Context: an optimization exercise on an open-source flow, tuned for small area. The choices shown serve that exercise and are no tape-out recipe. Where RTL was checked, it was by simulation tests only, not by an equivalence proof against the original. The series may have gaps, and a smaller design here may also do less where the tests do not look. The RTL of runs 3 to 6, 8 and 9 was laid out without a check of its function.

Fig. 1: run 1, the metal 1 layer
Scale bar: 100 um.
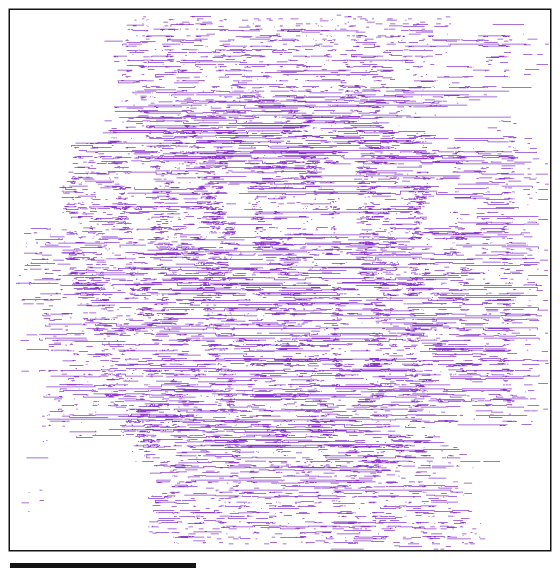
Fig. 2: run 1, metal 2
Cells faint in the background.
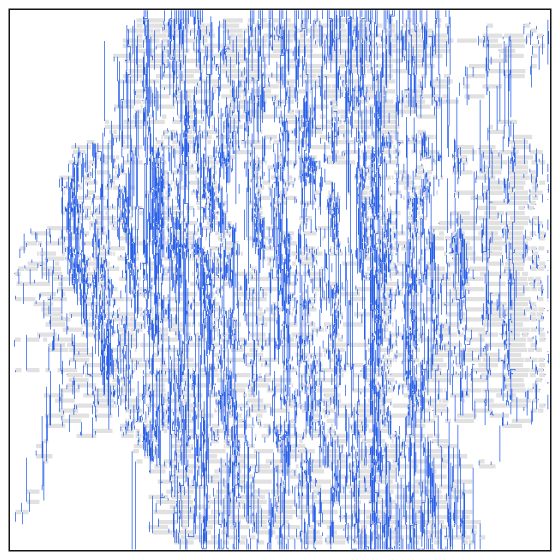
Fig. 3: run 1, M3 wires
Cells faint in the background.
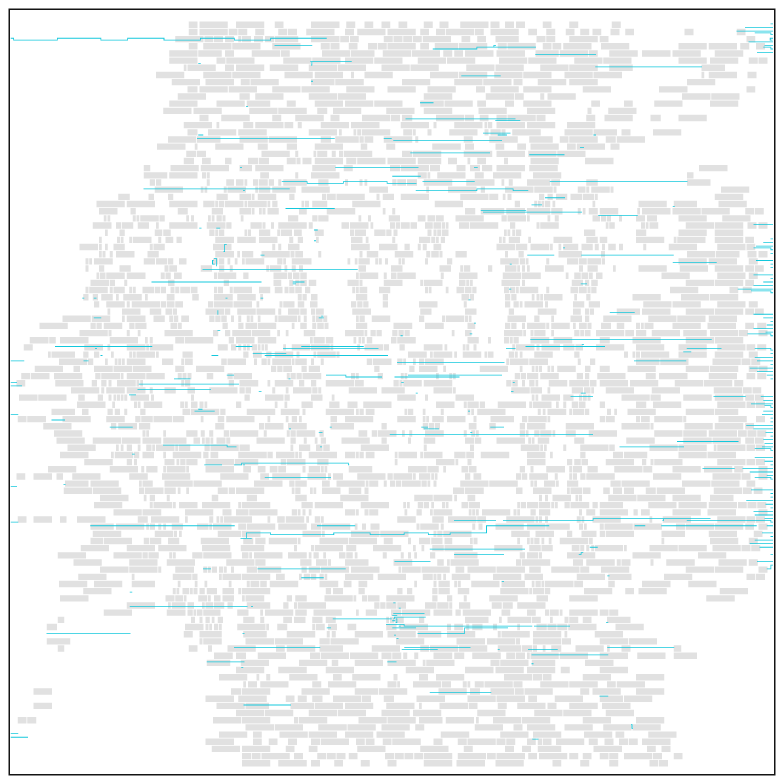
Fig. 4: run 1, metal 4
Cells faint in the background.
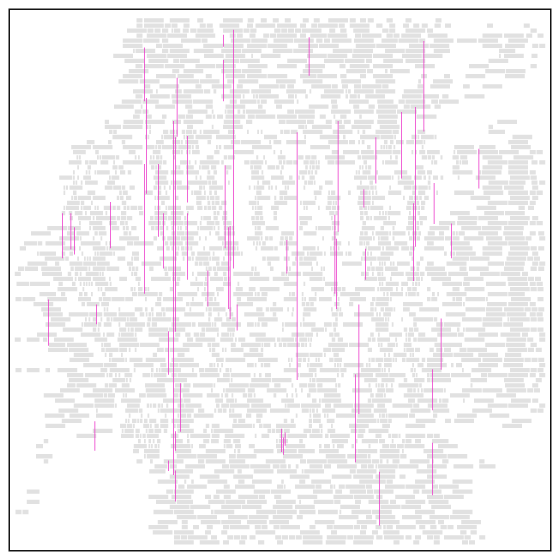
### flow/run.sh
#!/bin/bash
# synth_recipe.tcl (not shown) runs the flow's synth.tcl, then flattens the netlist and writes it again
# the make line also repeats each setting of config.mk as NAME=value (left out here)
make -C /OpenROAD-flow-scripts/flow DESIGN_CONFIG=/design/flow/config.mk WORK_HOME=/design/flow/orfs CLKGATE_MAP_FILE= SYNTH_SCRIPT=/design/flow/synth_recipe.tcl finish
### flow/config.mk
export PLATFORM = sky130hd
export DESIGN_NAME = data_loader
export DESIGN_NICKNAME = data_loader
export VERILOG_FILES = /design/flow/design.v
export SDC_FILE = /design/flow/constraint.sdc
export NUM_CORES = 4
export LEC_CHECK = 0
export CAP_MARGIN = 20
export CORE_MARGIN = 2
export CORE_UTILIZATION = 40
export SLEW_MARGIN = 20
### flow/constraint.sdc
create_clock -name core_clock -period 10.0 [get_ports {CLK}]
set_input_delay 2.0000 -clock core_clock [delete_from_list [all_inputs] [get_ports {CLK}]]
set_output_delay 2.0000 -clock core_clock [all_outputs]
set_load 0.01 [all_outputs]
### flow/design.v
`timescale 1 ns / 1 ps
module DflopX4(
    input wire CLK,
    input wire [7:0] a,
    output reg [7:0] x
    );
    always @(posedge CLK) begin
        x <= a;
    end
endmodule
`timescale 1 ns / 1 ps
module matrix(
    input  wire [15:0] acc,
    input  wire [7:0]  a,
    input  wire [7:0]  b,
    output wire [15:0] sum
);
    assign sum = acc + a * b;
endmodule
`timescale 1 ns / 1 ps
module data_loader(
    input wire CLK,
    input wire [7:0] data,
    input wire [1:0] ctrl_logic,
    output reg [255:0] res_mat
);
    wire [7:0] data_out;
    DflopX4 data_flop(CLK, data, data_out);
    reg n4, n3;
    reg [1:0] row, col;
    reg       phb;
    reg       done;
    wire cmd_data  = (ctrl_logic == 2'd0);
    wire cmd_head  = (ctrl_logic == 2'd1);
    wire cmd_clear = (ctrl_logic == 2'd2);
    wire [1:0] nm1 = n4 ? 2'd3 : (n3 ? 2'd2 : 2'd1);
    wire col_last = (col == nm1);
    wire row_last = (row == nm1);
    always @(posedge CLK) begin
        if (cmd_head) begin
            n4 <= data_out[2];
            n3 <= data_out[1] & data_out[0];
        end
    end
    always @(posedge CLK) begin
        done <= cmd_data & phb & col_last & row_last;
        if (cmd_clear) begin
            row <= 2'd0;
            col <= 2'd0;
            phb <= 1'b0;
        end else if (cmd_data) begin
            if (col_last) begin
                col <= 2'd0;
                if (row_last) begin
                    row <= 2'd0;
                    phb <= 1'b1;
                end else begin
                    row <= row + 2'd1;
                end
            end else begin
                col <= col + 2'd1;
            end
        end
    end
    reg [7:0] a [0:15];
    wire sh_a = cmd_data & (~phb | col_last);
    integer p;
    always @(posedge CLK) begin
        if (sh_a) begin
            for (p = 0; p < 15; p = p + 1)
                a[p] <= a[p + 1];
            a[15] <= data_out;
            if (n3) a[8] <= data_out;
            if (~n4 & ~n3) a[3] <= data_out;
        end
    end
    reg [15:0] ps [0:15];
    wire [7:0] a0 = a[0];
    wire [7:0] a1 = n4 ? a[4] : (n3 ? a[3] : a[2]);
    wire [7:0] a2 = n4 ? a[8] : a[6];
    wire [7:0] a3 = a[12];
    wire [15:0] t0 = n4 ? ps[15] : (n3 ? ps[8] : ps[3]);
    wire [15:0] t1 = n4 ? ps[11] : (n3 ? ps[5] : ps[1]);
    wire [15:0] t2 = n4 ? ps[7] : ps[2];
    wire [15:0] t3 = ps[3];
    wire first = (row == 2'd0);
    wire [15:0] s0, s1, s2, s3;
    matrix mac0(first ? 16'd0 : t0, a0, data_out, s0);
    matrix mac1(first ? 16'd0 : t1, a1, data_out, s1);
    matrix mac2(first ? 16'd0 : t2, a2, data_out, s2);
    matrix mac3(first ? 16'd0 : t3, a3, data_out, s3);
    wire sh_p = cmd_data & phb;
    always @(posedge CLK) begin
        if (sh_p) begin
            for (p = 1; p < 16; p = p + 1)
                ps[p] <= ps[p - 1];
            ps[0]  <= n4 ? s3 : (n3 ? s2 : s1);
            if (~n4 & ~n3) ps[2] <= s0;
            if (n3) ps[3] <= s1;
            if (n4) ps[4] <= s2;
            if (n3) ps[6] <= s0;
            if (n4) ps[8] <= s1;
            ps[12] <= s0;
        end
    end
    integer s;
    always @(posedge CLK) begin
        if (done) begin
            for (s = 0; s < 4; s = s + 1)
                res_mat[16 * s +: 16] <= ps[s];
            if (n4 | n3)
                for (s = 4; s < 9; s = s + 1)
                    res_mat[16 * s +: 16] <= ps[s];
            if (n4)
                for (s = 9; s < 16; s = s + 1)
                    res_mat[16 * s +: 16] <= ps[s];
        end
    end
endmodule
==> impl_metrics.json, run 1 <==
{
  "status": "complete, no violations",
  "critPathKind": "register to register",
  "wl_per_cell_um": 21.6,
  "hold_violations": 0,
  "dr.first_iter.drc_count": 1141,
  "cts_tree": "done",
  "cts_sinks": 656,
  "cp_top_family": "adder cells",
  "buffer_area_share_pct": 7.39,
  "clock_buffers": 85,
  "grt_overflow_total": 0,
  "finalWorstSetupSlack_ps": 3740,
  "holdWs_ps": 407,
  "hold_end": "a[9][2]",
  "mostFrequentLayoutCell": "edfxtp_1",
  "netlist.area_leader.share_pct": 59.0,
  "fin_skew_ps": 19.6,
  "hp-class": "register to register",
  "setup_violations": 0,
  "hp-start": "a[10][2]",
  "holdBufCountCts": 0,
  "cts_max_level": 3,
  "via_per_inst": 4.91,
  "n_tap_cell": 1060,
  "r2r_start": "n3",
  "slew_violations": 0,
  "cts.path.max_buffers": 3,
  "synth_cells": 2264,
  "worst_pin_slew_ps": 925,
  "cp_max_fo": 43,
  "worst_path_largest_cell_delay_ps": 670,
  "cp_data_required_time_ps": 10370,
  "synth_area_sq_mm": 0.0327,
  "synthAdderAreaFrac_pct": 17.6,
  "syn-num-nets": 2616,
  "cp_cell_sequence": "buf_4 -> mux2i_1 -> nor2_1 -> a21oi_1 -> nand2b_1 -> fa_1 -> inv_1 -> fa_1 -> fa_1 -> inv_1 -> fa_1 -> inv_1 -> ha_1 -> o21a_1 -> o31a_2 -> o211ai_2 -> a21oi_1 -> nor2_1 -> xnor2_1 -> a221o_1",
  "place.detailed.hpwl_um": 57100,
  "reg2reg_to": "ps[0][15]",
  "n_antenna_cell": 0,
  "synth-simple-area-share_pct": 7.58,
  "worstSetupPathDepth": 20,
  "fin_setup_tns_ps": 0,
  "antenna_left": 0,
  "buffers": 293,
  "yosysTopAreaCell": "edfxtp_1",
  "synth-edff-count": 642,
  "final_cell_mix": "edfxtp_1, inv_1, clkdlybuf4s50_1",
  "grt_antenna_before_repair": 2,
  "multi_input_area_share_pct": 29.7,
  "cts_setup_buffers": 0,
  "grt_pass1_wl_um": 121000,
  "seq_cell_count": 656,
  "synth-main-ff-cell": "edfxtp_1",
  "final_core_util_pct": 48.5,
  "synth_common_cells": "edfxtp_1, inv_1, fa_1",
  "synth_top_family_by_area": "adder cells",
  "yosysSeqAreaShare_pct": 59.8,
  "async_flop_share_pct": 0,
  "rsz0062_at_grt": "false",
  "rows": 104,
  "die-area_sq_mm": 0.0840,
  "end_kind": "register",
  "ctsResizeCount": 0,
  "drt-pass1-iter-count": 5,
  "regArea_sq_mm": 0.0196,
  "final.min_clock_period_ps": 6260,
  "synth_compound_area_share_pct": 3.48,
  "grt_start_max_net_pins": 143,
  "cp.arrival_ps": 6630,
  "cp_num_buf_inv": 4,
  "track_usage_pct": 19.1,
  "finalNetCount": 2919,
  "grt_pass1_vias": 19400,
  "crit_top_cell": "fa_1",
  "clock_cell_area_share_pct": 6.42,
  "cap_violations": 0,
  "numCtsBuffers": 74,
  "drive_above_1_share_pct": 10.5,
  "finalCritPeriodShare_pct": 62.6
}
Notes on Fig. 1 above:
The wires run mostly horizontal. The longest straight run is 83.7 um. The layer carries 34.6 mm of wire. 2752 nets have wire on it. The layer holds 44% of the routed length.

Notes on Fig. 2 above:
The layer carries 39.6 mm of wire. The layer holds 50% of the routed length.
GR Util met2: 32.7%
total wire length: 79400 um
vias: 18100

Notes on Fig. 3 above:
The wires run mostly horizontal. The layer carries 3190 um of wire. The layer holds 4.0% of the routed length. 172 nets have wire on it. The longest straight run is 76.8 um.

Notes on Fig. 4 above:
31 nets have wire on it. The layer carries 2010 um of wire. The wires run mostly vertical. The layer holds 2.5% of the routed length.

-- run 1: registers in the layout (all words and copies together), names as in the netlist --
name,cells
n4,1
res_mat,256
a,128
col,2
n3,1
done,1
row,2
data_flop.x,8
phb,1
ps,256
-- run 1: through the flow --
stage | cell area [sq um] | std cells
2_1_floorplan | 32700 | 2264
3_3_place_gp | 36600 | 3551
3_5_place_dp | 36600 | 3551
4_1_cts | 39200 | 3686
5_1_grt | 39200 | 3686
6_report | 39200 | 3686
-- run 1: worst max-delay path by stage --
stage                             start         to
after floorplan           ctrl_logic[0]    a[0][0]
after global placement               n3  ps[6][15]
after detailed placement             n3  ps[2][15]
after CTS                            n3  ps[6][15]
after global routing                 n3  ps[0][12]
final                                n3  ps[0][15]
-- run 1: routing by layer --
metal	vias to the layer above	share of wire [%]	track usage, %
met1	9270	44	25.0
li1	8318	-	-
met4	0	2.5	5.86
met3	124	4.0	2.94
met2	377	50	32.7
met5	-	0	0
Fig. 5: run 1, signal routing as the flow saved it
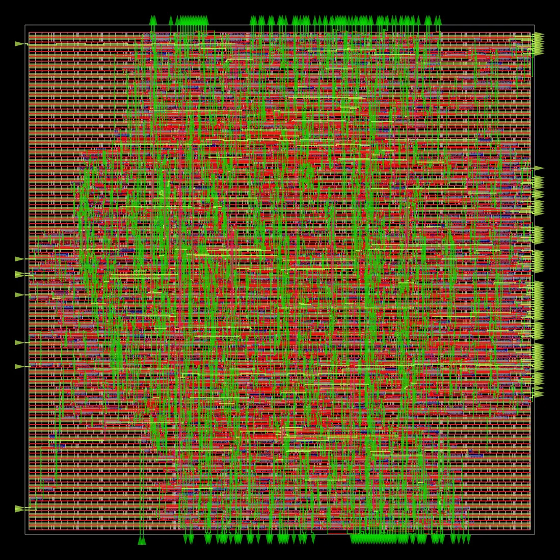

==> run 2: changes to the inputs <==
--- a/flow/config.mk
+++ b/flow/config.mk
@@ -5,6 +5,7 @@
 export SDC_FILE = /design/flow/constraint.sdc
 export NUM_CORES = 4
 export LEC_CHECK = 0
+export ABC_AREA = 1
 export CAP_MARGIN = 20
 export CORE_MARGIN = 2
 export CORE_UTILIZATION = 40
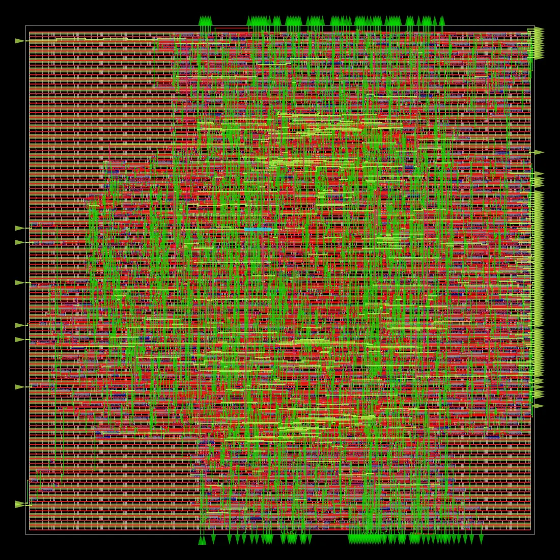
Fig. 6. Signal routing as the flow saved it (run 2).
mean routed wirelength per cell: 19.9 um
met2 wire len: 41100 um
WL met3: 5160 um

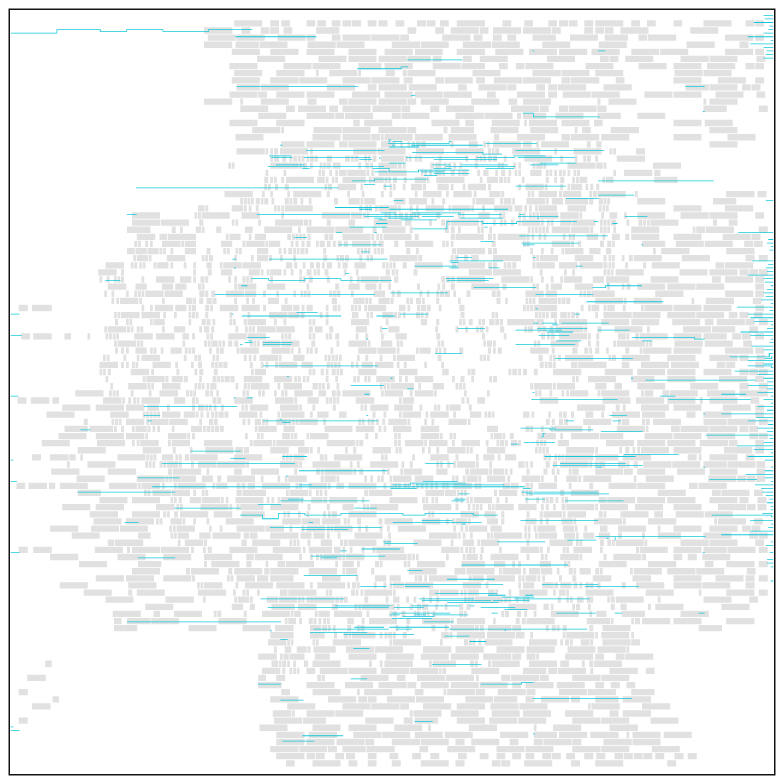
Fig. 7. M3 wires (run 2).
Cells faint in the background.
The longest straight run is 142 um. The layer holds 6.1% of the routed length. 271 nets have wire on it. The layer carries 5160 um of wire.
met3 GRT Util: 3.02%
vias: 20900
total wire length: 84800 um

==> run 2 against run 1 <==
Compared with the run above:
- still clean on timing, DRC and antenna
- first-iteration DRC count is 54% higher
- register-to-register slack worse by 430 ps
- hold slack better by 5.7 ps
- core utilization is 0.63 points lower
- final area is 0.45% higher
- clock skew is 2.0 ps higher
- synthesized cell count is 27% higher
- critical path type unchanged
==> impl_metrics.json, run 2 <==
{
  "drt-pass1-iter-count": 5,
  "die-area_sq_mm": 0.0853,
  "hp-class": "register to register",
  "dr.first_iter.drc_count": 1758,
  "grt_pass1_wl_um": 129000,
  "final_core_util_pct": 47.9,
  "synth_common_cells": "nand2_1, edfxtp_1, inv_1",
  "fin_skew_ps": 21.6,
  "synth_compound_area_share_pct": 3.45,
  "rsz0062_at_grt": "false",
  "grt_overflow_total": 0,
  "final_cells": 4262,
  "setup_violations": 0,
  "met1_length_um": 36900,
  "top_layer": "met5",
  "async_flop_share_pct": 0,
  "grt_antenna_before_repair": 2,
  "synth-simple-area-share_pct": 11.7,
  "fin_setup_tns_ps": 0,
  "holdBufCountCts": 0,
  "initial_core_util_pct": 40.4,
  "largestRegisters": "ps x256, res_mat x256, a x128",
  "numCtsBuffers": 70,
  "placedInstanceArea_sq_mm": 0.0370,
  "reg2reg_slack_ps": 3310,
  "timing.fmax_mhz": 150,
  "syn-num-nets": 3220,
  "syn2layout_area_growth_pct": 18.5,
  "status": "complete, no violations",
  "rows": 105,
  "synth-main-ff-cell": "edfxtp_1",
  "clock_cell_area_share_pct": 5.84,
  "n_antenna_cell": 1,
  "top_usage_layer": "met2",
  "synth-edff-count": 642,
  "relSlewSlack_pct": 29.8,
  "met2_usage_pct": 33.5,
  "met1_usage_pct": 27.5,
  "fin_area_sq_mm": 0.0393,
  "slew_violations": 0,
  "cts_sinks": 656,
  "clock_buffers": 91,
  "fillerInstances": 7408,
  "syn_area_per_cell_sq_um": 11.6,
  "end_kind": "register",
  "cp_max_fo": 37,
  "cts_setup_buffers": 0,
  "drive_above_1_share_pct": 5.14,
  "ctsResizeCount": 0,
  "yosysSeqAreaShare_pct": 58.9,
  "place.detailed.hpwl_um": 61600,
  "whs_path_depth": 0,
  "multi_input_area_share_pct": 28.0,
  "yosysTopAreaCell": "edfxtp_1",
  "final_cell_mix": "nand2_1, edfxtp_1, inv_1",
  "cap_violations": 0,
  "cts.path.max_buffers": 3,
  "n_tap_cell": 1070,
  "hold_end": "a[10][1]",
  "synth_cells": 2868,
  "synth_area_sq_mm": 0.0332,
  "r2r_start": "n4",
  "synth-seq-cells": 656,
  "regArea_sq_mm": 0.0196,
  "yosys-top-cells-area": "edfxtp_1, fa_1, nand2_1, inv_1, ha_1",
  "netlist.area_leader.share_pct": 58.1,
  "hp-start": "a[11][1]",
  "clkSlewWorstSetupHoldPaths_ps": 60,
  "synthAdderAreaFrac_pct": 17.4,
  "synth_top_family_by_area": "adder cells",
  "final.min_clock_period_ps": 6690,
  "critPathLaunchType": "register",
  "buffers": 290,
  "via_per_inst": 4.91,
  "antenna_left": 0,
  "grt_pass1_vias": 21000,
  "critPathKind": "register to register",
  "worst_pin_slew_ps": 1050,
  "cts_max_level": 3,
  "ff2ff_path_depth": 21,
  "clock_latency_ps": 610,
  "track_usage_pct": 20.1,
  "grt_start_max_net_pins": 142,
  "mostFrequentLayoutCell": "nand2_1",
  "cp.arrival_ps": 7020,
  "hold_violations": 0,
  "buffer_area_share_pct": 7.32,
  "port-buffer-count": 266,
  "dp_cells": 4135,
  "finalNetCount": 3489,
  "pin_count": 267,
  "cp_data_required_time_ps": 10330,
  "reg2reg_to": "ps[8][13]",
  "finalCritPeriodShare_pct": 66.9,
  "seq_cell_count": 656,
  "cts_tree": "done"
}
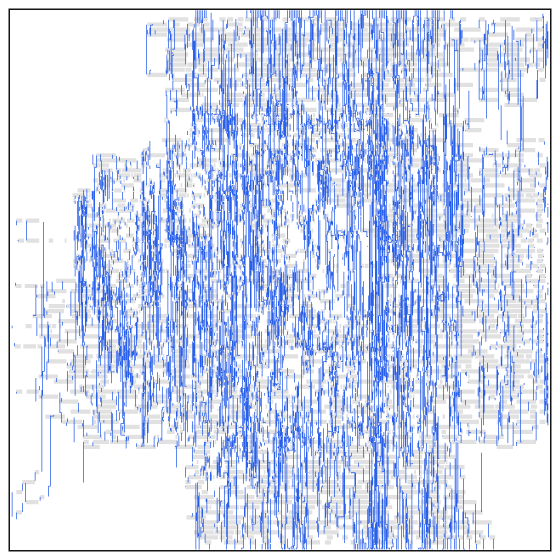
Fig. 8. Metal 2 (run 2).
Cells faint in the background.
The layer holds 48% of the routed length. 2862 nets have wire on it. The layer carries 41.1 mm of wire.

-- run 2: changes by cell type in the layout (fill, tap and decap cells not counted), sizes merged, moves of 74 or more --
cell   before  now
nand3       3  118
mux2i      74    0
mux2       94    0
and2      123    7
nand2     147  663
inv       332  601
-- run 2: worst max-delay path by stage --
| stage | startpoint | slack, ps | end |
|---|---|---|---|
| after CTS | n4 | 3260 | ps[8][13] |
| after global placement | n4 | 3350 | ps[8][15] |
| after detailed placement | n4 | 3290 | ps[0][13] |
| after floorplan | ctrl_logic[0] | 630 | ps[0][0] |
| final | n4 | 3310 | ps[8][13] |
| after global routing | n4 | 2840 | ps[8][15] |
-- run 2: worst max-delay path, stage by stage, from the launching register on --
cell and delay (ps):
edfxtp_1 490, inv_2 510, nand2_2 530, inv_2 590, buf_4 370, nand2_1 80, nand2_1 250, nand2_1 120
fa_1 520, inv_1 50, fa_1 490, fa_1 550, inv_1 50, fa_1 470, inv_1 40, ha_1 340
nand2_1 160, a21oi_1 60, o21ai_0 270, nand4_1 220, nand3_1 130, o21ai_0 90
-- run 2: stage by stage --
step	hold slack [ps]	setup slack [ps]
after detailed placement	405	3290
after CTS	410	3260
final	413	3310
after global placement	400	3350
after global routing	414	2840
after floorplan	400	627
Fig. 9: run 2, metal 4
Cells faint in the background.
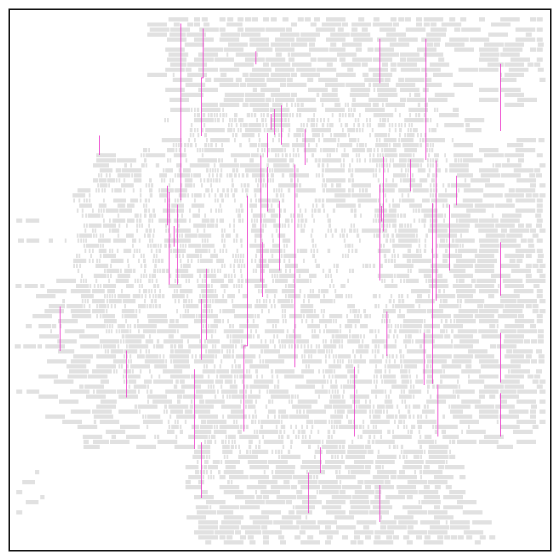

--- run 3 (changed files replaced; the others as in run 2) ---
==> flow/design.v <==
`timescale 1 ns / 1 ps
module DflopX4(
    input wire CLK,
    input wire [7:0] a,
    output reg [7:0] x
    );
    always @(posedge CLK) begin
        x <= a;
    end
endmodule
`timescale 1 ns / 1 ps
module matrix(
    input  wire [15:0] acc,
    input  wire [7:0]  a,
    input  wire [7:0]  b,
    output wire [15:0] sum
);
    wire pp0_0 = a[0] & b[0];
    wire pp0_1 = a[0] & b[1];
    wire pp0_2 = a[0] & b[2];
    wire pp0_3 = a[0] & b[3];
    wire pp0_4 = a[0] & b[4];
    wire pp0_5 = a[0] & b[5];
    wire pp0_6 = a[0] & b[6];
    wire pp0_7 = a[0] & b[7];
    wire pp1_0 = a[1] & b[0];
    wire pp1_1 = a[1] & b[1];
    wire pp1_2 = a[1] & b[2];
    wire pp1_3 = a[1] & b[3];
    wire pp1_4 = a[1] & b[4];
    wire pp1_5 = a[1] & b[5];
    wire pp1_6 = a[1] & b[6];
    wire pp1_7 = a[1] & b[7];
    wire pp2_0 = a[2] & b[0];
    wire pp2_1 = a[2] & b[1];
    wire pp2_2 = a[2] & b[2];
    wire pp2_3 = a[2] & b[3];
    wire pp2_4 = a[2] & b[4];
    wire pp2_5 = a[2] & b[5];
    wire pp2_6 = a[2] & b[6];
    wire pp2_7 = a[2] & b[7];
    wire pp3_0 = a[3] & b[0];
    wire pp3_1 = a[3] & b[1];
    wire pp3_2 = a[3] & b[2];
    wire pp3_3 = a[3] & b[3];
    wire pp3_4 = a[3] & b[4];
    wire pp3_5 = a[3] & b[5];
    wire pp3_6 = a[3] & b[6];
    wire pp3_7 = a[3] & b[7];
    wire pp4_0 = a[4] & b[0];
    wire pp4_1 = a[4] & b[1];
    wire pp4_2 = a[4] & b[2];
    wire pp4_3 = a[4] & b[3];
    wire pp4_4 = a[4] & b[4];
    wire pp4_5 = a[4] & b[5];
    wire pp4_6 = a[4] & b[6];
    wire pp4_7 = a[4] & b[7];
    wire pp5_0 = a[5] & b[0];
    wire pp5_1 = a[5] & b[1];
    wire pp5_2 = a[5] & b[2];
    wire pp5_3 = a[5] & b[3];
    wire pp5_4 = a[5] & b[4];
    wire pp5_5 = a[5] & b[5];
    wire pp5_6 = a[5] & b[6];
    wire pp5_7 = a[5] & b[7];
    wire pp6_0 = a[6] & b[0];
    wire pp6_1 = a[6] & b[1];
    wire pp6_2 = a[6] & b[2];
    wire pp6_3 = a[6] & b[3];
    wire pp6_4 = a[6] & b[4];
    wire pp6_5 = a[6] & b[5];
    wire pp6_6 = a[6] & b[6];
    wire pp6_7 = a[6] & b[7];
    wire pp7_0 = a[7] & b[0];
    wire pp7_1 = a[7] & b[1];
    wire pp7_2 = a[7] & b[2];
    wire pp7_3 = a[7] & b[3];
    wire pp7_4 = a[7] & b[4];
    wire pp7_5 = a[7] & b[5];
    wire pp7_6 = a[7] & b[6];
    wire pp7_7 = a[7] & b[7];
    wire w1, w2, w3, w4, w5, w6, w7, w8, w9, w10, w11, w12, w13, w14, w15, w16, w17, w18, w19, w20, w21, w22, w23, w24, w25, w26, w27, w28, w29, w30, w31, w32, w33, w34, w35, w36, w37, w38, w39, w40, w41, w42, w43, w44, w45, w46, w47, w48, w49, w50, w51, w52, w53, w54, w55, w56, w57, w58, w59, w60, w61, w62, w63, w64, w65, w66, w67, w68, w69, w70, w71, w72, w73, w74, w75, w76, w77, w78, w79, w80, w81, w82, w83, w84, w85, w86, w87, w88, w89, w90, w91, w92, w93, w94, w95, w96, w97, w98, w99, w100, w101, w102, w103, w104, w105, w106, w107, w108, w109, w110, w111, w112, w113, w114, w115, w116, w117, w118, w119, w120, w121, w122, w123, w124, w125, w126, w127, w128, w129, w130, w131, w132, w133, w134, w135, w136, w137, w138, w139, w140, w141, w142, w143, w144;
    assign w1 = pp0_0 ^ acc[0];
    assign w2 = pp0_0 & acc[0];
    assign sum[0] = w1;
    assign w3 = pp0_1 ^ pp1_0 ^ acc[1];
    assign w4 = (pp0_1 & pp1_0) | (pp0_1 & acc[1]) | (pp1_0 & acc[1]);
    assign w5 = w2 ^ w3;
    assign w6 = w2 & w3;
    assign sum[1] = w5;
    assign w7 = pp0_2 ^ pp1_1 ^ pp2_0;
    assign w8 = (pp0_2 & pp1_1) | (pp0_2 & pp2_0) | (pp1_1 & pp2_0);
    assign w9 = acc[2] ^ w7 ^ w4;
    assign w10 = (acc[2] & w7) | (acc[2] & w4) | (w7 & w4);
    assign w11 = w6 ^ w9;
    assign w12 = w6 & w9;
    assign sum[2] = w11;
    assign w13 = pp0_3 ^ pp1_2 ^ pp2_1;
    assign w14 = (pp0_3 & pp1_2) | (pp0_3 & pp2_1) | (pp1_2 & pp2_1);
    assign w15 = pp3_0 ^ acc[3] ^ w8;
    assign w16 = (pp3_0 & acc[3]) | (pp3_0 & w8) | (acc[3] & w8);
    assign w17 = w13 ^ w15 ^ w10;
    assign w18 = (w13 & w15) | (w13 & w10) | (w15 & w10);
    assign w19 = w12 ^ w17;
    assign w20 = w12 & w17;
    assign sum[3] = w19;
    assign w21 = pp0_4 ^ pp1_3 ^ pp2_2;
    assign w22 = (pp0_4 & pp1_3) | (pp0_4 & pp2_2) | (pp1_3 & pp2_2);
    assign w23 = pp3_1 ^ pp4_0 ^ acc[4];
    assign w24 = (pp3_1 & pp4_0) | (pp3_1 & acc[4]) | (pp4_0 & acc[4]);
    assign w25 = w14 ^ w21 ^ w23;
    assign w26 = (w14 & w21) | (w14 & w23) | (w21 & w23);
    assign w27 = w16 ^ w25 ^ w18;
    assign w28 = (w16 & w25) | (w16 & w18) | (w25 & w18);
    assign w29 = w20 ^ w27;
    assign w30 = w20 & w27;
    assign sum[4] = w29;
    assign w31 = pp0_5 ^ pp1_4 ^ pp2_3;
    assign w32 = (pp0_5 & pp1_4) | (pp0_5 & pp2_3) | (pp1_4 & pp2_3);
    assign w33 = pp3_2 ^ pp4_1 ^ pp5_0;
    assign w34 = (pp3_2 & pp4_1) | (pp3_2 & pp5_0) | (pp4_1 & pp5_0);
    assign w35 = acc[5] ^ w22 ^ w31;
    assign w36 = (acc[5] & w22) | (acc[5] & w31) | (w22 & w31);
    assign w37 = w33 ^ w24 ^ w35;
    assign w38 = (w33 & w24) | (w33 & w35) | (w24 & w35);
    assign w39 = w26 ^ w37 ^ w28;
    assign w40 = (w26 & w37) | (w26 & w28) | (w37 & w28);
    assign w41 = w30 ^ w39;
    assign w42 = w30 & w39;
    assign sum[5] = w41;
    assign w43 = pp0_6 ^ pp1_5 ^ pp2_4;
    assign w44 = (pp0_6 & pp1_5) | (pp0_6 & pp2_4) | (pp1_5 & pp2_4);
    assign w45 = pp3_3 ^ pp4_2 ^ pp5_1;
    assign w46 = (pp3_3 & pp4_2) | (pp3_3 & pp5_1) | (pp4_2 & pp5_1);
    assign w47 = pp6_0 ^ acc[6] ^ w32;
    assign w48 = (pp6_0 & acc[6]) | (pp6_0 & w32) | (acc[6] & w32);
    assign w49 = w34 ^ w43 ^ w45;
    assign w50 = (w34 & w43) | (w34 & w45) | (w43 & w45);
    assign w51 = w36 ^ w47 ^ w49;
    assign w52 = (w36 & w47) | (w36 & w49) | (w47 & w49);
    assign w53 = w38 ^ w51 ^ w40;
    assign w54 = (w38 & w51) | (w38 & w40) | (w51 & w40);
    assign w55 = w42 ^ w53;
    assign w56 = w42 & w53;
    assign sum[6] = w55;
    assign w57 = pp0_7 ^ pp1_6 ^ pp2_5;
    assign w58 = (pp0_7 & pp1_6) | (pp0_7 & pp2_5) | (pp1_6 & pp2_5);
    assign w59 = pp3_4 ^ pp4_3 ^ pp5_2;
    assign w60 = (pp3_4 & pp4_3) | (pp3_4 & pp5_2) | (pp4_3 & pp5_2);
    assign w61 = pp6_1 ^ pp7_0 ^ acc[7];
    assign w62 = (pp6_1 & pp7_0) | (pp6_1 & acc[7]) | (pp7_0 & acc[7]);
    assign w63 = w44 ^ w46 ^ w57;
    assign w64 = (w44 & w46) | (w44 & w57) | (w46 & w57);
    assign w65 = w59 ^ w61 ^ w48;
    assign w66 = (w59 & w61) | (w59 & w48) | (w61 & w48);
    assign w67 = w50 ^ w63 ^ w65;
    assign w68 = (w50 & w63) | (w50 & w65) | (w63 & w65);
    assign w69 = w52 ^ w67 ^ w54;
    assign w70 = (w52 & w67) | (w52 & w54) | (w67 & w54);
    assign w71 = w56 ^ w69;
    assign w72 = w56 & w69;
    assign sum[7] = w71;
    assign w73 = pp1_7 ^ pp2_6 ^ pp3_5;
    assign w74 = (pp1_7 & pp2_6) | (pp1_7 & pp3_5) | (pp2_6 & pp3_5);
    assign w75 = pp4_4 ^ pp5_3 ^ pp6_2;
    assign w76 = (pp4_4 & pp5_3) | (pp4_4 & pp6_2) | (pp5_3 & pp6_2);
    assign w77 = pp7_1 ^ acc[8] ^ w58;
    assign w78 = (pp7_1 & acc[8]) | (pp7_1 & w58) | (acc[8] & w58);
    assign w79 = w60 ^ w73 ^ w75;
    assign w80 = (w60 & w73) | (w60 & w75) | (w73 & w75);
    assign w81 = w62 ^ w64 ^ w77;
    assign w82 = (w62 & w64) | (w62 & w77) | (w64 & w77);
    assign w83 = w79 ^ w66 ^ w81;
    assign w84 = (w79 & w66) | (w79 & w81) | (w66 & w81);
    assign w85 = w68 ^ w83 ^ w70;
    assign w86 = (w68 & w83) | (w68 & w70) | (w83 & w70);
    assign w87 = w72 ^ w85;
    assign w88 = w72 & w85;
    assign sum[8] = w87;
    assign w89 = pp2_7 ^ pp3_6 ^ pp4_5;
    assign w90 = (pp2_7 & pp3_6) | (pp2_7 & pp4_5) | (pp3_6 & pp4_5);
    assign w91 = pp5_4 ^ pp6_3 ^ pp7_2;
    assign w92 = (pp5_4 & pp6_3) | (pp5_4 & pp7_2) | (pp6_3 & pp7_2);
    assign w93 = acc[9] ^ w74 ^ w76;
    assign w94 = (acc[9] & w74) | (acc[9] & w76) | (w74 & w76);
    assign w95 = w89 ^ w91 ^ w78;
    assign w96 = (w89 & w91) | (w89 & w78) | (w91 & w78);
    assign w97 = w80 ^ w93 ^ w82;
    assign w98 = (w80 & w93) | (w80 & w82) | (w93 & w82);
    assign w99 = w95 ^ w84 ^ w97;
    assign w100 = (w95 & w84) | (w95 & w97) | (w84 & w97);
    assign w101 = w99 ^ w86 ^ w88;
    assign w102 = (w99 & w86) | (w99 & w88) | (w86 & w88);
    assign sum[9] = w101;
    assign w103 = pp3_7 ^ pp4_6 ^ pp5_5;
    assign w104 = (pp3_7 & pp4_6) | (pp3_7 & pp5_5) | (pp4_6 & pp5_5);
    assign w105 = pp6_4 ^ pp7_3 ^ acc[10];
    assign w106 = (pp6_4 & pp7_3) | (pp6_4 & acc[10]) | (pp7_3 & acc[10]);
    assign w107 = w90 ^ w92 ^ w103;
    assign w108 = (w90 & w92) | (w90 & w103) | (w92 & w103);
    assign w109 = w105 ^ w94 ^ w107;
    assign w110 = (w105 & w94) | (w105 & w107) | (w94 & w107);
    assign w111 = w96 ^ w109 ^ w98;
    assign w112 = (w96 & w109) | (w96 & w98) | (w109 & w98);
    assign w113 = w100 ^ w111 ^ w102;
    assign w114 = (w100 & w111) | (w100 & w102) | (w111 & w102);
    assign sum[10] = w113;
    assign w115 = pp4_7 ^ pp5_6 ^ pp6_5;
    assign w116 = (pp4_7 & pp5_6) | (pp4_7 & pp6_5) | (pp5_6 & pp6_5);
    assign w117 = pp7_4 ^ acc[11] ^ w104;
    assign w118 = (pp7_4 & acc[11]) | (pp7_4 & w104) | (acc[11] & w104);
    assign w119 = w115 ^ w106 ^ w108;
    assign w120 = (w115 & w106) | (w115 & w108) | (w106 & w108);
    assign w121 = w117 ^ w110 ^ w119;
    assign w122 = (w117 & w110) | (w117 & w119) | (w110 & w119);
    assign w123 = w121 ^ w112 ^ w114;
    assign w124 = (w121 & w112) | (w121 & w114) | (w112 & w114);
    assign sum[11] = w123;
    assign w125 = pp5_7 ^ pp6_6 ^ pp7_5;
    assign w126 = (pp5_7 & pp6_6) | (pp5_7 & pp7_5) | (pp6_6 & pp7_5);
    assign w127 = acc[12] ^ w116 ^ w125;
    assign w128 = (acc[12] & w116) | (acc[12] & w125) | (w116 & w125);
    assign w129 = w118 ^ w127 ^ w120;
    assign w130 = (w118 & w127) | (w118 & w120) | (w127 & w120);
    assign w131 = w122 ^ w129 ^ w124;
    assign w132 = (w122 & w129) | (w122 & w124) | (w129 & w124);
    assign sum[12] = w131;
    assign w133 = pp6_7 ^ pp7_6 ^ acc[13];
    assign w134 = (pp6_7 & pp7_6) | (pp6_7 & acc[13]) | (pp7_6 & acc[13]);
    assign w135 = w126 ^ w133 ^ w128;
    assign w136 = (w126 & w133) | (w126 & w128) | (w133 & w128);
    assign w137 = w135 ^ w130 ^ w132;
    assign w138 = (w135 & w130) | (w135 & w132) | (w130 & w132);
    assign sum[13] = w137;
    assign w139 = pp7_7 ^ acc[14] ^ w134;
    assign w140 = (pp7_7 & acc[14]) | (pp7_7 & w134) | (acc[14] & w134);
    assign w141 = w139 ^ w136 ^ w138;
    assign w142 = (w139 & w136) | (w139 & w138) | (w136 & w138);
    assign sum[14] = w141;
    assign w143 = acc[15] ^ w140;
    assign w144 = w143 ^ w142;
    assign sum[15] = w144;
endmodule
`timescale 1 ns / 1 ps
module data_loader(
    input wire CLK,
    input wire [7:0] data,
    input wire [1:0] ctrl_logic,
    output reg [255:0] res_mat
);
    wire [7:0] data_out;
    DflopX4 data_flop(CLK, data, data_out);
    reg n4, n3;
    wire n2 = ~n4 & ~n3;
    reg [1:0] row, col;
    reg       phb;
    reg       done;
    wire cmd_data  = (ctrl_logic == 2'd0);
    wire cmd_head  = (ctrl_logic == 2'd1);
    wire cmd_clear = (ctrl_logic == 2'd2);
    wire [1:0] nm1 = n4 ? 2'd3 : (n3 ? 2'd2 : 2'd1);
    wire col_last = (col == nm1);
    wire row_last = (row == nm1);
    always @(posedge CLK) begin
        if (cmd_head) begin
            n4 <= data_out[2];
            n3 <= data_out[1] & data_out[0];
        end
    end
    always @(posedge CLK) begin
        done <= cmd_data & phb & col_last & row_last;
        if (cmd_clear) begin
            row <= 2'd0;
            col <= 2'd0;
            phb <= 1'b0;
        end else if (cmd_data) begin
            if (col_last) begin
                col <= 2'd0;
                if (row_last) begin
                    row <= 2'd0;
                    phb <= 1'b1;
                end else begin
                    row <= row + 2'd1;
                end
            end else begin
                col <= col + 2'd1;
            end
        end
    end
    reg [7:0] a [0:15];
    wire sh_a = cmd_data & (~phb | col_last);
    integer p;
    always @(posedge CLK) begin
        if (sh_a) begin
            a[0] <= data_out;
            for (p = 1; p < 16; p = p + 1)
                a[p] <= a[p - 1];
        end
    end
    reg [15:0] ps [0:15];
    wire [7:0] a0 = n4 ? a[15] : a[8];
    wire [7:0] a1 = n4 ? a[11] : a[5];
    wire [7:0] a2 = n4 ? a[7] : (n3 ? a[2] : a[1]);
    wire [7:0] a3 = a[3];
    wire first = (row == 2'd0);
    wire [15:0] t0 = first ? 16'd0 : (n4 ? ps[15] : ps[8]);
    wire [15:0] t1 = first ? 16'd0 : (n4 ? ps[11] : ps[5]);
    wire [15:0] t2 = first ? 16'd0 : (n4 ? ps[7] : (n3 ? ps[2] : ps[1]));
    wire [15:0] t3 = first ? 16'd0 : ps[3];
    wire [15:0] s0, s1, s2, s3;
    matrix mac0(t0, a0, data_out, s0);
    matrix mac1(t1, a1, data_out, s1);
    matrix mac2(t2, a2, data_out, s2);
    matrix mac3(t3, a3, data_out, s3);
    wire sh_p = cmd_data & phb;
    always @(posedge CLK) begin
        if (sh_p) begin
            ps[0] <= n4 ? s3 : s2;
            for (p = 1; p < 16; p = p + 1)
                ps[p] <= ps[p - 1];
            if (n2) ps[2] <= s3;
            if (n3) ps[3] <= s1;
            if (n4) ps[4] <= s2;
            if (n3) ps[6] <= s0;
            if (n4) ps[8] <= s1;
            ps[12] <= s0;
        end
    end
    integer s;
    always @(posedge CLK) begin
        if (done) begin
            for (s = 0; s < 4; s = s + 1)
                res_mat[16 * s +: 16] <= ps[s];
            if (~n2)
                for (s = 4; s < 9; s = s + 1)
                    res_mat[16 * s +: 16] <= ps[s];
            if (n4)
                for (s = 9; s < 16; s = s + 1)
                    res_mat[16 * s +: 16] <= ps[s];
        end
    end
endmodule
==> flow/config.mk <==
export PLATFORM = sky130hd
export DESIGN_NAME = data_loader
export DESIGN_NICKNAME = data_loader
export VERILOG_FILES = /design/flow/design.v
export SDC_FILE = /design/flow/constraint.sdc
export NUM_CORES = 4
export LEC_CHECK = 0
export CAP_MARGIN = 20
export CORE_MARGIN = 2
export CORE_UTILIZATION = 40
export SLEW_MARGIN = 20
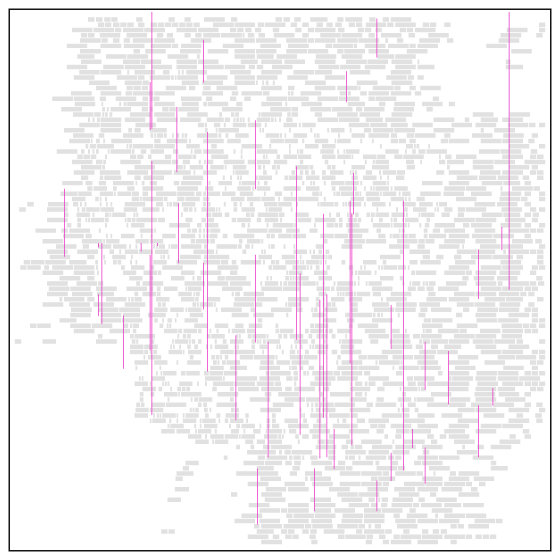
Fig. 10. Metal 4 (run 3).
Cells faint in the background.
26 nets have wire on it. The layer carries 2060 um of wire. The layer holds 2.9% of the routed length. The longest straight run is 143 um. The wires run mostly vertical.
vias: 15400
total wire length: 70700 um

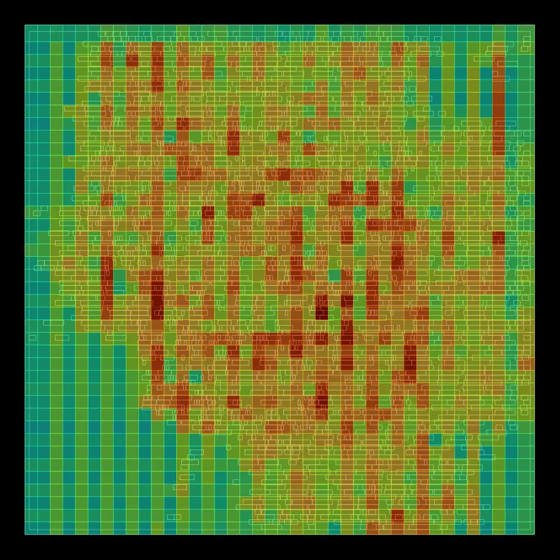
Fig. 11. Routing congestion (run 3).
met1 Use GR: 24.7%
GR Util met2: 31.5%
gr busiest metal: met2

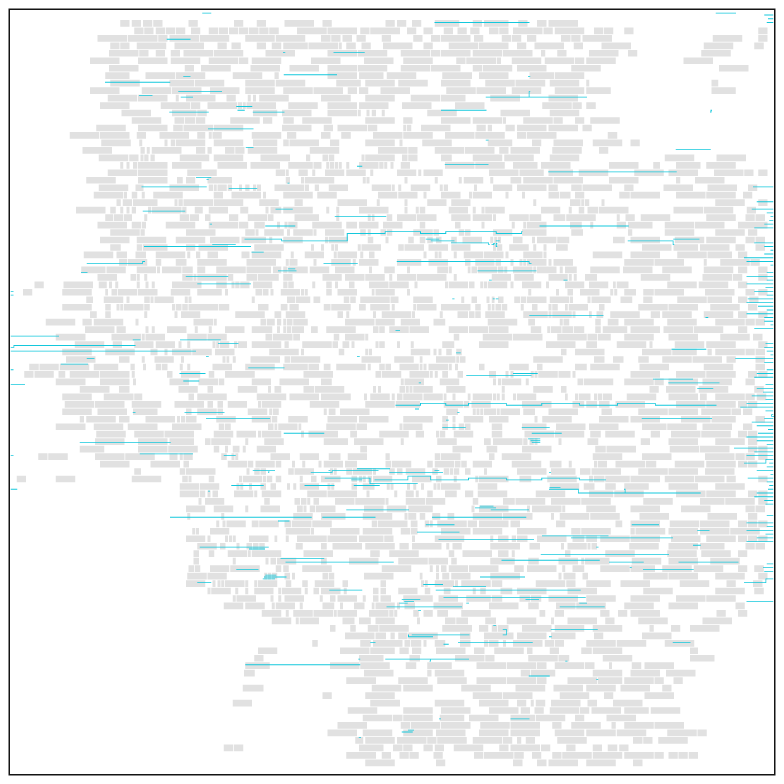
Fig. 12. M3 wires (run 3).
Cells faint in the background.
The layer carries 3090 um of wire. The layer holds 4.4% of the routed length.
met3 GRT Util: 3.11%

==> run 3 against run 2 <==
Compared with the run above:
- die area shrank 9.2%
- core utilization is 0.85 points higher
- final area fell by 7.7%
- global-route usage fell by 1.4 points
==> impl_metrics.json, run 3 <==
{
  "status": "complete, no violations",
  "reg2reg_slack_ps": 1520,
  "rsz0062_at_grt": "false",
  "slew_violations": 0,
  "fin_area_sq_mm": 0.0363,
  "startpoint": "n3",
  "hp-class": "register to register",
  "top_layer": "met5",
  "fin_skew_ps": 23.7,
  "grt_antenna_before_repair": 3,
  "placedInstanceArea_sq_mm": 0.0339,
  "track_usage_pct": 18.7,
  "reg2reg_to": "ps[4][15]",
  "r2r_start": "n3",
  "port-buffer-count": 266,
  "synth-main-ff-cell": "edfxtp_1",
  "grt_overflow_total": 0,
  "hold_end": "a[5][1]",
  "clock_latency_ps": 620,
  "syn-num-nets": 2109,
  "final_core_util_pct": 48.8,
  "cp.arrival_ps": 8810,
  "cts_setup_buffers": 0,
  "clkSlewWorstSetupHoldPaths_ps": 60,
  "grt_start_max_net_pins": 156,
  "drt-pass1-iter-count": 5,
  "finalWorstSetupSlack_ps": 1520,
  "post-place-ws_ps": 1470,
  "die-area_sq_mm": 0.0774,
  "holdWs_ps": 413,
  "worst_pin_slew_ps": 1080,
  "cp_top_family": "adder cells",
  "synth-edff-count": 642,
  "ctsResizeCount": 0,
  "grt_pass1_vias": 16600,
  "hold_violations": 0,
  "drive_above_1_share_pct": 12.2,
  "worstSetupPathDepth": 31,
  "wl_met2_um": 35400,
  "dp_cells": 3019,
  "largestRegisters": "ps x256, res_mat x256, a x128",
  "mostFrequentLayoutCell": "edfxtp_1",
  "whs_path_depth": 0,
  "yosysSeqAreaShare_pct": 65.0,
  "antenna_left": 0,
  "via_per_inst": 4.88,
  "cts_max_level": 3,
  "holdBufCountCts": 0,
  "setup_violations": 0,
  "ff2ff_path_depth": 31,
  "cts_sinks": 656,
  "rows": 100,
  "fillerInstances": 6258,
  "final.min_clock_period_ps": 8480,
  "syn_area_per_cell_sq_um": 16.6,
  "critPathKind": "register to register",
  "cp_data_required_time_ps": 10330,
  "met1_length_um": 30200,
  "n_antenna_cell": 0,
  "cp_num_buf_inv": 9,
  "wl_per_cell_um": 22.5,
  "synth_cells": 1813,
  "critical_path.slowest_cell": "edfxtp_1",
  "end_kind": "register",
  "timing.fmax_mhz": 118,
  "grt_pass1_wl_um": 107000,
  "cts_tree": "done",
  "numCtsBuffers": 72,
  "fin_setup_tns_ps": 0,
  "place.detailed.hpwl_um": 51300,
  "netlist.area_leader.share_pct": 64.1,
  "yosys-top-cells-area": "edfxtp_1, fa_1, mux2_2, inv_1, and2_1",
  "syn2layout_area_growth_pct": 20.7,
  "final_cells": 3149,
  "route.met3.wl_um": 3090,
  "cap_violations": 0
}
==> run 3: cell count changes after synthesis, sizes merged, moves of 24 or more <==
cell,delta
ha,-104
mux2,+89
nor2,-71
fa,+48
and2,+120
nand2b,+24
o21ai,-109
nor2b,+34
clkbuf,-30
nand3,-117
nand2,-548
inv,-378
mux2i,+60
==> run 3: area by class of cell <==
class                           count  area, sq um  area share [%]
Inverter                          219          822            2.26
Tap cell                          969         1210            3.34
Multi-Input combinational cell    880         9440            26.0
Sequential cell                   656        19600            53.9
Timing Repair Buffer              295         2890            7.97
Clock buffer                       81         1900            5.23
Clock inverter                     49          479            1.32
==> run 3: per-layer routing <==
metal / GRT usage [%] / vias up
met5: 0 / -
met4: 6.40 / 4
met3: 3.11 / 99
met2: 31.5 / 410
met1: 24.7 / 8086
li1: - / 6783
==> run 3: cells by family after synthesis <==
logic type	count (synthesis)	share of synthesized area, %
xor+xnor	9	0.262
compound gates	51	0.973
fa+ha+maj	285	18.0
simple gates	386	6.65
buf+inv	277	3.73
mux	149	5.33
flops	656	65.0
Fig. 13: run 3, the metal 1 layer
Scale bar: 100 um.
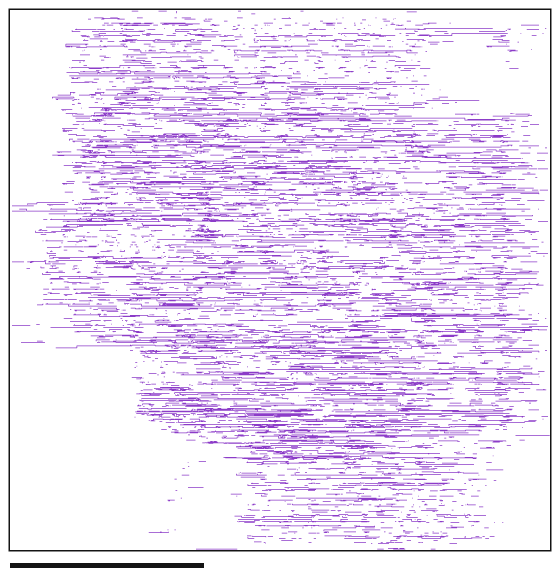

==> run 4: changes to the inputs <==
--- a/flow/config.mk
+++ b/flow/config.mk
@@ -7,5 +7,6 @@
 export LEC_CHECK = 0
 export CAP_MARGIN = 20
 export CORE_MARGIN = 2
-export CORE_UTILIZATION = 40
+export CORE_UTILIZATION = 60
+export CTS_BUF_LIST = sky130_fd_sc_hd__clkbuf_4
 export SLEW_MARGIN = 20
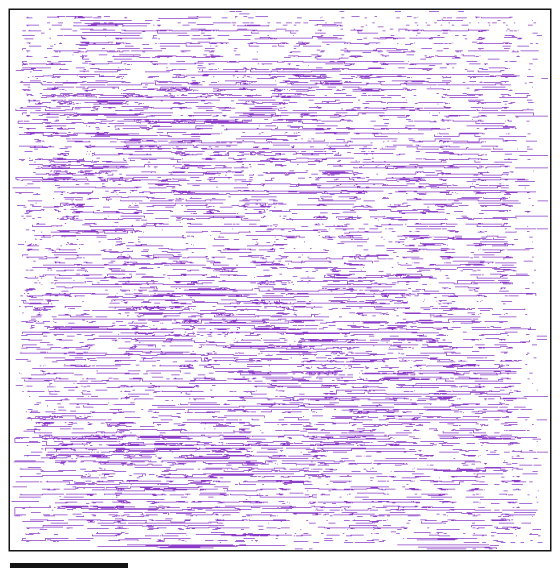
Fig. 14. The metal 1 layer (run 4).
Scale bar: 50 um.
2329 nets have wire on it. The layer carries 28.4 mm of wire. The layer holds 41% of the routed length. The wires run mostly horizontal. The longest straight run is 63.9 um.
vias: 16000
total wire length: 68700 um

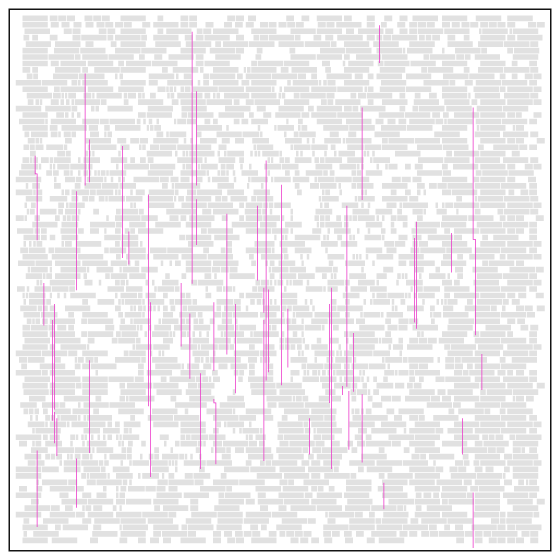
Fig. 15. Metal 4 (run 4).
Cells faint in the background.
The layer carries 1940 um of wire. 38 nets have wire on it. The wires run mostly vertical. The longest straight run is 106 um.

==> run 4 against run 3 <==
Compared with the run above:
- first-iteration DRC count up 3.0%
- clock skew up 30 ps
- final cell count fell by 4.3%
- clock-buffer cell count increased by 159
- final area is 1.8% lower
- critical path depth is 3 lower
- synthesized area did not move
- highest routed layer is now met4
==> impl_metrics.json, run 4 <==
{
  "status": "complete, no violations",
  "final_cells": 3015,
  "route.met3.wl_um": 4650,
  "ctsResizeCount": 0,
  "syn2layout_area_growth_pct": 18.5,
  "cp.arrival_ps": 8950,
  "setup_violations": 0,
  "end_kind": "register",
  "finalCritPeriodShare_pct": 82.4,
  "antenna_left": 0,
  "cts_tree": "done",
  "final_core_util_pct": 71.5,
  "mostFrequentLayoutCell": "edfxtp_1",
  "ys_types": 36,
  "wl_met2_um": 33700,
  "timing.fmax_mhz": 121,
  "yosys-top-cells-area": "edfxtp_1, fa_1, mux2_2, inv_1, and2_1",
  "numCtsBuffers": 165,
  "cts_setup_buffers": 0,
  "synth-main-ff-cell": "edfxtp_1",
  "grt_overflow_total": 0,
  "fin_area_sq_mm": 0.0356,
  "slew_violations": 0,
  "clkSlewWorstSetupHoldPaths_ps": 70,
  "largestRegisters": "ps x256, res_mat x256, a x128",
  "cp_data_required_time_ps": 10710,
  "reg2reg_slack_ps": 1760,
  "whs_path_depth": 0,
  "worst_pin_slew_ps": 1030,
  "critical_path.slowest_cell": "fa_1",
  "synth_compound_area_share_pct": 0.973,
  "synth-xor-area-share_pct": 0.262,
  "ff2ff_path_depth": 28,
  "synth_top_family_by_area": "adder cells",
  "holdWs_ps": 379,
  "grt_start_max_net_pins": 163,
  "track_usage_pct": 27.8,
  "dp_cells": 2723,
  "grt_pass1_vias": 17100,
  "synth-simple-area-share_pct": 6.65,
  "synth_cells": 1813,
  "clock_latency_ps": 1010,
  "drive_above_1_share_pct": 17.5,
  "hold_end": "a[14][4]",
  "die_h_um": 228,
  "hp-class": "register to register",
  "fin_setup_tns_ps": 0,
  "grt_pass1_wl_um": 104000,
  "synthMuxAreaShare_pct": 5.33,
  "post-place-ws_ps": 1740,
  "critPathKind": "register to register",
  "rows": 82,
  "via_per_inst": 5.30,
  "wl_per_cell_um": 22.8,
  "finalWorstSetupSlack_ps": 1760,
  "startpoint": "n3",
  "synth_common_cells": "edfxtp_1, fa_1, inv_1",
  "die-area_sq_mm": 0.0519,
  "r2r_start": "n3",
  "yosysSeqAreaShare_pct": 65.0,
  "die_w_um": 228,
  "hold_violations": 0,
  "place.detailed.hpwl_um": 49100,
  "netlist.area_leader.share_pct": 64.1,
  "reg2reg_to": "ps[4][15]",
  "synth-edff-count": 642,
  "syn_area_per_cell_sq_um": 16.6,
  "cap_violations": 0,
  "drt-pass1-iter-count": 5,
  "syn-num-nets": 2109,
  "met1_length_um": 28400,
  "holdBufCountCts": 0,
  "cts_max_level": 4,
  "grt_antenna_before_repair": 2,
  "fin_skew_ps": 53.8,
  "port-buffer-count": 266,
  "cts_sinks": 656,
  "final.min_clock_period_ps": 8240,
  "rsz0062_at_grt": "false",
  "synthAdderAreaFrac_pct": 18.0,
  "top_layer": "met4",
  "placedInstanceArea_sq_mm": 0.0336,
  "finalNetCount": 2514
}
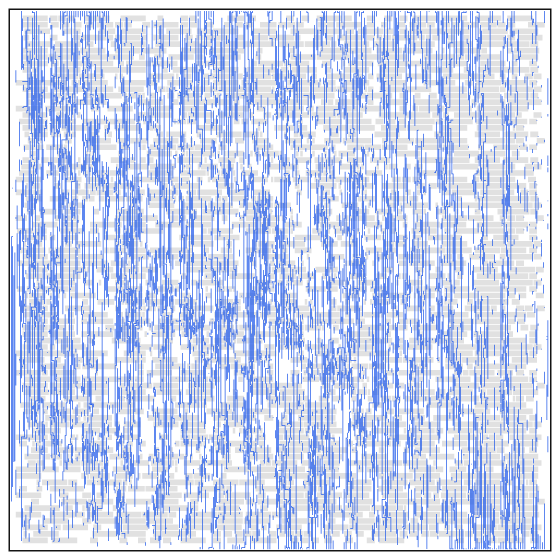
Fig. 16. Metal 2 (run 4).
Cells faint in the background.
The wires run mostly vertical. The layer carries 33.7 mm of wire. The longest straight run is 112 um.
GR Util met2: 43.9%

## run 4: cell counts after synthesis
No cell type changed its count.
## run 4: layout make-up
| class | count | area [sq um] |
|---|---|---|
| flip-flops and latches | 656 | 19600 |
| clock inverters | 47 | 256 |
| fillers | 3408 | 14200 |
| multi-input cells | 880 | 9440 |
| clock buffers | 240 | 1800 |
| repair buffers | 296 | 2910 |
| inverters | 219 | 822 |
| diodes | 5 | 12.5 |
| well taps | 672 | 841 |
## run 4: worst max-delay path, delay by kind of cell (launching register included)
kind,cells,cell delay (ps)
adder cells (fa/ha/maj),14,5380
buffers and inverters,8,820
AO/OA/AOI/OAI,2,560
flip-flops,1,500
AND/OR/NAND/NOR,1,160
multiplexers,1,120
XOR/XNOR,2,450
## run 4: worst max path at each step
stage | to | cells past startpoint
2_1_floorplan | ps[0][0] | 2
3_3_place_gp | ps[8][14] | 26
3_5_place_dp | ps[0][15] | 28
4_1_cts | ps[4][15] | 28
5_1_grt | ps[0][15] | 28
6_report | ps[4][15] | 28
## run 4: per-layer routing
metal	global-route usage (%)	up-vias
met1	37.7	8228
met4	10.9	0
met2	43.9	537
met3	6.90	122
li1	-	7083
met5	0	-
Fig. 17: run 4, routing congestion
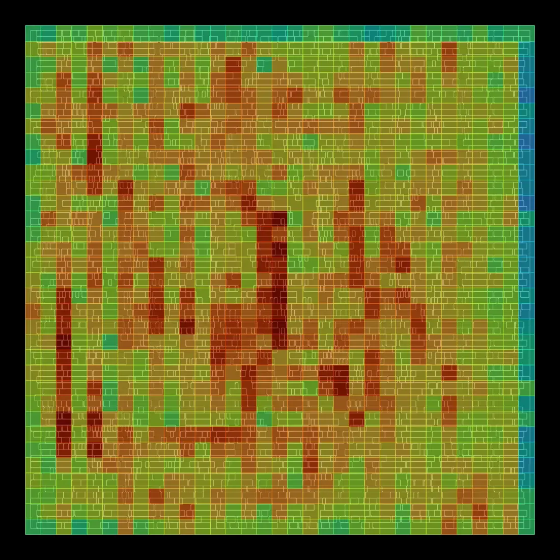

==> run 5: changes to the inputs <==
==> flow/flow/run.sh (new file) <==
#!/bin/bash
# The standard layout, with three changes to how it is made:
#  - ports are buffered with buf_1 rather than the resizer's default buffer;
#  - clock tree synthesis inserts no dummy loads and builds from clkbuf_4;
#  - after global routing, cells off the critical paths are downsized.
set -euo pipefail
bash standard.sh \
  "BUFFER_PORTS_ARGS=-buffer_cell sky130_fd_sc_hd__buf_1" \
  "CTS_ARGS=-sink_clustering_enable -repair_clock_nets -dont_use_dummy_load -buf_list sky130_fd_sc_hd__clkbuf_4" \
  "RECOVER_POWER=100" \
  finish > make.log 2>&1
==> flow/standard.sh (new file) <==
#!/bin/bash
# synth_recipe.tcl (not shown) runs the flow's synth.tcl, then flattens the netlist and writes it again
# the make line also repeats each setting of config.mk as NAME=value (left out here)
make -C /OpenROAD-flow-scripts/flow DESIGN_CONFIG=/design/flow/config.mk WORK_HOME=/design/flow/orfs CLKGATE_MAP_FILE= SYNTH_SCRIPT=/design/flow/synth_recipe.tcl "${@:-finish}"
--- a/flow/config.mk
+++ b/flow/config.mk
@@ -7,6 +7,5 @@
 export LEC_CHECK = 0
 export CAP_MARGIN = 20
 export CORE_MARGIN = 2
-export CORE_UTILIZATION = 60
-export CTS_BUF_LIST = sky130_fd_sc_hd__clkbuf_4
+export CORE_UTILIZATION = 40
 export SLEW_MARGIN = 20
removed: flow/run.sh
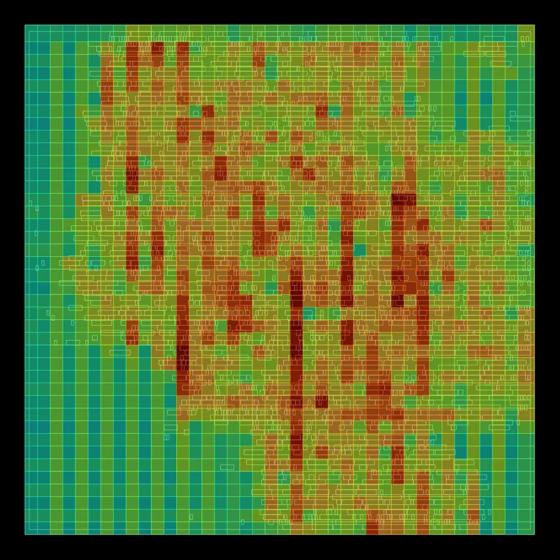
Fig. 18. Routing congestion (run 5).
Util after Layout: 44.9%
Tot GR Track Use: 18.8%
met1 Use GR: 23.9%
met3 GRT Util: 4.21%
mean routed wirelength per cell: 22.0 um

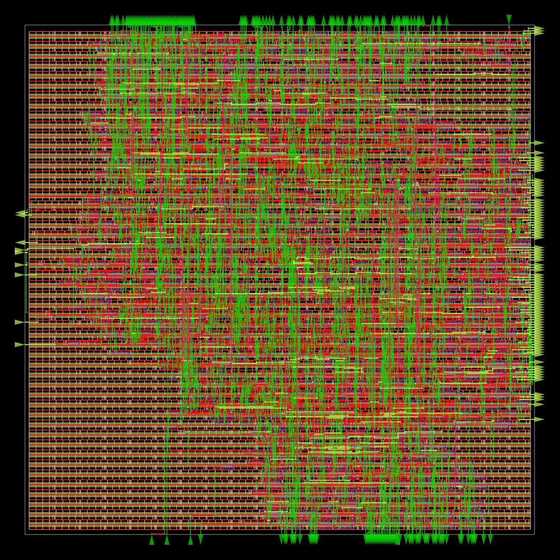
Fig. 19. Signal routing as the flow saved it (run 5).
vias: 15700
met2 wire len: 34700 um
top routing layer used: met4
total wire length: 70400 um
WL met3: 3690 um

==> run 5 against run 4 <==
Compared with the run above:
- non-clock buffer count is the same
- core utilization shrank 27 points
- first-iteration DRC count shrank 8.3%
- via count shrank 1.6%
- register-to-register slack lost 430 ps
- now fails the layout checks on capacitance limit, slew limit
- clock skew grew 74 ps
- final area shrank 6.1%
- global-route usage shrank 9.0 points
- clock-buffer cell count shrank 72
- synthesized area is the same
==> impl_metrics.json, run 5 <==
{
  "status": "finished with violations",
  "failed_checks": "capacitance limit, slew limit",
  "syn2layout_area_growth_pct": 11.2,
  "cp_top_family": "adder cells",
  "cts_sinks": 656,
  "clock_latency_ps": 980,
  "cts_root_buffer": "clkbuf_4",
  "cts_setup_buffers": 0,
  "grt_pass1_wl_um": 107000,
  "netlist.area_leader.share_pct": 64.1,
  "worst_path_largest_cell_delay_ps": 800,
  "synth_area_sq_mm": 0.0301,
  "yosys_warnings": 4,
  "cts.path.max_buffers": 3,
  "finalWorstSetupSlack_ps": 1340,
  "synth_top_family_by_area": "adder cells",
  "syn-num-nets": 2109,
  "rsz0062_at_grt": "false",
  "grt_start_max_net_pins": 129,
  "port-buffer-count": 266,
  "synthAdderAreaFrac_pct": 18.0,
  "initial_core_util_pct": 40.4,
  "cts_tree": "done",
  "crit_top_cell": "fa_1",
  "worst_pin_slew_ps": 4440,
  "synth_compound_area_share_pct": 0.973,
  "finalCritPeriodShare_pct": 86.6,
  "cp_data_required_time_ps": 10700,
  "post-place-ws_ps": 1400,
  "timing.fmax_mhz": 115,
  "ys_types": 36,
  "cap_violations": 13,
  "antenna_left": 0,
  "mostFrequentLayoutCell": "edfxtp_1",
  "critPathKind": "register to register",
  "drive_above_1_share_pct": 13.1,
  "die_h_um": 278,
  "holdBufCountCts": 0,
  "grt_overflow_total": 0,
  "critPathLaunchType": "register",
  "place.detailed.hpwl_um": 50800,
  "slew_violations": 729,
  "numCtsBuffers": 168,
  "drt-pass1-iter-count": 5,
  "final_cell_mix": "edfxtp_1, buf_1, fa_1",
  "dr.first_iter.drc_count": 1082,
  "hp-class": "register to register",
  "critical_path.slowest_cell": "edfxtp_1",
  "whs_path_depth": 0,
  "synth-simple-area-share_pct": 6.65,
  "end_kind": "register",
  "drc_errors": 0,
  "die_w_um": 278,
  "cp.arrival_ps": 9360,
  "yosysMostFrequentCell": "edfxtp_1",
  "hold_violations": 0,
  "synth_common_cells": "edfxtp_1, fa_1, inv_1",
  "largestRegisters": "ps x256, res_mat x256, a x128",
  "core_area_sq_mm": 0.0744,
  "fin_skew_ps": 128,
  "syn_area_per_cell_sq_um": 16.6,
  "synth-xor-area-share_pct": 0.262,
  "ctsResizeCount": 0,
  "place_congestion": 0.828,
  "clkSlewWorstSetupHoldPaths_ps": 70,
  "finalNetCount": 2517,
  "cp_max_fo": 34,
  "yosys-top-cells-area": "edfxtp_1, fa_1, mux2_2, inv_1, and2_1",
  "cp_num_buf_inv": 8,
  "worstSetupPathDepth": 27,
  "synthMuxAreaShare_pct": 5.33,
  "async_flop_share_pct": 0,
  "yosysTopAreaCell": "edfxtp_1",
  "cts_max_level": 4,
  "fillerInstances": 6631,
  "grt_pass1_vias": 17100,
  "yosysSeqAreaShare_pct": 65.0,
  "grt_antenna_before_repair": 2,
  "rows": 100,
  "via_per_inst": 4.92,
  "fin_setup_tns_ps": 0,
  "final.min_clock_period_ps": 8660,
  "pin_count": 267,
  "ff2ff_path_depth": 27,
  "synth-edff-count": 642,
  "synth-main-ff-cell": "edfxtp_1",
  "synth_cells": 1813,
  "setup_violations": 0,
  "die-area_sq_mm": 0.0774
}
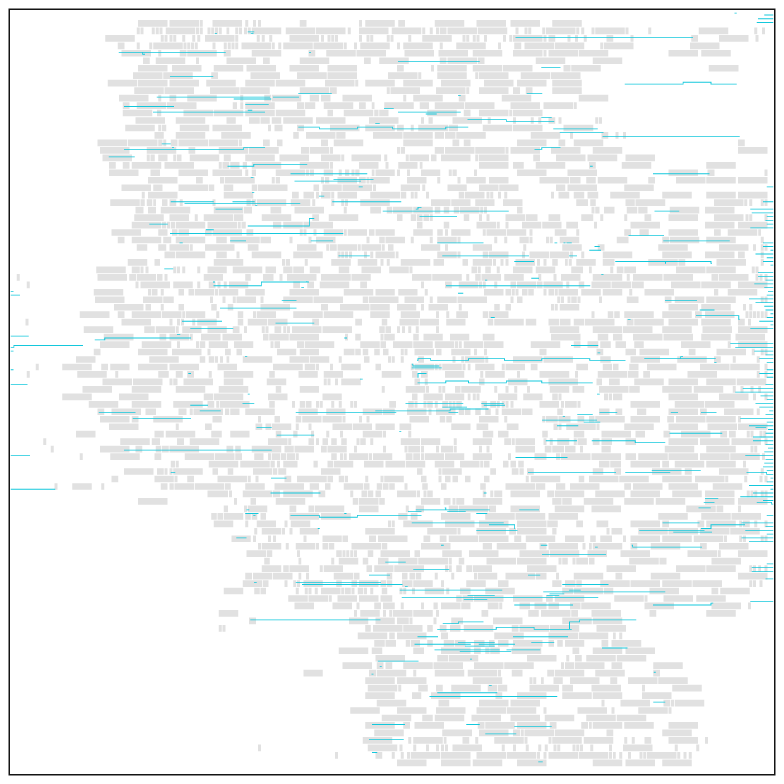
Fig. 20. M3 wires (run 5).
Cells faint in the background.
The longest straight run is 71.3 um. The layer holds 5.3% of the routed length. The layer carries 3690 um of wire. 204 nets have wire on it.

[run 5: final timing paths]
check	from	to	slack [ps]
setup / recovery	n4	ps[4][15]	1340
hold / removal	a[12][2]	a[13][2]	320
setup reg to reg	n4	ps[4][15]	1340
hold reg to reg	a[12][2]	a[13][2]	320
[run 5: layer usage]
metal / GRT usage, % / up-vias / wire (um)
met2: 30.7 / 492 / 34700
met4: 8.76 / 0 / 2870
met5: 0 / - / 0
met1: 23.9 / 8124 / 29100
li1: - / 6977 / -
met3: 4.21 / 122 / 3690
[run 5: final cells by class]
class,count,area (sq um),share of cell area [%]
clock buffer,168,1260,3.77
inverter,219,822,2.46
sequential,656,19600,58.5
antenna,5,12.5,0.0374
multi-input combinational,880,9410,28.1
timing repair buffer,296,1180,3.53
tap,969,1210,3.62
[run 5: per-stage QoR]
| step | hold WS [ps] | area [sq um] | cells |
|---|---|---|---|
| floorplan | 400 | 30100 | 1813 |
| global placement | 400 | 32300 | 3020 |
| detailed placement | 405 | 32300 | 3020 |
| CTS | 298 | 33500 | 3188 |
| global route | 312 | 33500 | 3193 |
| finish | 315 | 33500 | 3193 |
Fig. 21: run 5, metal 2
Cells faint in the background.
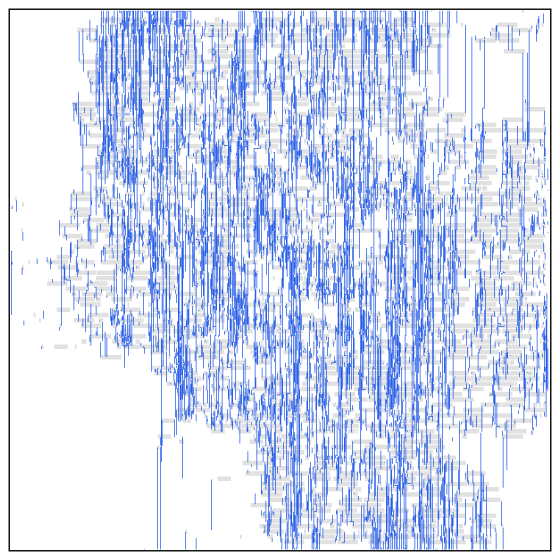

==> run 6: changes to the inputs <==
==> flow/flow/run.sh (replaced) <==
#!/bin/bash
# The standard layout, with two changes to how it is made:
#  - ports are buffered with buf_1 rather than the resizer's default buffer;
#  - clock tree synthesis inserts no dummy loads and builds from clkbuf_4;
set -euo pipefail
bash standard.sh \
  "BUFFER_PORTS_ARGS=-buffer_cell sky130_fd_sc_hd__buf_1" \
  "CTS_ARGS=-sink_clustering_enable -repair_clock_nets -dont_use_dummy_load -buf_list sky130_fd_sc_hd__clkbuf_4" \
  finish > make.log 2>&1
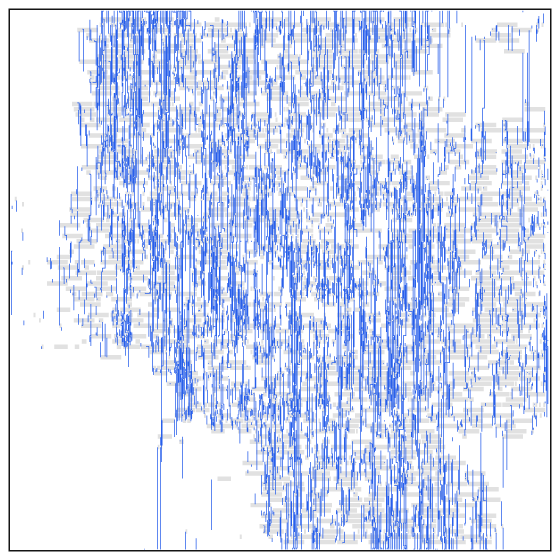
Fig. 22. Metal 2 (run 6).
Cells faint in the background.
The layer holds 50% of the routed length. 2266 nets have wire on it. The layer carries 34.9 mm of wire. The longest straight run is 119 um.

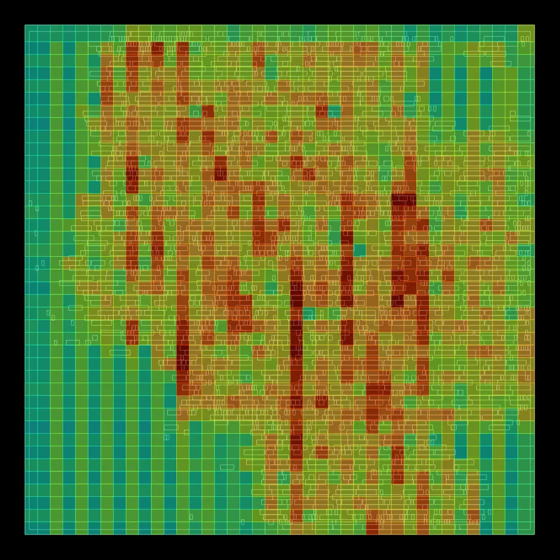
Fig. 23. Routing congestion (run 6).
GR Util met2: 30.7%
Util after Layout: 45.1%

==> run 6 against run 5 <==
Compared with the run above:
- core utilization increased by 0.12 points
- critical path depth increased by 1
- final cell count about the same
- the run now finishes clean
- worst setup slack improved by 160 ps
- critical endpoint unchanged
- synthesized area unchanged
- critical path type unchanged
==> impl_metrics.json, run 6 <==
{
  "cp_max_fo": 34,
  "holdBufCountCts": 0,
  "place.detailed.hpwl_um": 50800,
  "clock_cell_area_share_pct": 3.76,
  "grt_antenna_before_repair": 2,
  "worst_path_largest_cell_delay_ps": 1030,
  "critPathLaunchType": "register",
  "buffers": 296,
  "wl_per_cell_um": 22.0,
  "synth-edff-count": 642,
  "fin_skew_ps": 130,
  "ctsResizeCount": 0,
  "final.min_clock_period_ps": 8500,
  "rows": 100,
  "critical_path.slowest_cell": "edfxtp_1",
  "syn2layout_area_growth_pct": 11.5,
  "via_per_inst": 4.93,
  "initial_core_util_pct": 40.4,
  "setup_violations": 0,
  "fin_setup_tns_ps": 0,
  "yosysTopAreaCell": "edfxtp_1",
  "cp.arrival_ps": 9210,
  "syn-num-nets": 2109,
  "status": "complete, no violations",
  "comb.multi_input.count": 880,
  "cts_sinks": 656,
  "multi_input_area_sq_mm": 0.00944,
  "finalCritPeriodShare_pct": 85.0,
  "multi_input_area_share_pct": 28.1,
  "hold_violations": 0,
  "largest_class": "flip-flops and latches",
  "fillerInstances": 6620,
  "hp-class": "register to register",
  "worst_pin_slew_ps": 1060,
  "cap_violations": 0,
  "seq-cell-share_pct": 58.3
}
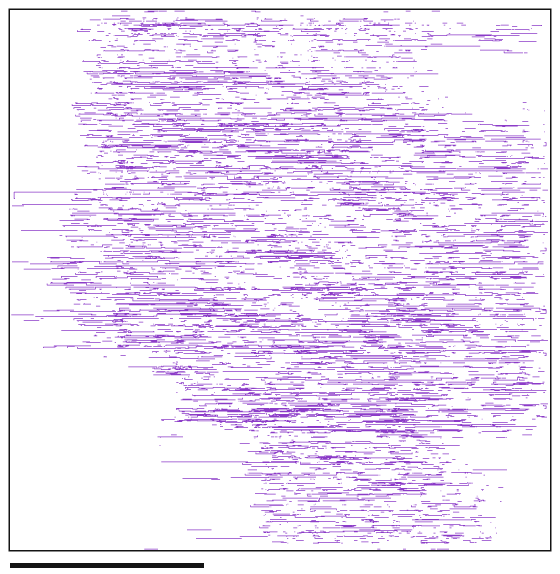
Fig. 24. The metal 1 layer (run 6).
Scale bar: 100 um.
2302 nets have wire on it. The wires run mostly horizontal.
vias: 15700
total wire length: 70300 um

## run 6: through the flow
stage	instances	hold WS, ps	setup slack (ps)	area, sq um	util [%]
3_3_place_gp	3020	400	1500	32300	43.4
3_5_place_dp	3020	405	1400	32300	43.4
5_1_grt	3192	312	925	33600	45.1
4_1_cts	3188	298	1410	33500	45.1
2_1_floorplan	1813	400	1280	30100	-
6_report	3192	315	1500	33600	45.1
## run 6: path summary, 6_finish.rpt
path,cells after the start,slack [ps],startpoint,endpoint
max,28,1500,n4,ps[4][15]
min reg2reg,0,320,a[12][2],a[13][2]
min,0,320,a[12][2],a[13][2]
max reg2reg,28,1500,n4,ps[4][15]
## run 6: logic make-up (layout without fill, tap and decap cells)
kind of cell	after synthesis	in the layout	share of synthesized area, %
AOI/OAI and AO/OA	51	51	0.973
muxes	149	149	5.33
DFF	656	656	65.0
buffers and inverters	277	683	3.73
xor gates and xnor gates	9	9	0.262
adders and majority gates	285	285	18.0
and+or+nand+nor	386	386	6.65
other	0	4	0
## run 6: worst max-delay path: cells and delay by family (launching register included)
kind | cells | cell delay [ps]
xor+xnor | 2 | 470
simple gates | 2 | 250
compound gates | 2 | 370
flops | 1 | 1030
buf+inv | 8 | 800
fa+ha+maj | 14 | 5350
Fig. 25: run 6, metal 4
Cells faint in the background.
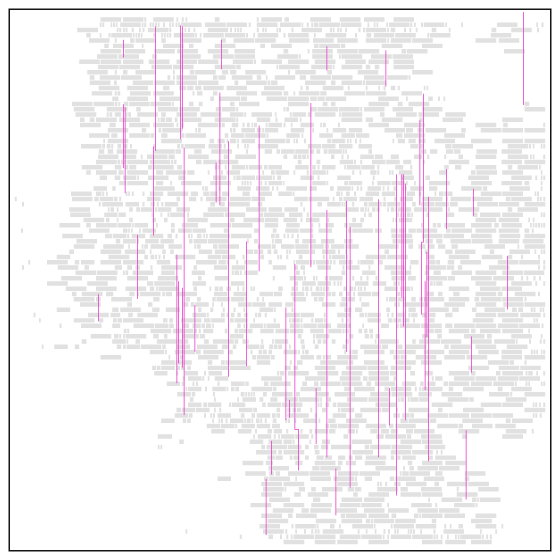

## Run 7: files that changed since run 6, shown whole
==> flow/design.v <==
`timescale 1 ns / 1 ps
module DflopX4(
    input wire CLK,
    input wire [7:0] a,
    output reg [7:0] x
    );
    always @(posedge CLK) begin
        x <= a;
    end
endmodule
`timescale 1 ns / 1 ps
module matrix(
    input  wire [15:0] acc,
    input  wire [7:0]  a,
    input  wire [7:0]  b,
    output wire [15:0] sum
);
    wire pp0_0 = a[0] & b[0];
    wire pp0_1 = a[0] & b[1];
    wire pp0_2 = a[0] & b[2];
    wire pp0_3 = a[0] & b[3];
    wire pp0_4 = a[0] & b[4];
    wire pp0_5 = a[0] & b[5];
    wire pp0_6 = a[0] & b[6];
    wire pp0_7 = a[0] & b[7];
    wire pp1_0 = a[1] & b[0];
    wire pp1_1 = a[1] & b[1];
    wire pp1_2 = a[1] & b[2];
    wire pp1_3 = a[1] & b[3];
    wire pp1_4 = a[1] & b[4];
    wire pp1_5 = a[1] & b[5];
    wire pp1_6 = a[1] & b[6];
    wire pp1_7 = a[1] & b[7];
    wire pp2_0 = a[2] & b[0];
    wire pp2_1 = a[2] & b[1];
    wire pp2_2 = a[2] & b[2];
    wire pp2_3 = a[2] & b[3];
    wire pp2_4 = a[2] & b[4];
    wire pp2_5 = a[2] & b[5];
    wire pp2_6 = a[2] & b[6];
    wire pp2_7 = a[2] & b[7];
    wire pp3_0 = a[3] & b[0];
    wire pp3_1 = a[3] & b[1];
    wire pp3_2 = a[3] & b[2];
    wire pp3_3 = a[3] & b[3];
    wire pp3_4 = a[3] & b[4];
    wire pp3_5 = a[3] & b[5];
    wire pp3_6 = a[3] & b[6];
    wire pp3_7 = a[3] & b[7];
    wire pp4_0 = a[4] & b[0];
    wire pp4_1 = a[4] & b[1];
    wire pp4_2 = a[4] & b[2];
    wire pp4_3 = a[4] & b[3];
    wire pp4_4 = a[4] & b[4];
    wire pp4_5 = a[4] & b[5];
    wire pp4_6 = a[4] & b[6];
    wire pp4_7 = a[4] & b[7];
    wire pp5_0 = a[5] & b[0];
    wire pp5_1 = a[5] & b[1];
    wire pp5_2 = a[5] & b[2];
    wire pp5_3 = a[5] & b[3];
    wire pp5_4 = a[5] & b[4];
    wire pp5_5 = a[5] & b[5];
    wire pp5_6 = a[5] & b[6];
    wire pp5_7 = a[5] & b[7];
    wire pp6_0 = a[6] & b[0];
    wire pp6_1 = a[6] & b[1];
    wire pp6_2 = a[6] & b[2];
    wire pp6_3 = a[6] & b[3];
    wire pp6_4 = a[6] & b[4];
    wire pp6_5 = a[6] & b[5];
    wire pp6_6 = a[6] & b[6];
    wire pp6_7 = a[6] & b[7];
    wire pp7_0 = a[7] & b[0];
    wire pp7_1 = a[7] & b[1];
    wire pp7_2 = a[7] & b[2];
    wire pp7_3 = a[7] & b[3];
    wire pp7_4 = a[7] & b[4];
    wire pp7_5 = a[7] & b[5];
    wire pp7_6 = a[7] & b[6];
    wire pp7_7 = a[7] & b[7];
    wire w1, w2, w3, w4, w5, w6, w7, w8, w9, w10, w11, w12, w13, w14, w15, w16, w17, w18, w19, w20, w21, w22, w23, w24, w25, w26, w27, w28, w29, w30, w31, w32, w33, w34, w35, w36, w37, w38, w39, w40, w41, w42, w43, w44, w45, w46, w47, w48, w49, w50, w51, w52, w53, w54, w55, w56, w57, w58, w59, w60, w61, w62, w63, w64, w65, w66, w67, w68, w69, w70, w71, w72, w73, w74, w75, w76, w77, w78, w79, w80, w81, w82, w83, w84, w85, w86, w87, w88, w89, w90, w91, w92, w93, w94, w95, w96, w97, w98, w99, w100, w101, w102, w103, w104, w105, w106, w107, w108, w109, w110, w111, w112, w113, w114, w115, w116, w117, w118, w119, w120, w121, w122, w123, w124, w125, w126, w127, w128, w129, w130, w131, w132, w133, w134, w135, w136, w137, w138, w139, w140, w141, w142, w143, w144;
    hadd h1(pp0_0, acc[0], w1, w2);
    assign sum[0] = w1;
    fadd f1(pp0_1, pp1_0, acc[1], w3, w4);
    hadd h2(w2, w3, w5, w6);
    assign sum[1] = w5;
    fadd f2(pp0_2, pp1_1, pp2_0, w7, w8);
    fadd f3(acc[2], w7, w4, w9, w10);
    hadd h3(w6, w9, w11, w12);
    assign sum[2] = w11;
    fadd f4(pp0_3, pp1_2, pp2_1, w13, w14);
    fadd f5(pp3_0, acc[3], w8, w15, w16);
    fadd f6(w13, w15, w10, w17, w18);
    hadd h4(w12, w17, w19, w20);
    assign sum[3] = w19;
    fadd f7(pp0_4, pp1_3, pp2_2, w21, w22);
    fadd f8(pp3_1, pp4_0, acc[4], w23, w24);
    fadd f9(w14, w21, w23, w25, w26);
    fadd f10(w16, w25, w18, w27, w28);
    hadd h5(w20, w27, w29, w30);
    assign sum[4] = w29;
    fadd f11(pp0_5, pp1_4, pp2_3, w31, w32);
    fadd f12(pp3_2, pp4_1, pp5_0, w33, w34);
    fadd f13(acc[5], w22, w31, w35, w36);
    fadd f14(w33, w24, w35, w37, w38);
    fadd f15(w26, w37, w28, w39, w40);
    hadd h6(w30, w39, w41, w42);
    assign sum[5] = w41;
    fadd f16(pp0_6, pp1_5, pp2_4, w43, w44);
    fadd f17(pp3_3, pp4_2, pp5_1, w45, w46);
    fadd f18(pp6_0, acc[6], w32, w47, w48);
    fadd f19(w34, w43, w45, w49, w50);
    fadd f20(w36, w47, w49, w51, w52);
    fadd f21(w38, w51, w40, w53, w54);
    hadd h7(w42, w53, w55, w56);
    assign sum[6] = w55;
    fadd f22(pp0_7, pp1_6, pp2_5, w57, w58);
    fadd f23(pp3_4, pp4_3, pp5_2, w59, w60);
    fadd f24(pp6_1, pp7_0, acc[7], w61, w62);
    fadd f25(w44, w46, w57, w63, w64);
    fadd f26(w59, w61, w48, w65, w66);
    fadd f27(w50, w63, w65, w67, w68);
    fadd f28(w52, w67, w54, w69, w70);
    hadd h8(w56, w69, w71, w72);
    assign sum[7] = w71;
    fadd f29(pp1_7, pp2_6, pp3_5, w73, w74);
    fadd f30(pp4_4, pp5_3, pp6_2, w75, w76);
    fadd f31(pp7_1, acc[8], w58, w77, w78);
    fadd f32(w60, w73, w75, w79, w80);
    fadd f33(w62, w64, w77, w81, w82);
    fadd f34(w79, w66, w81, w83, w84);
    fadd f35(w68, w83, w70, w85, w86);
    hadd h9(w72, w85, w87, w88);
    assign sum[8] = w87;
    fadd f36(pp2_7, pp3_6, pp4_5, w89, w90);
    fadd f37(pp5_4, pp6_3, pp7_2, w91, w92);
    fadd f38(acc[9], w74, w76, w93, w94);
    fadd f39(w89, w91, w78, w95, w96);
    fadd f40(w80, w93, w82, w97, w98);
    fadd f41(w95, w84, w97, w99, w100);
    fadd f42(w99, w86, w88, w101, w102);
    assign sum[9] = w101;
    fadd f43(pp3_7, pp4_6, pp5_5, w103, w104);
    fadd f44(pp6_4, pp7_3, acc[10], w105, w106);
    fadd f45(w90, w92, w103, w107, w108);
    fadd f46(w105, w94, w107, w109, w110);
    fadd f47(w96, w109, w98, w111, w112);
    fadd f48(w100, w111, w102, w113, w114);
    assign sum[10] = w113;
    fadd f49(pp4_7, pp5_6, pp6_5, w115, w116);
    fadd f50(pp7_4, acc[11], w104, w117, w118);
    fadd f51(w115, w106, w108, w119, w120);
    fadd f52(w117, w110, w119, w121, w122);
    fadd f53(w121, w112, w114, w123, w124);
    assign sum[11] = w123;
    fadd f54(pp5_7, pp6_6, pp7_5, w125, w126);
    fadd f55(acc[12], w116, w125, w127, w128);
    fadd f56(w118, w127, w120, w129, w130);
    fadd f57(w122, w129, w124, w131, w132);
    assign sum[12] = w131;
    fadd f58(pp6_7, pp7_6, acc[13], w133, w134);
    fadd f59(w126, w133, w128, w135, w136);
    fadd f60(w135, w130, w132, w137, w138);
    assign sum[13] = w137;
    fadd f61(pp7_7, acc[14], w134, w139, w140);
    fadd f62(w139, w136, w138, w141, w142);
    assign sum[14] = w141;
    assign w143 = acc[15] ^ w140;
    assign w144 = w143 ^ w142;
    assign sum[15] = w144;
endmodule
module fadd(input wire x, input wire y, input wire z, output wire s, output wire c);
    assign {c, s} = x + y + z;
endmodule
module hadd(input wire x, input wire y, output wire s, output wire c);
    assign {c, s} = x + y;
endmodule
`timescale 1 ns / 1 ps
module data_loader(
    input wire CLK,
    input wire [7:0] data,
    input wire [1:0] ctrl_logic,
    output reg [255:0] res_mat
);
    wire [7:0] data_out;
    DflopX4 data_flop(CLK, data, data_out);
    reg n4, n3;
    wire n2 = ~n4 & ~n3;
    reg [1:0] row, col;
    reg       phb;
    reg       done;
    wire cmd_data  = (ctrl_logic == 2'd0);
    wire cmd_head  = (ctrl_logic == 2'd1);
    wire cmd_clear = (ctrl_logic == 2'd2);
    wire [1:0] nm1 = n4 ? 2'd3 : (n3 ? 2'd2 : 2'd1);
    wire col_last = (col == nm1);
    wire row_last = (row == nm1);
    always @(posedge CLK) begin
        if (cmd_head) begin
            n4 <= data_out[2];
            n3 <= data_out[1] & data_out[0];
        end
    end
    always @(posedge CLK) begin
        done <= cmd_data & phb & col_last & row_last;
        if (cmd_clear) begin
            row <= 2'd0;
            col <= 2'd0;
            phb <= 1'b0;
        end else if (cmd_data) begin
            if (col_last) begin
                col <= 2'd0;
                if (row_last) begin
                    row <= 2'd0;
                    phb <= 1'b1;
                end else begin
                    row <= row + 2'd1;
                end
            end else begin
                col <= col + 2'd1;
            end
        end
    end
    reg [7:0] a [0:15];
    wire sh_a = cmd_data & (~phb | col_last);
    integer p;
    always @(posedge CLK) begin
        if (sh_a) begin
            a[0] <= data_out;
            for (p = 1; p < 16; p = p + 1)
                a[p] <= a[p - 1];
        end
    end
    reg [15:0] ps [0:15];
    wire [7:0] a0 = n4 ? a[15] : a[8];
    wire [7:0] a1 = n4 ? a[11] : a[5];
    wire [7:0] a2 = n4 ? a[7] : (n3 ? a[2] : a[1]);
    wire [7:0] a3 = a[3];
    wire first = (row == 2'd0);
    wire [15:0] t0 = first ? 16'd0 : (n4 ? ps[15] : ps[8]);
    wire [15:0] t1 = first ? 16'd0 : (n4 ? ps[11] : ps[5]);
    wire [15:0] t2 = first ? 16'd0 : (n4 ? ps[7] : (n3 ? ps[2] : ps[1]));
    wire [15:0] t3 = first ? 16'd0 : ps[3];
    wire [15:0] s0, s1, s2, s3;
    matrix mac0(t0, a0, data_out, s0);
    matrix mac1(t1, a1, data_out, s1);
    matrix mac2(t2, a2, data_out, s2);
    matrix mac3(t3, a3, data_out, s3);
    wire sh_p = cmd_data & phb;
    always @(posedge CLK) begin
        if (sh_p) begin
            ps[0] <= n4 ? s3 : s2;
            for (p = 1; p < 16; p = p + 1)
                ps[p] <= ps[p - 1];
            if (n2) ps[2] <= s3;
            if (n3) ps[3] <= s1;
            if (n4) ps[4] <= s2;
            if (n3) ps[6] <= s0;
            if (n4) ps[8] <= s1;
            ps[12] <= s0;
        end
    end
    integer s;
    always @(posedge CLK) begin
        if (done) begin
            for (s = 0; s < 4; s = s + 1)
                res_mat[16 * s +: 16] <= ps[s];
            if (~n2)
                for (s = 4; s < 9; s = s + 1)
                    res_mat[16 * s +: 16] <= ps[s];
            if (n4)
                for (s = 9; s < 16; s = s + 1)
                    res_mat[16 * s +: 16] <= ps[s];
        end
    end
endmodule
==> flow/config.mk <==
export PLATFORM = sky130hd
export DESIGN_NAME = data_loader
export DESIGN_NICKNAME = data_loader
export VERILOG_FILES = /design/flow/design.v
export SDC_FILE = /design/flow/constraint.sdc
export NUM_CORES = 4
export LEC_CHECK = 0
export CAP_MARGIN = 20
export CORE_MARGIN = 2
export CORE_UTILIZATION = 40
export SLEW_MARGIN = 20
export SYNTH_HIERARCHICAL = 1
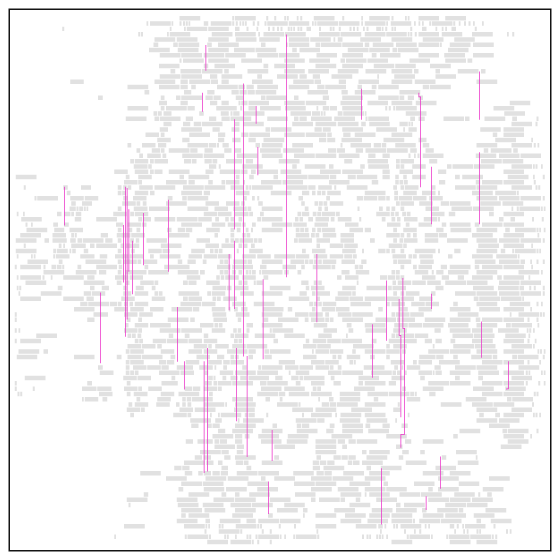
Fig. 26. Metal 4 (run 7).
Cells faint in the background.
30 nets have wire on it. The wires run mostly vertical. The longest straight run is 140 um.

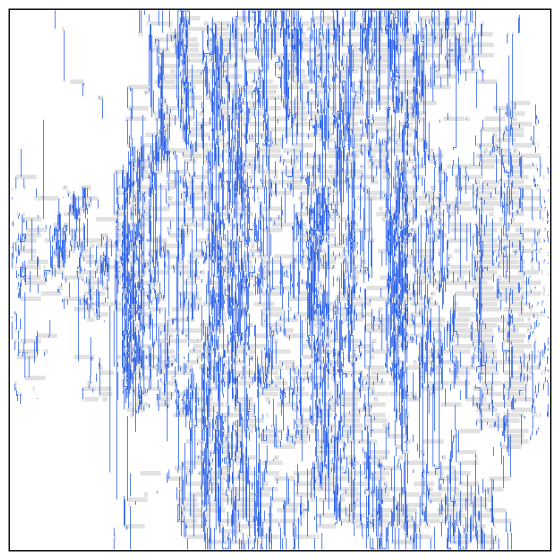
Fig. 27. Metal 2 (run 7).
Cells faint in the background.
The longest straight run is 123 um. The wires run mostly vertical. The layer carries 33.5 mm of wire. 2102 nets have wire on it.
GR Util met2: 29.3%
total wire length: 69300 um

==> run 7 against run 6 <==
Compared with the run above:
- register-to-register slack worse by 250 ps
- worst setup slack worse by 250 ps
- critical endpoint is now ps[6][15]
- core utilization is 0.57 points lower
- hold slack better by 51 ps
- critical path type unchanged
- via count is 5.4% lower
==> impl_metrics.json, run 7 <==
{
  "fin_area_sq_mm": 0.0331,
  "synth-xor-area-share_pct": 0.318,
  "status": "complete, no violations",
  "cts_sinks": 656,
  "via_per_inst": 5.07,
  "largest_class": "flip-flops and latches",
  "worst_pin_slew_ps": 998,
  "hp-class": "register to register",
  "dp_cells": 2764,
  "syn-num-nets": 1891,
  "holdWs_ps": 366,
  "synth-edff-count": 642,
  "syn2layout_area_growth_pct": 10.4,
  "critPathLaunchType": "register",
  "ctsResizeCount": 0,
  "multi_input_area_share_pct": 29.5,
  "synth_compound_area_share_pct": 0.305,
  "final_cells": 2936,
  "seq-cell-share_pct": 59.2,
  "rows": 100,
  "buffers": 294,
  "clock_cell_area_share_pct": 3.84,
  "synthMuxAreaShare_pct": 6.77,
  "crit_path_end": "ps[6][15]",
  "vias": 14900,
  "cp_max_fo": 17,
  "finalCritPeriodShare_pct": 87.5,
  "place.detailed.hpwl_um": 48500,
  "synthAdderAreaFrac_pct": 18.1,
  "initial_core_util_pct": 40.3,
  "grt_pass1_vias": 16700,
  "finalWorstSetupSlack_ps": 1250,
  "whs_path_depth": 0,
  "grt_antenna_before_repair": 7,
  "setup_violations": 0,
  "comb.multi_input.count": 843,
  "final.min_clock_period_ps": 8750,
  "synth_top_family_by_area": "adder cells",
  "synth-simple-area-share_pct": 7.00,
  "multi_input_area_sq_mm": 0.00977,
  "ff2ff_path_depth": 19,
  "reg2reg_slack_ps": 1250,
  "final_core_util_pct": 44.5,
  "reg2reg_to": "ps[6][15]",
  "holdBufCountCts": 0,
  "wl_per_cell_um": 23.6,
  "top_layer": "met4",
  "post-place-ws_ps": 1250
}
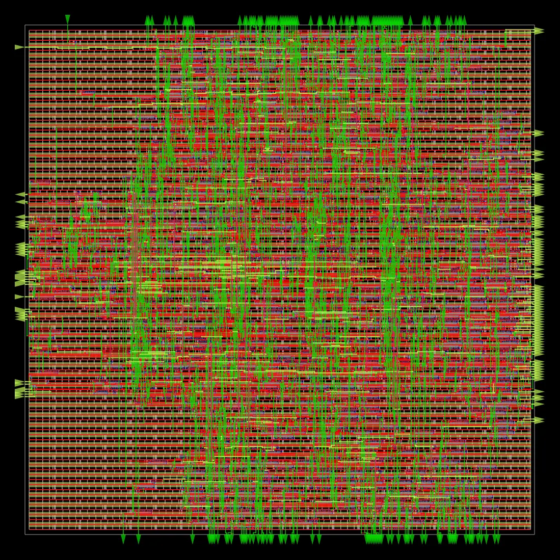
Fig. 28. Signal routing as the flow saved it (run 7).
met2 wire len: 33500 um
WL met3: 3870 um

[run 7: cell types whose count changed in the layout (fill, tap and decap cells not counted), moves of 18 or more]
cell | before | now
nand2b_1 | 25 | 1
mux2_1 | 0 | 20
a21oi_1 | 27 | 0
inv_1 | 219 | 2
mux2_2 | 89 | 108
nand2_1 | 115 | 12
or2_2 | 18 | 0
and2_1 | 125 | 258
[run 7: critical path, cell delays in order, from the launching register on]
cell,delay (ps)
edfxtp_1,870
mux2_2,470
and2_1,170
fa_1,450
fa_1,500
fa_1,470
fa_1,430
fa_1,430
fa_1,430
fa_1,450
fa_1,470
ha_1,230
fa_1,410
fa_1,420
fa_1,440
fa_1,440
fa_1,440
fa_1,410
xor3_1,220
mux2_2,280
[run 7: worst min path at each step]
stage          endpoint  slack (ps)     start
2_1_floorplan  a[10][0]         400   a[9][0]
3_3_place_gp   a[13][3]         400  a[12][3]
3_5_place_dp   a[15][5]         400  a[14][5]
4_1_cts         a[7][6]         360   a[6][6]
5_1_grt         a[7][6]         350   a[6][6]
6_report        a[7][6]         370   a[6][6]
Fig. 29: run 7, M3 wires
Cells faint in the background.
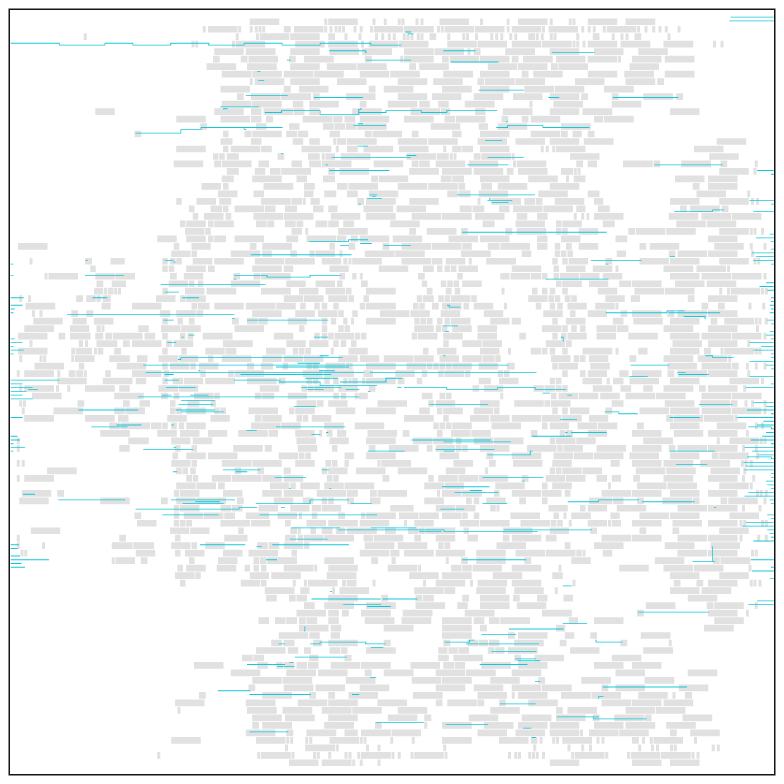

==> run 8: too many edits to list; what changed since run 7 <==
flow/design.v: 277 -> 334 lines; modules unchanged: 2
  matrix: edited, 161 -> 159 lines
  haddn: new, 4 lines
  xor2: new, 3 lines
  or2: new, 3 lines
  data_loader: edited, 98 -> 113 lines
  hold2: new, 14 lines
  hold2b: new, 3 lines
  hold3: new, 16 lines
  hold3b: new, 4 lines
  removed: hadd
==> module xor2 as of run 8 <==
module xor2(input wire x, input wire y, output wire z);
    assign z = x ^ y;
endmodule
==> module hold3 as of run 8 <==
module hold3 #(parameter W = 1) (
    input  wire         e1,
    input  wire         e2,
    input  wire         eh,
    input  wire [W-1:0] x1,
    input  wire [W-1:0] x2,
    input  wire [W-1:0] q,
    output wire [W-1:0] d
);
    genvar i;
    generate
        for (i = 0; i < W; i = i + 1) begin : b
            hold3b h(e1, e2, eh, x1[i], x2[i], q[i], d[i]);
        end
    endgenerate
endmodule
==> module hold3b as of run 8 <==
module hold3b(input wire e1, input wire e2, input wire eh, input wire x1, input wire x2, input wire q,
              output wire d);
    assign d = (e1 & x1) | (e2 & x2) | (eh & q);
endmodule
==> module hold2 as of run 8 <==
module hold2 #(parameter W = 1) (
    input  wire         en,
    input  wire         enb,
    input  wire [W-1:0] x,
    input  wire [W-1:0] q,
    output wire [W-1:0] d
);
    genvar i;
    generate
        for (i = 0; i < W; i = i + 1) begin : b
            hold2b h(en, enb, x[i], q[i], d[i]);
        end
    endgenerate
endmodule
==> module haddn as of run 8 <==
module haddn(input wire xn, input wire yn, output wire s, output wire cn);
    xor2 x(xn, yn, s);
    or2 o(xn, yn, cn);
endmodule
==> module or2 as of run 8 <==
module or2(input wire x, input wire y, output wire z);
    assign z = x | y;
endmodule
==> module hold2b as of run 8 <==
module hold2b(input wire en, input wire enb, input wire x, input wire q, output wire d);
    assign d = (en & x) | (enb & q);
endmodule
==> module data_loader as of run 8 <==
module data_loader(
    input wire CLK,
    input wire [7:0] data,
    input wire [1:0] ctrl_logic,
    output reg [255:0] res_mat
);
    wire [7:0] data_out;
    DflopX4 data_flop(CLK, data, data_out);
    reg n4, n3;
    wire n2 = ~n4 & ~n3;
    reg [1:0] row, col;
    reg       phb;
    reg       done;
    wire cmd_data  = (ctrl_logic == 2'd0);
    wire cmd_head  = (ctrl_logic == 2'd1);
    wire cmd_clear = (ctrl_logic == 2'd2);
    wire [1:0] nm1 = n4 ? 2'd3 : (n3 ? 2'd2 : 2'd1);
    wire col_last = (col == nm1);
    wire row_last = (row == nm1);
    always @(posedge CLK) begin
        if (cmd_head) begin
            n4 <= data_out[2];
            n3 <= data_out[1] & data_out[0];
        end
    end
    always @(posedge CLK) begin
        done <= cmd_data & phb & col_last & row_last;
        if (cmd_clear) begin
            row <= 2'd0;
            col <= 2'd0;
            phb <= 1'b0;
        end else if (cmd_data) begin
            if (col_last) begin
                col <= 2'd0;
                if (row_last) begin
                    row <= 2'd0;
                    phb <= 1'b1;
                end else begin
                    row <= row + 2'd1;
                end
            end else begin
                col <= col + 2'd1;
            end
        end
    end
    reg  [7:0] a   [0:15];
    wire [7:0] a_d [0:15];
    wire sh_a = cmd_data & (~phb | col_last);
    hold2 #(8) ha0(sh_a, ~sh_a, data_out, a[0], a_d[0]);
    genvar g;
    generate
        for (g = 1; g < 16; g = g + 1) begin : ga
            hold2 #(8) h(sh_a, ~sh_a, a[g - 1], a[g], a_d[g]);
        end
    endgenerate
    integer p;
    always @(posedge CLK)
        for (p = 0; p < 16; p = p + 1)
            a[p] <= a_d[p];
    reg  [15:0] ps   [0:15];
    wire [15:0] ps_d [0:15];
    wire [7:0] a0 = n4 ? a[15] : a[8];
    wire [7:0] a1 = n4 ? a[11] : a[5];
    wire [7:0] a2 = n4 ? a[7] : (n3 ? a[2] : a[1]);
    wire [7:0] a3 = a[3];
    wire first = (row == 2'd0);
    wire [15:0] t0n = {16{first}} | ~(n4 ? ps[15] : ps[8]);
    wire [15:0] t1n = {16{first}} | ~(n4 ? ps[11] : ps[5]);
    wire [15:0] t2n = {16{first}} | ~(n4 ? ps[7] : (n3 ? ps[2] : ps[1]));
    wire [15:0] t3n = {16{first}} | ~ps[3];
    wire [15:0] s0, s1, s2, s3;
    matrix mac0(t0n, a0, data_out, s0);
    matrix mac1(t1n, a1, data_out, s1);
    matrix mac2(t2n, a2, data_out, s2);
    matrix mac3(t3n, a3, data_out, s3);
    wire sh_p = cmd_data & phb;
    wire hd_p = ~sh_p;
    hold3 #(16) hp0(sh_p & n4, sh_p & ~n4, hd_p, s3, s2, ps[0], ps_d[0]);
    hold2 #(16) hp1(sh_p, hd_p, ps[0], ps[1], ps_d[1]);
    hold3 #(16) hp2(sh_p & n2, sh_p & ~n2, hd_p, s3, ps[1], ps[2], ps_d[2]);
    hold3 #(16) hp3(sh_p & n3, sh_p & ~n3, hd_p, s1, ps[2], ps[3], ps_d[3]);
    hold3 #(16) hp4(sh_p & n4, sh_p & ~n4, hd_p, s2, ps[3], ps[4], ps_d[4]);
    hold2 #(16) hp5(sh_p, hd_p, ps[4], ps[5], ps_d[5]);
    hold3 #(16) hp6(sh_p & n3, sh_p & ~n3, hd_p, s0, ps[5], ps[6], ps_d[6]);
    hold2 #(16) hp7(sh_p, hd_p, ps[6], ps[7], ps_d[7]);
    hold3 #(16) hp8(sh_p & n4, sh_p & ~n4, hd_p, s1, ps[7], ps[8], ps_d[8]);
    hold2 #(16) hp9(sh_p, hd_p, ps[8], ps[9], ps_d[9]);
    hold2 #(16) hp10(sh_p, hd_p, ps[9], ps[10], ps_d[10]);
    hold2 #(16) hp11(sh_p, hd_p, ps[10], ps[11], ps_d[11]);
    hold2 #(16) hp12(sh_p, hd_p, s0, ps[12], ps_d[12]);
    hold2 #(16) hp13(sh_p, hd_p, ps[12], ps[13], ps_d[13]);
    hold2 #(16) hp14(sh_p, hd_p, ps[13], ps[14], ps_d[14]);
    hold2 #(16) hp15(sh_p, hd_p, ps[14], ps[15], ps_d[15]);
    always @(posedge CLK)
        for (p = 0; p < 16; p = p + 1)
            ps[p] <= ps_d[p];
    wire ld0 = done;
    wire ld1 = done & ~n2;
    wire ld2 = done & n4;
    wire [255:0] res_d;
    generate
        for (g = 0; g < 16; g = g + 1) begin : gr
            if (g < 4)
                hold2 #(16) h(ld0, ~ld0, ps[g], res_mat[16 * g +: 16], res_d[16 * g +: 16]);
            else if (g < 9)
                hold2 #(16) h(ld1, ~ld1, ps[g], res_mat[16 * g +: 16], res_d[16 * g +: 16]);
            else
                hold2 #(16) h(ld2, ~ld2, ps[g], res_mat[16 * g +: 16], res_d[16 * g +: 16]);
        end
    endgenerate
    always @(posedge CLK)
        res_mat <= res_d;
endmodule
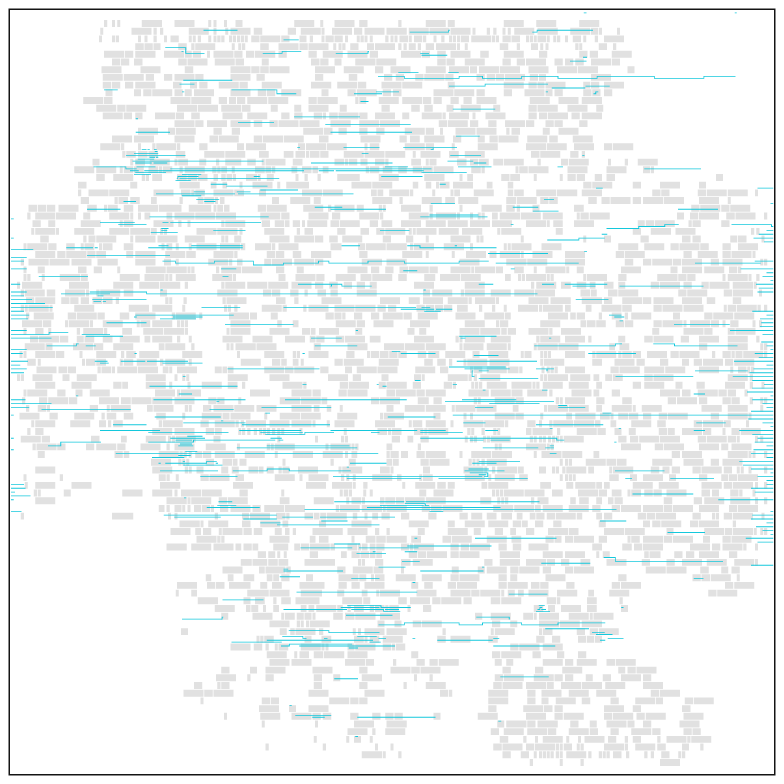
Fig. 30. M3 wires (run 8).
Cells faint in the background.
The longest straight run is 138 um. The layer carries 6120 um of wire. 293 nets have wire on it. The layer holds 7.4% of the routed length.
met3 GRT Util: 5.41%
total wire length: 82700 um
vias: 20800

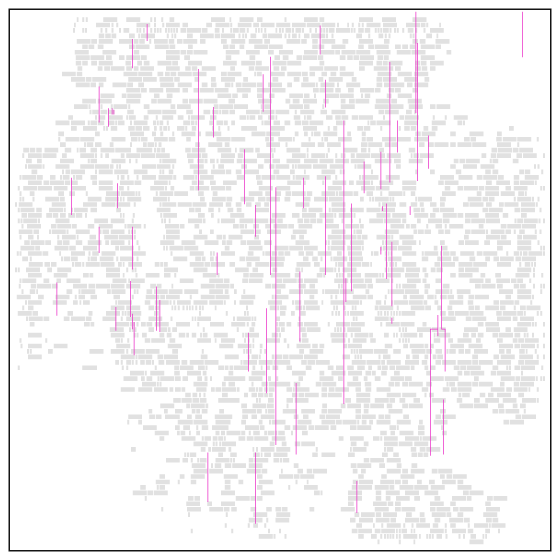
Fig. 31. Metal 4 (run 8).
Cells faint in the background.
The wires run mostly vertical. The layer carries 1620 um of wire. The longest straight run is 141 um.

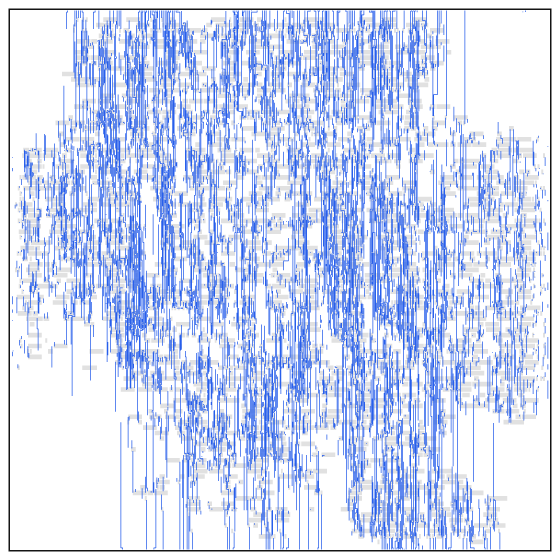
Fig. 32. Metal 2 (run 8).
Cells faint in the background.
2669 nets have wire on it. The layer carries 38.8 mm of wire. The longest straight run is 89.9 um. The wires run mostly vertical.

==> run 8 against run 7 <==
Compared with the run above:
- still clean
- sequential share of layout area is 17 points lower
- hold slack better by 55 ps
- final area down 5.0%
- clock skew is 29 ps higher
- die area decreased by 5.4%
- non-clock buffer count is 7 higher
- critical endpoint is now ps[4][15]
==> impl_metrics.json, run 8 <==
{
  "holdBufCountCts": 0,
  "critPathLaunchType": "register",
  "multi_input_area_sq_mm": 0.0140,
  "post-place-ws_ps": 992,
  "hold_end": "a[13][4]",
  "finalWorstSetupSlack_ps": 1060,
  "final.min_clock_period_ps": 8940,
  "ctsResizeCount": 0,
  "rows": 97,
  "synth-edff-count": 2,
  "wl_per_cell_um": 22.7,
  "grt_pass1_vias": 21500,
  "worst_pin_slew_ps": 1120,
  "finalCritPeriodShare_pct": 89.4,
  "holdWs_ps": 420,
  "syn2layout_area_growth_pct": 11.0,
  "fin_area_sq_mm": 0.0314,
  "final_cells": 3643,
  "status": "complete, no violations",
  "hp-start": "a[12][4]",
  "grt_overflow_total": 0,
  "antenna_left": 0,
  "grt_pass1_wl_um": 128000,
  "place.detailed.hpwl_um": 57400,
  "place_congestion": 0.913,
  "crit_path_end": "ps[4][15]",
  "reg2reg_slack_ps": 1060,
  "whs_path_depth": 1,
  "met2_usage_pct": 35.9,
  "route.met3.wl_um": 6120,
  "grt_antenna_before_repair": 5,
  "mostFrequentLayoutCell": "dfxtp_1",
  "final_core_util_pct": 44.9,
  "setup_violations": 0,
  "dp_cells": 3469,
  "rsz0062_at_grt": "false",
  "hp-class": "register to register",
  "cp_max_fo": 16
}
==> run 8: worst max-delay path, cell delays in order (launching register included) <==
cell and delay, ps:
edfxtp_1 920, mux2i_1 210, o21ai_1 510, nand2_1 160
fa_1 460, fa_1 500, fa_1 460, fa_1 430
fa_1 450, fa_1 440, fa_1 430, fa_1 500
or2_1 270, fa_1 440, fa_1 430, fa_1 430
fa_1 430, fa_1 440, fa_1 410, xnor3_1 220
a222oi_1 310, inv_1 70
==> run 8: layout make-up <==
| cell class | count | share of cell area (%) |
|---|---|---|
| diodes | 4 | 0.0319 |
| clock buffers | 170 | 4.06 |
| inverters | 126 | 1.53 |
| multi-input cells | 1446 | 44.7 |
| flip-flops and latches | 656 | 41.9 |
| well taps | 940 | 3.74 |
| repair buffers | 301 | 4.09 |
==> run 8: kinds of logic (layout without fill, tap and decap cells) <==
kind of cell	after synthesis	after routing	synth area share (%)
AOI/OAI and AO/OA	672	672	20.9
adders and majority gates	249	249	17.6
and+or+nand+nor	411	411	6.68
other	0	4	0
muxes	74	74	2.71
buffers and inverters	249	597	4.23
xor gates and xnor gates	40	40	1.43
DFF	656	656	46.5
Fig. 33: run 8, signal routing as the flow saved it
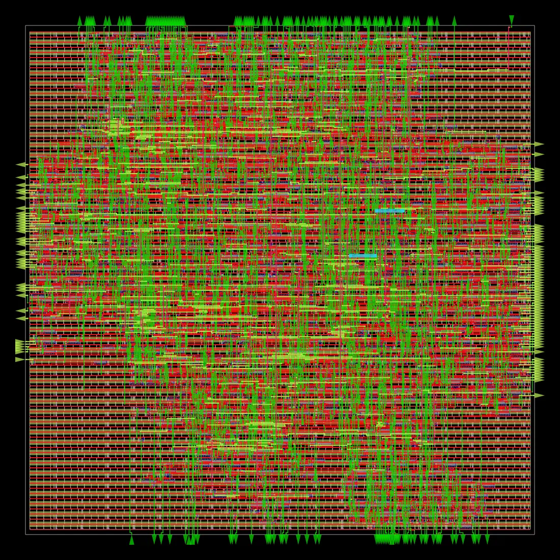

==> run 9: changes to the inputs <==
==> flow/flow/run.sh (replaced) <==
#!/bin/bash
# The standard layout, with two changes to how it is made:
#  - ports are buffered with buf_1 rather than the resizer's default buffer;
#  - clock tree synthesis inserts no dummy loads and builds from clkbuf_4,
#    with clusters of at most 8 sinks within 60 um.
set -euo pipefail
bash standard.sh \
  "BUFFER_PORTS_ARGS=-buffer_cell sky130_fd_sc_hd__buf_1" \
  "CTS_ARGS=-sink_clustering_enable -repair_clock_nets -dont_use_dummy_load -buf_list sky130_fd_sc_hd__clkbuf_4 -sink_clustering_size 8 -sink_clustering_max_diameter 60" \
  finish > make.log 2>&1
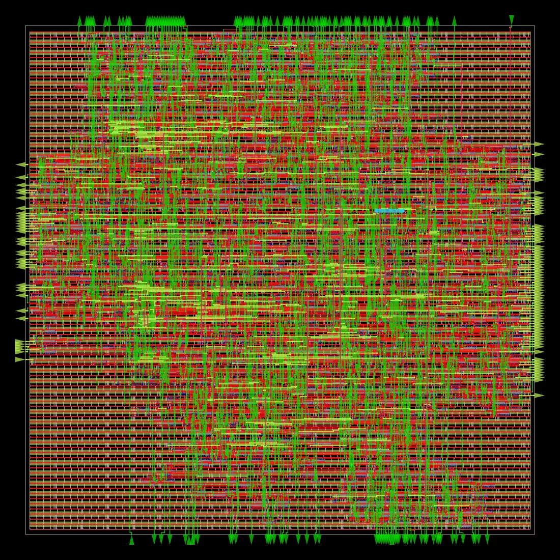
Fig. 34. Signal routing as the flow saved it (run 9).
WL met3: 6040 um
met2 wire len: 38800 um

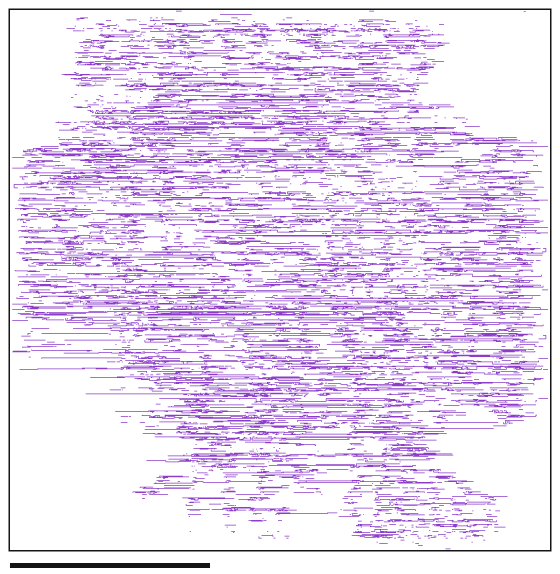
Fig. 35. The metal 1 layer (run 9).
Scale bar: 100 um.
The layer holds 44% of the routed length. The longest straight run is 108 um. The wires run mostly horizontal.

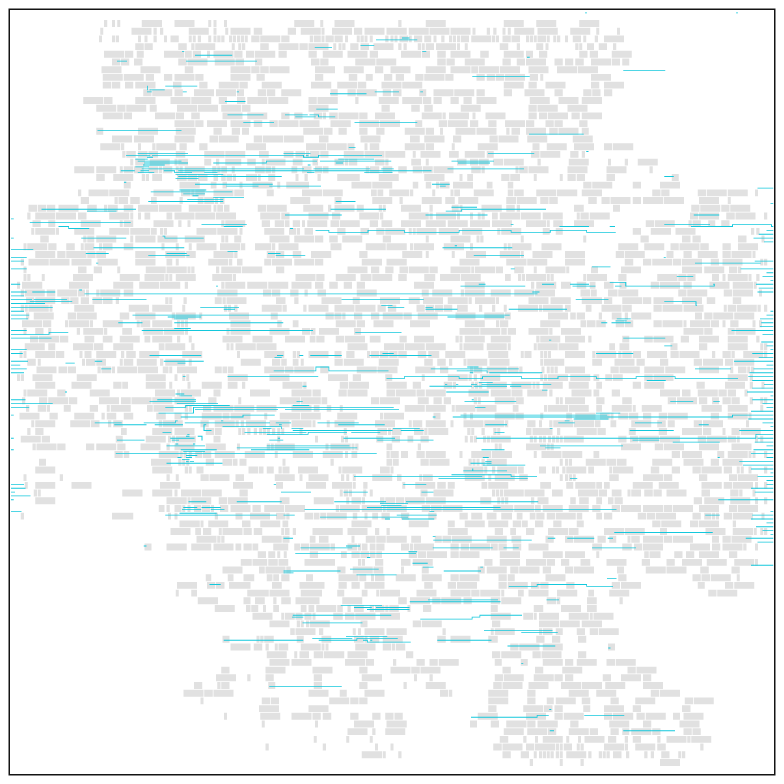
Fig. 36. M3 wires (run 9).
Cells faint in the background.
The wires run mostly horizontal. The longest straight run is 160 um. The layer holds 7.3% of the routed length. 291 nets have wire on it. The layer carries 6040 um of wire.

==> run 9 against run 8 <==
Compared with the run above:
- largest cell class unchanged
- clock-buffer cell count is 73 lower
- still clean on timing, DRC and antenna
- critical endpoint unchanged
- critical path depth stayed put
==> impl_metrics.json, run 9 <==
{
  "holdBufCountCts": 0,
  "grt_antenna_before_repair": 3,
  "dp_cells": 3469,
  "cp_data_required_time_ps": 10810,
  "final_cells": 3572,
  "place_congestion": 0.913,
  "place.detailed.hpwl_um": 57400,
  "cts_setup_buffers": 0,
  "setup_violations": 0,
  "finalNetCount": 2888,
  "critPathLaunchType": "register",
  "drt-pass1-iter-count": 7,
  "cp_top_family": "adder cells",
  "status": "complete, no violations",
  "timing.fmax_mhz": 112,
  "wirelength_um": 82500,
  "clkSlewWorstSetupHoldPaths_ps": 100,
  "synth-simple-area-share_pct": 6.68,
  "antenna_left": 0,
  "drc_errors": 0,
  "vias": 20500,
  "cp_num_buf_inv": 1,
  "yosysMostFrequentCell": "dfxtp_1",
  "slew_violations": 0,
  "synthMuxAreaShare_pct": 2.71,
  "synthAdderAreaFrac_pct": 17.6,
  "critical_path.slowest_cell": "edfxtp_1",
  "hold_violations": 0,
  "synth_common_cells": "dfxtp_1, a22o_1, nand2_1",
  "rows": 97,
  "grt_overflow_total": 0,
  "cp_max_fo": 16,
  "cts_sinks": 656,
  "finalCritPeriodShare_pct": 89.6,
  "cts_max_level": 3,
  "synth-edff-count": 2,
  "die-area_sq_mm": 0.0729,
  "final_core_util_pct": 44.1,
  "hp-class": "register to register",
  "synth-xor-area-share_pct": 1.43,
  "grt_start_max_net_pins": 113,
  "synth_top_family_by_area": "compound AO/OA/AOI/OAI gates",
  "syn2layout_area_growth_pct": 9.09,
  "die_w_um": 270,
  "crit_top_cell": "fa_1",
  "relSlewSlack_pct": 22.3,
  "worst_pin_slew_ps": 1160,
  "grt_pass1_wl_um": 127000,
  "cp_cell_sequence": "mux2i_1 -> o21ai_1 -> nand2_1 -> fa_1 -> fa_1 -> fa_1 -> fa_1 -> fa_1 -> fa_1 -> fa_1 -> fa_1 -> or2_1 -> fa_1 -> fa_1 -> fa_1 -> fa_1 -> fa_1 -> fa_1 -> xnor3_1 -> a222oi_1 -> inv_1",
  "ctsResizeCount": 0,
  "synth_area_sq_mm": 0.0283,
  "synth_compound_area_share_pct": 20.9,
  "final.min_clock_period_ps": 8960,
  "wl_per_cell_um": 23.1,
  "mostFrequentLayoutCell": "dfxtp_1",
  "die_h_um": 270,
  "initial_core_util_pct": 40.4,
  "final_cell_mix": "dfxtp_1, a22o_1, nand2_1",
  "grt_pass1_vias": 20800,
  "worst_path_largest_cell_delay_ps": 920,
  "yosys-top-cells-area": "dfxtp_1, fa_1, a22o_1, nand2_1, a222oi_1",
  "holdWs_ps": 395,
  "dr.first_iter.drc_count": 1941,
  "rsz0062_at_grt": "false",
  "pin_count": 267,
  "end_kind": "register"
}
run 9: cell counts after synthesis:
Identical to the previous run, type by type.
run 9: path summary, 6_finish.rpt:
kind | from | end | slack (ps) | cells past startpoint
setup / recovery | n3 | ps[4][15] | 1040 | 21
setup reg to reg | n3 | ps[4][15] | 1040 | 21
hold / removal | a[0][6] | a[1][6] | 390 | 1
hold reg to reg | a[0][6] | a[1][6] | 390 | 1
run 9: metrics by stage:
step	setup WS (ps)	instance area [sq um]
finish	1040	30900
global route	547	30900
CTS	1020	30800
detailed placement	992	30100
global placement	1070	30100
floorplan	203	28300
run 9: area by class of cell:
type,instances,area [sq um]
fillers,6586,39200
multi-input cells,1446,14000
inverters,126,479
diodes,6,15.0
well taps,940,1180
flip-flops and latches,656,13200
repair buffers,301,1280
clock buffers,97,728
run 9: metal layers:
layer  vias to the layer above  GRT usage (%)  share of wire, %
met3                       127           4.86               7.3
met1                     10400           30.3                44
met4                         2           6.23               2.1
met5                         -              0             0.016
met2                       822           36.0                47
li1                       9107              -                 -

==> layout pictures side by side <==
Routing congestion.
(a)
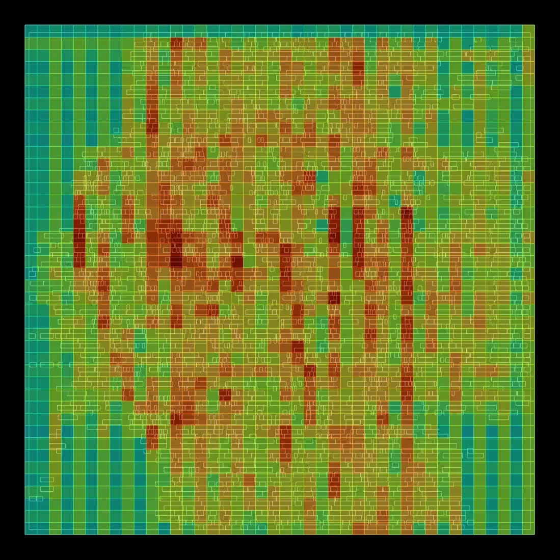
(b)
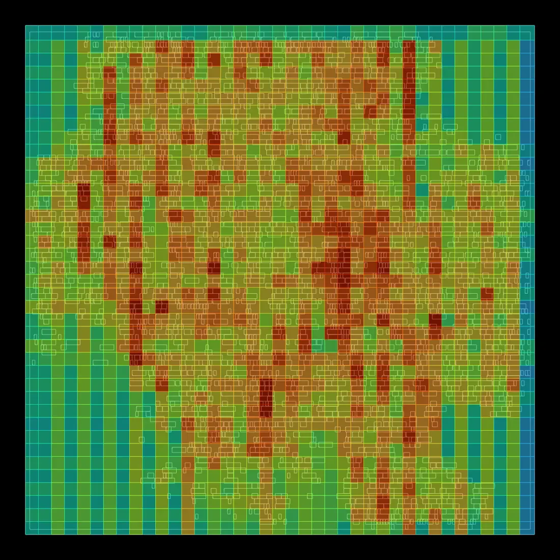
(c)
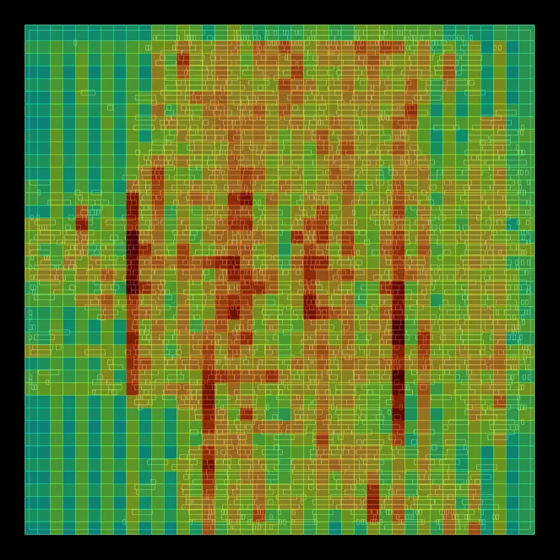
- (a) = run 1
- (c) = run 7
- (b) = run 8
Of these, highest track usage: (b)


## Gallery

Signal routing as the flow saved it.
shot_01.png
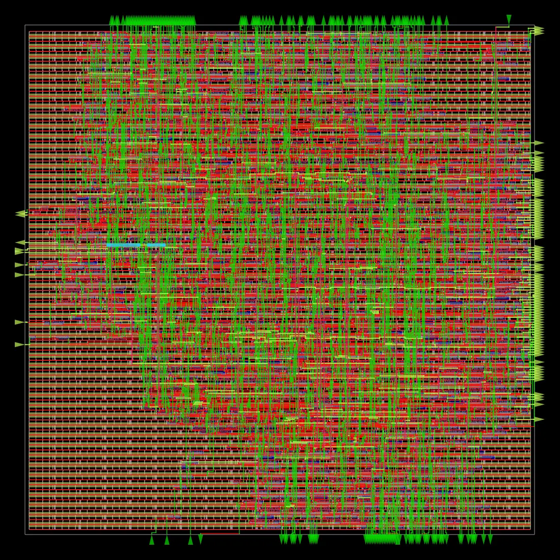
shot_02.png
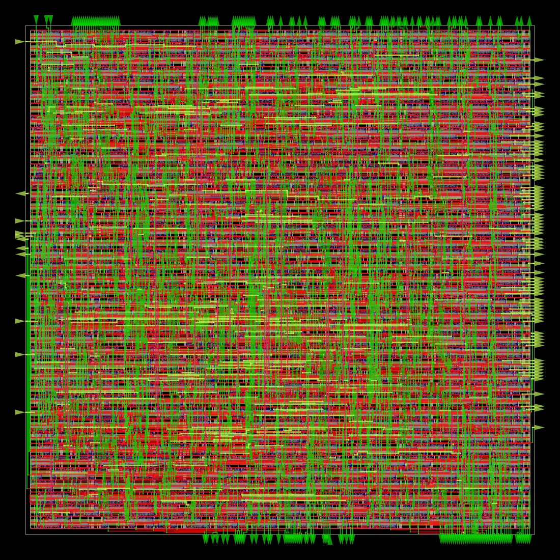
shot_01.png -> run 3
shot_02.png -> run 4

## static timing again, ports no longer ideal
No port has a modelled driver above. Below, the same layouts with a new extraction and two added sets of constraints. Step 1, drivers: a clkbuf_16 drives CLK and a buf_2 each remaining input, both assumed. Step 2 times the ports against the registers' clock, not the clock port: input delays grow and output delays shrink by t, the midpoint of the rising clock arrivals with the driver on. Three values: ideal, step 1, step 2; two values: the first two.
run	t (ns)	setup WS [ns]	hold slack, ns	worst data-port slew with drivers (ns)
run 1	0.679	3.745 / 3.745 / 3.745	0.407 / 0.407 / 0.407	0.05
run 2	0.664	3.312 / 3.312 / 3.312	0.413 / 0.413 / 0.413	0.04
run 3	0.672	1.523 / 1.523 / 1.523	0.413 / 0.413 / 0.413	0.08
run 4	1.037	1.763 / 1.763 / 1.763	0.379 / 0.379 / 0.379	0.07
run 5	0.980	1.338 / 1.338 / 0.979	0.315 / 0.315 / 0.315	0.05
run 6	0.986	1.497 / 1.497 / 1.497	0.315 / 0.315 / 0.315	0.05
run 7	0.988	1.248 / 1.248 / 1.248	0.366 / 0.366 / 0.366	0.04
run 8	0.998	1.060 / 1.060 / 1.060	0.420 / 0.420 / 0.420	0.05
run 9	0.909	1.041 / 1.041 / 1.041	0.395 / 0.395 / 0.395	0.05
For run 5, which loses most, drivers alone change the setup slack by 0.000 ns; drivers and shift together by -0.359 ns.
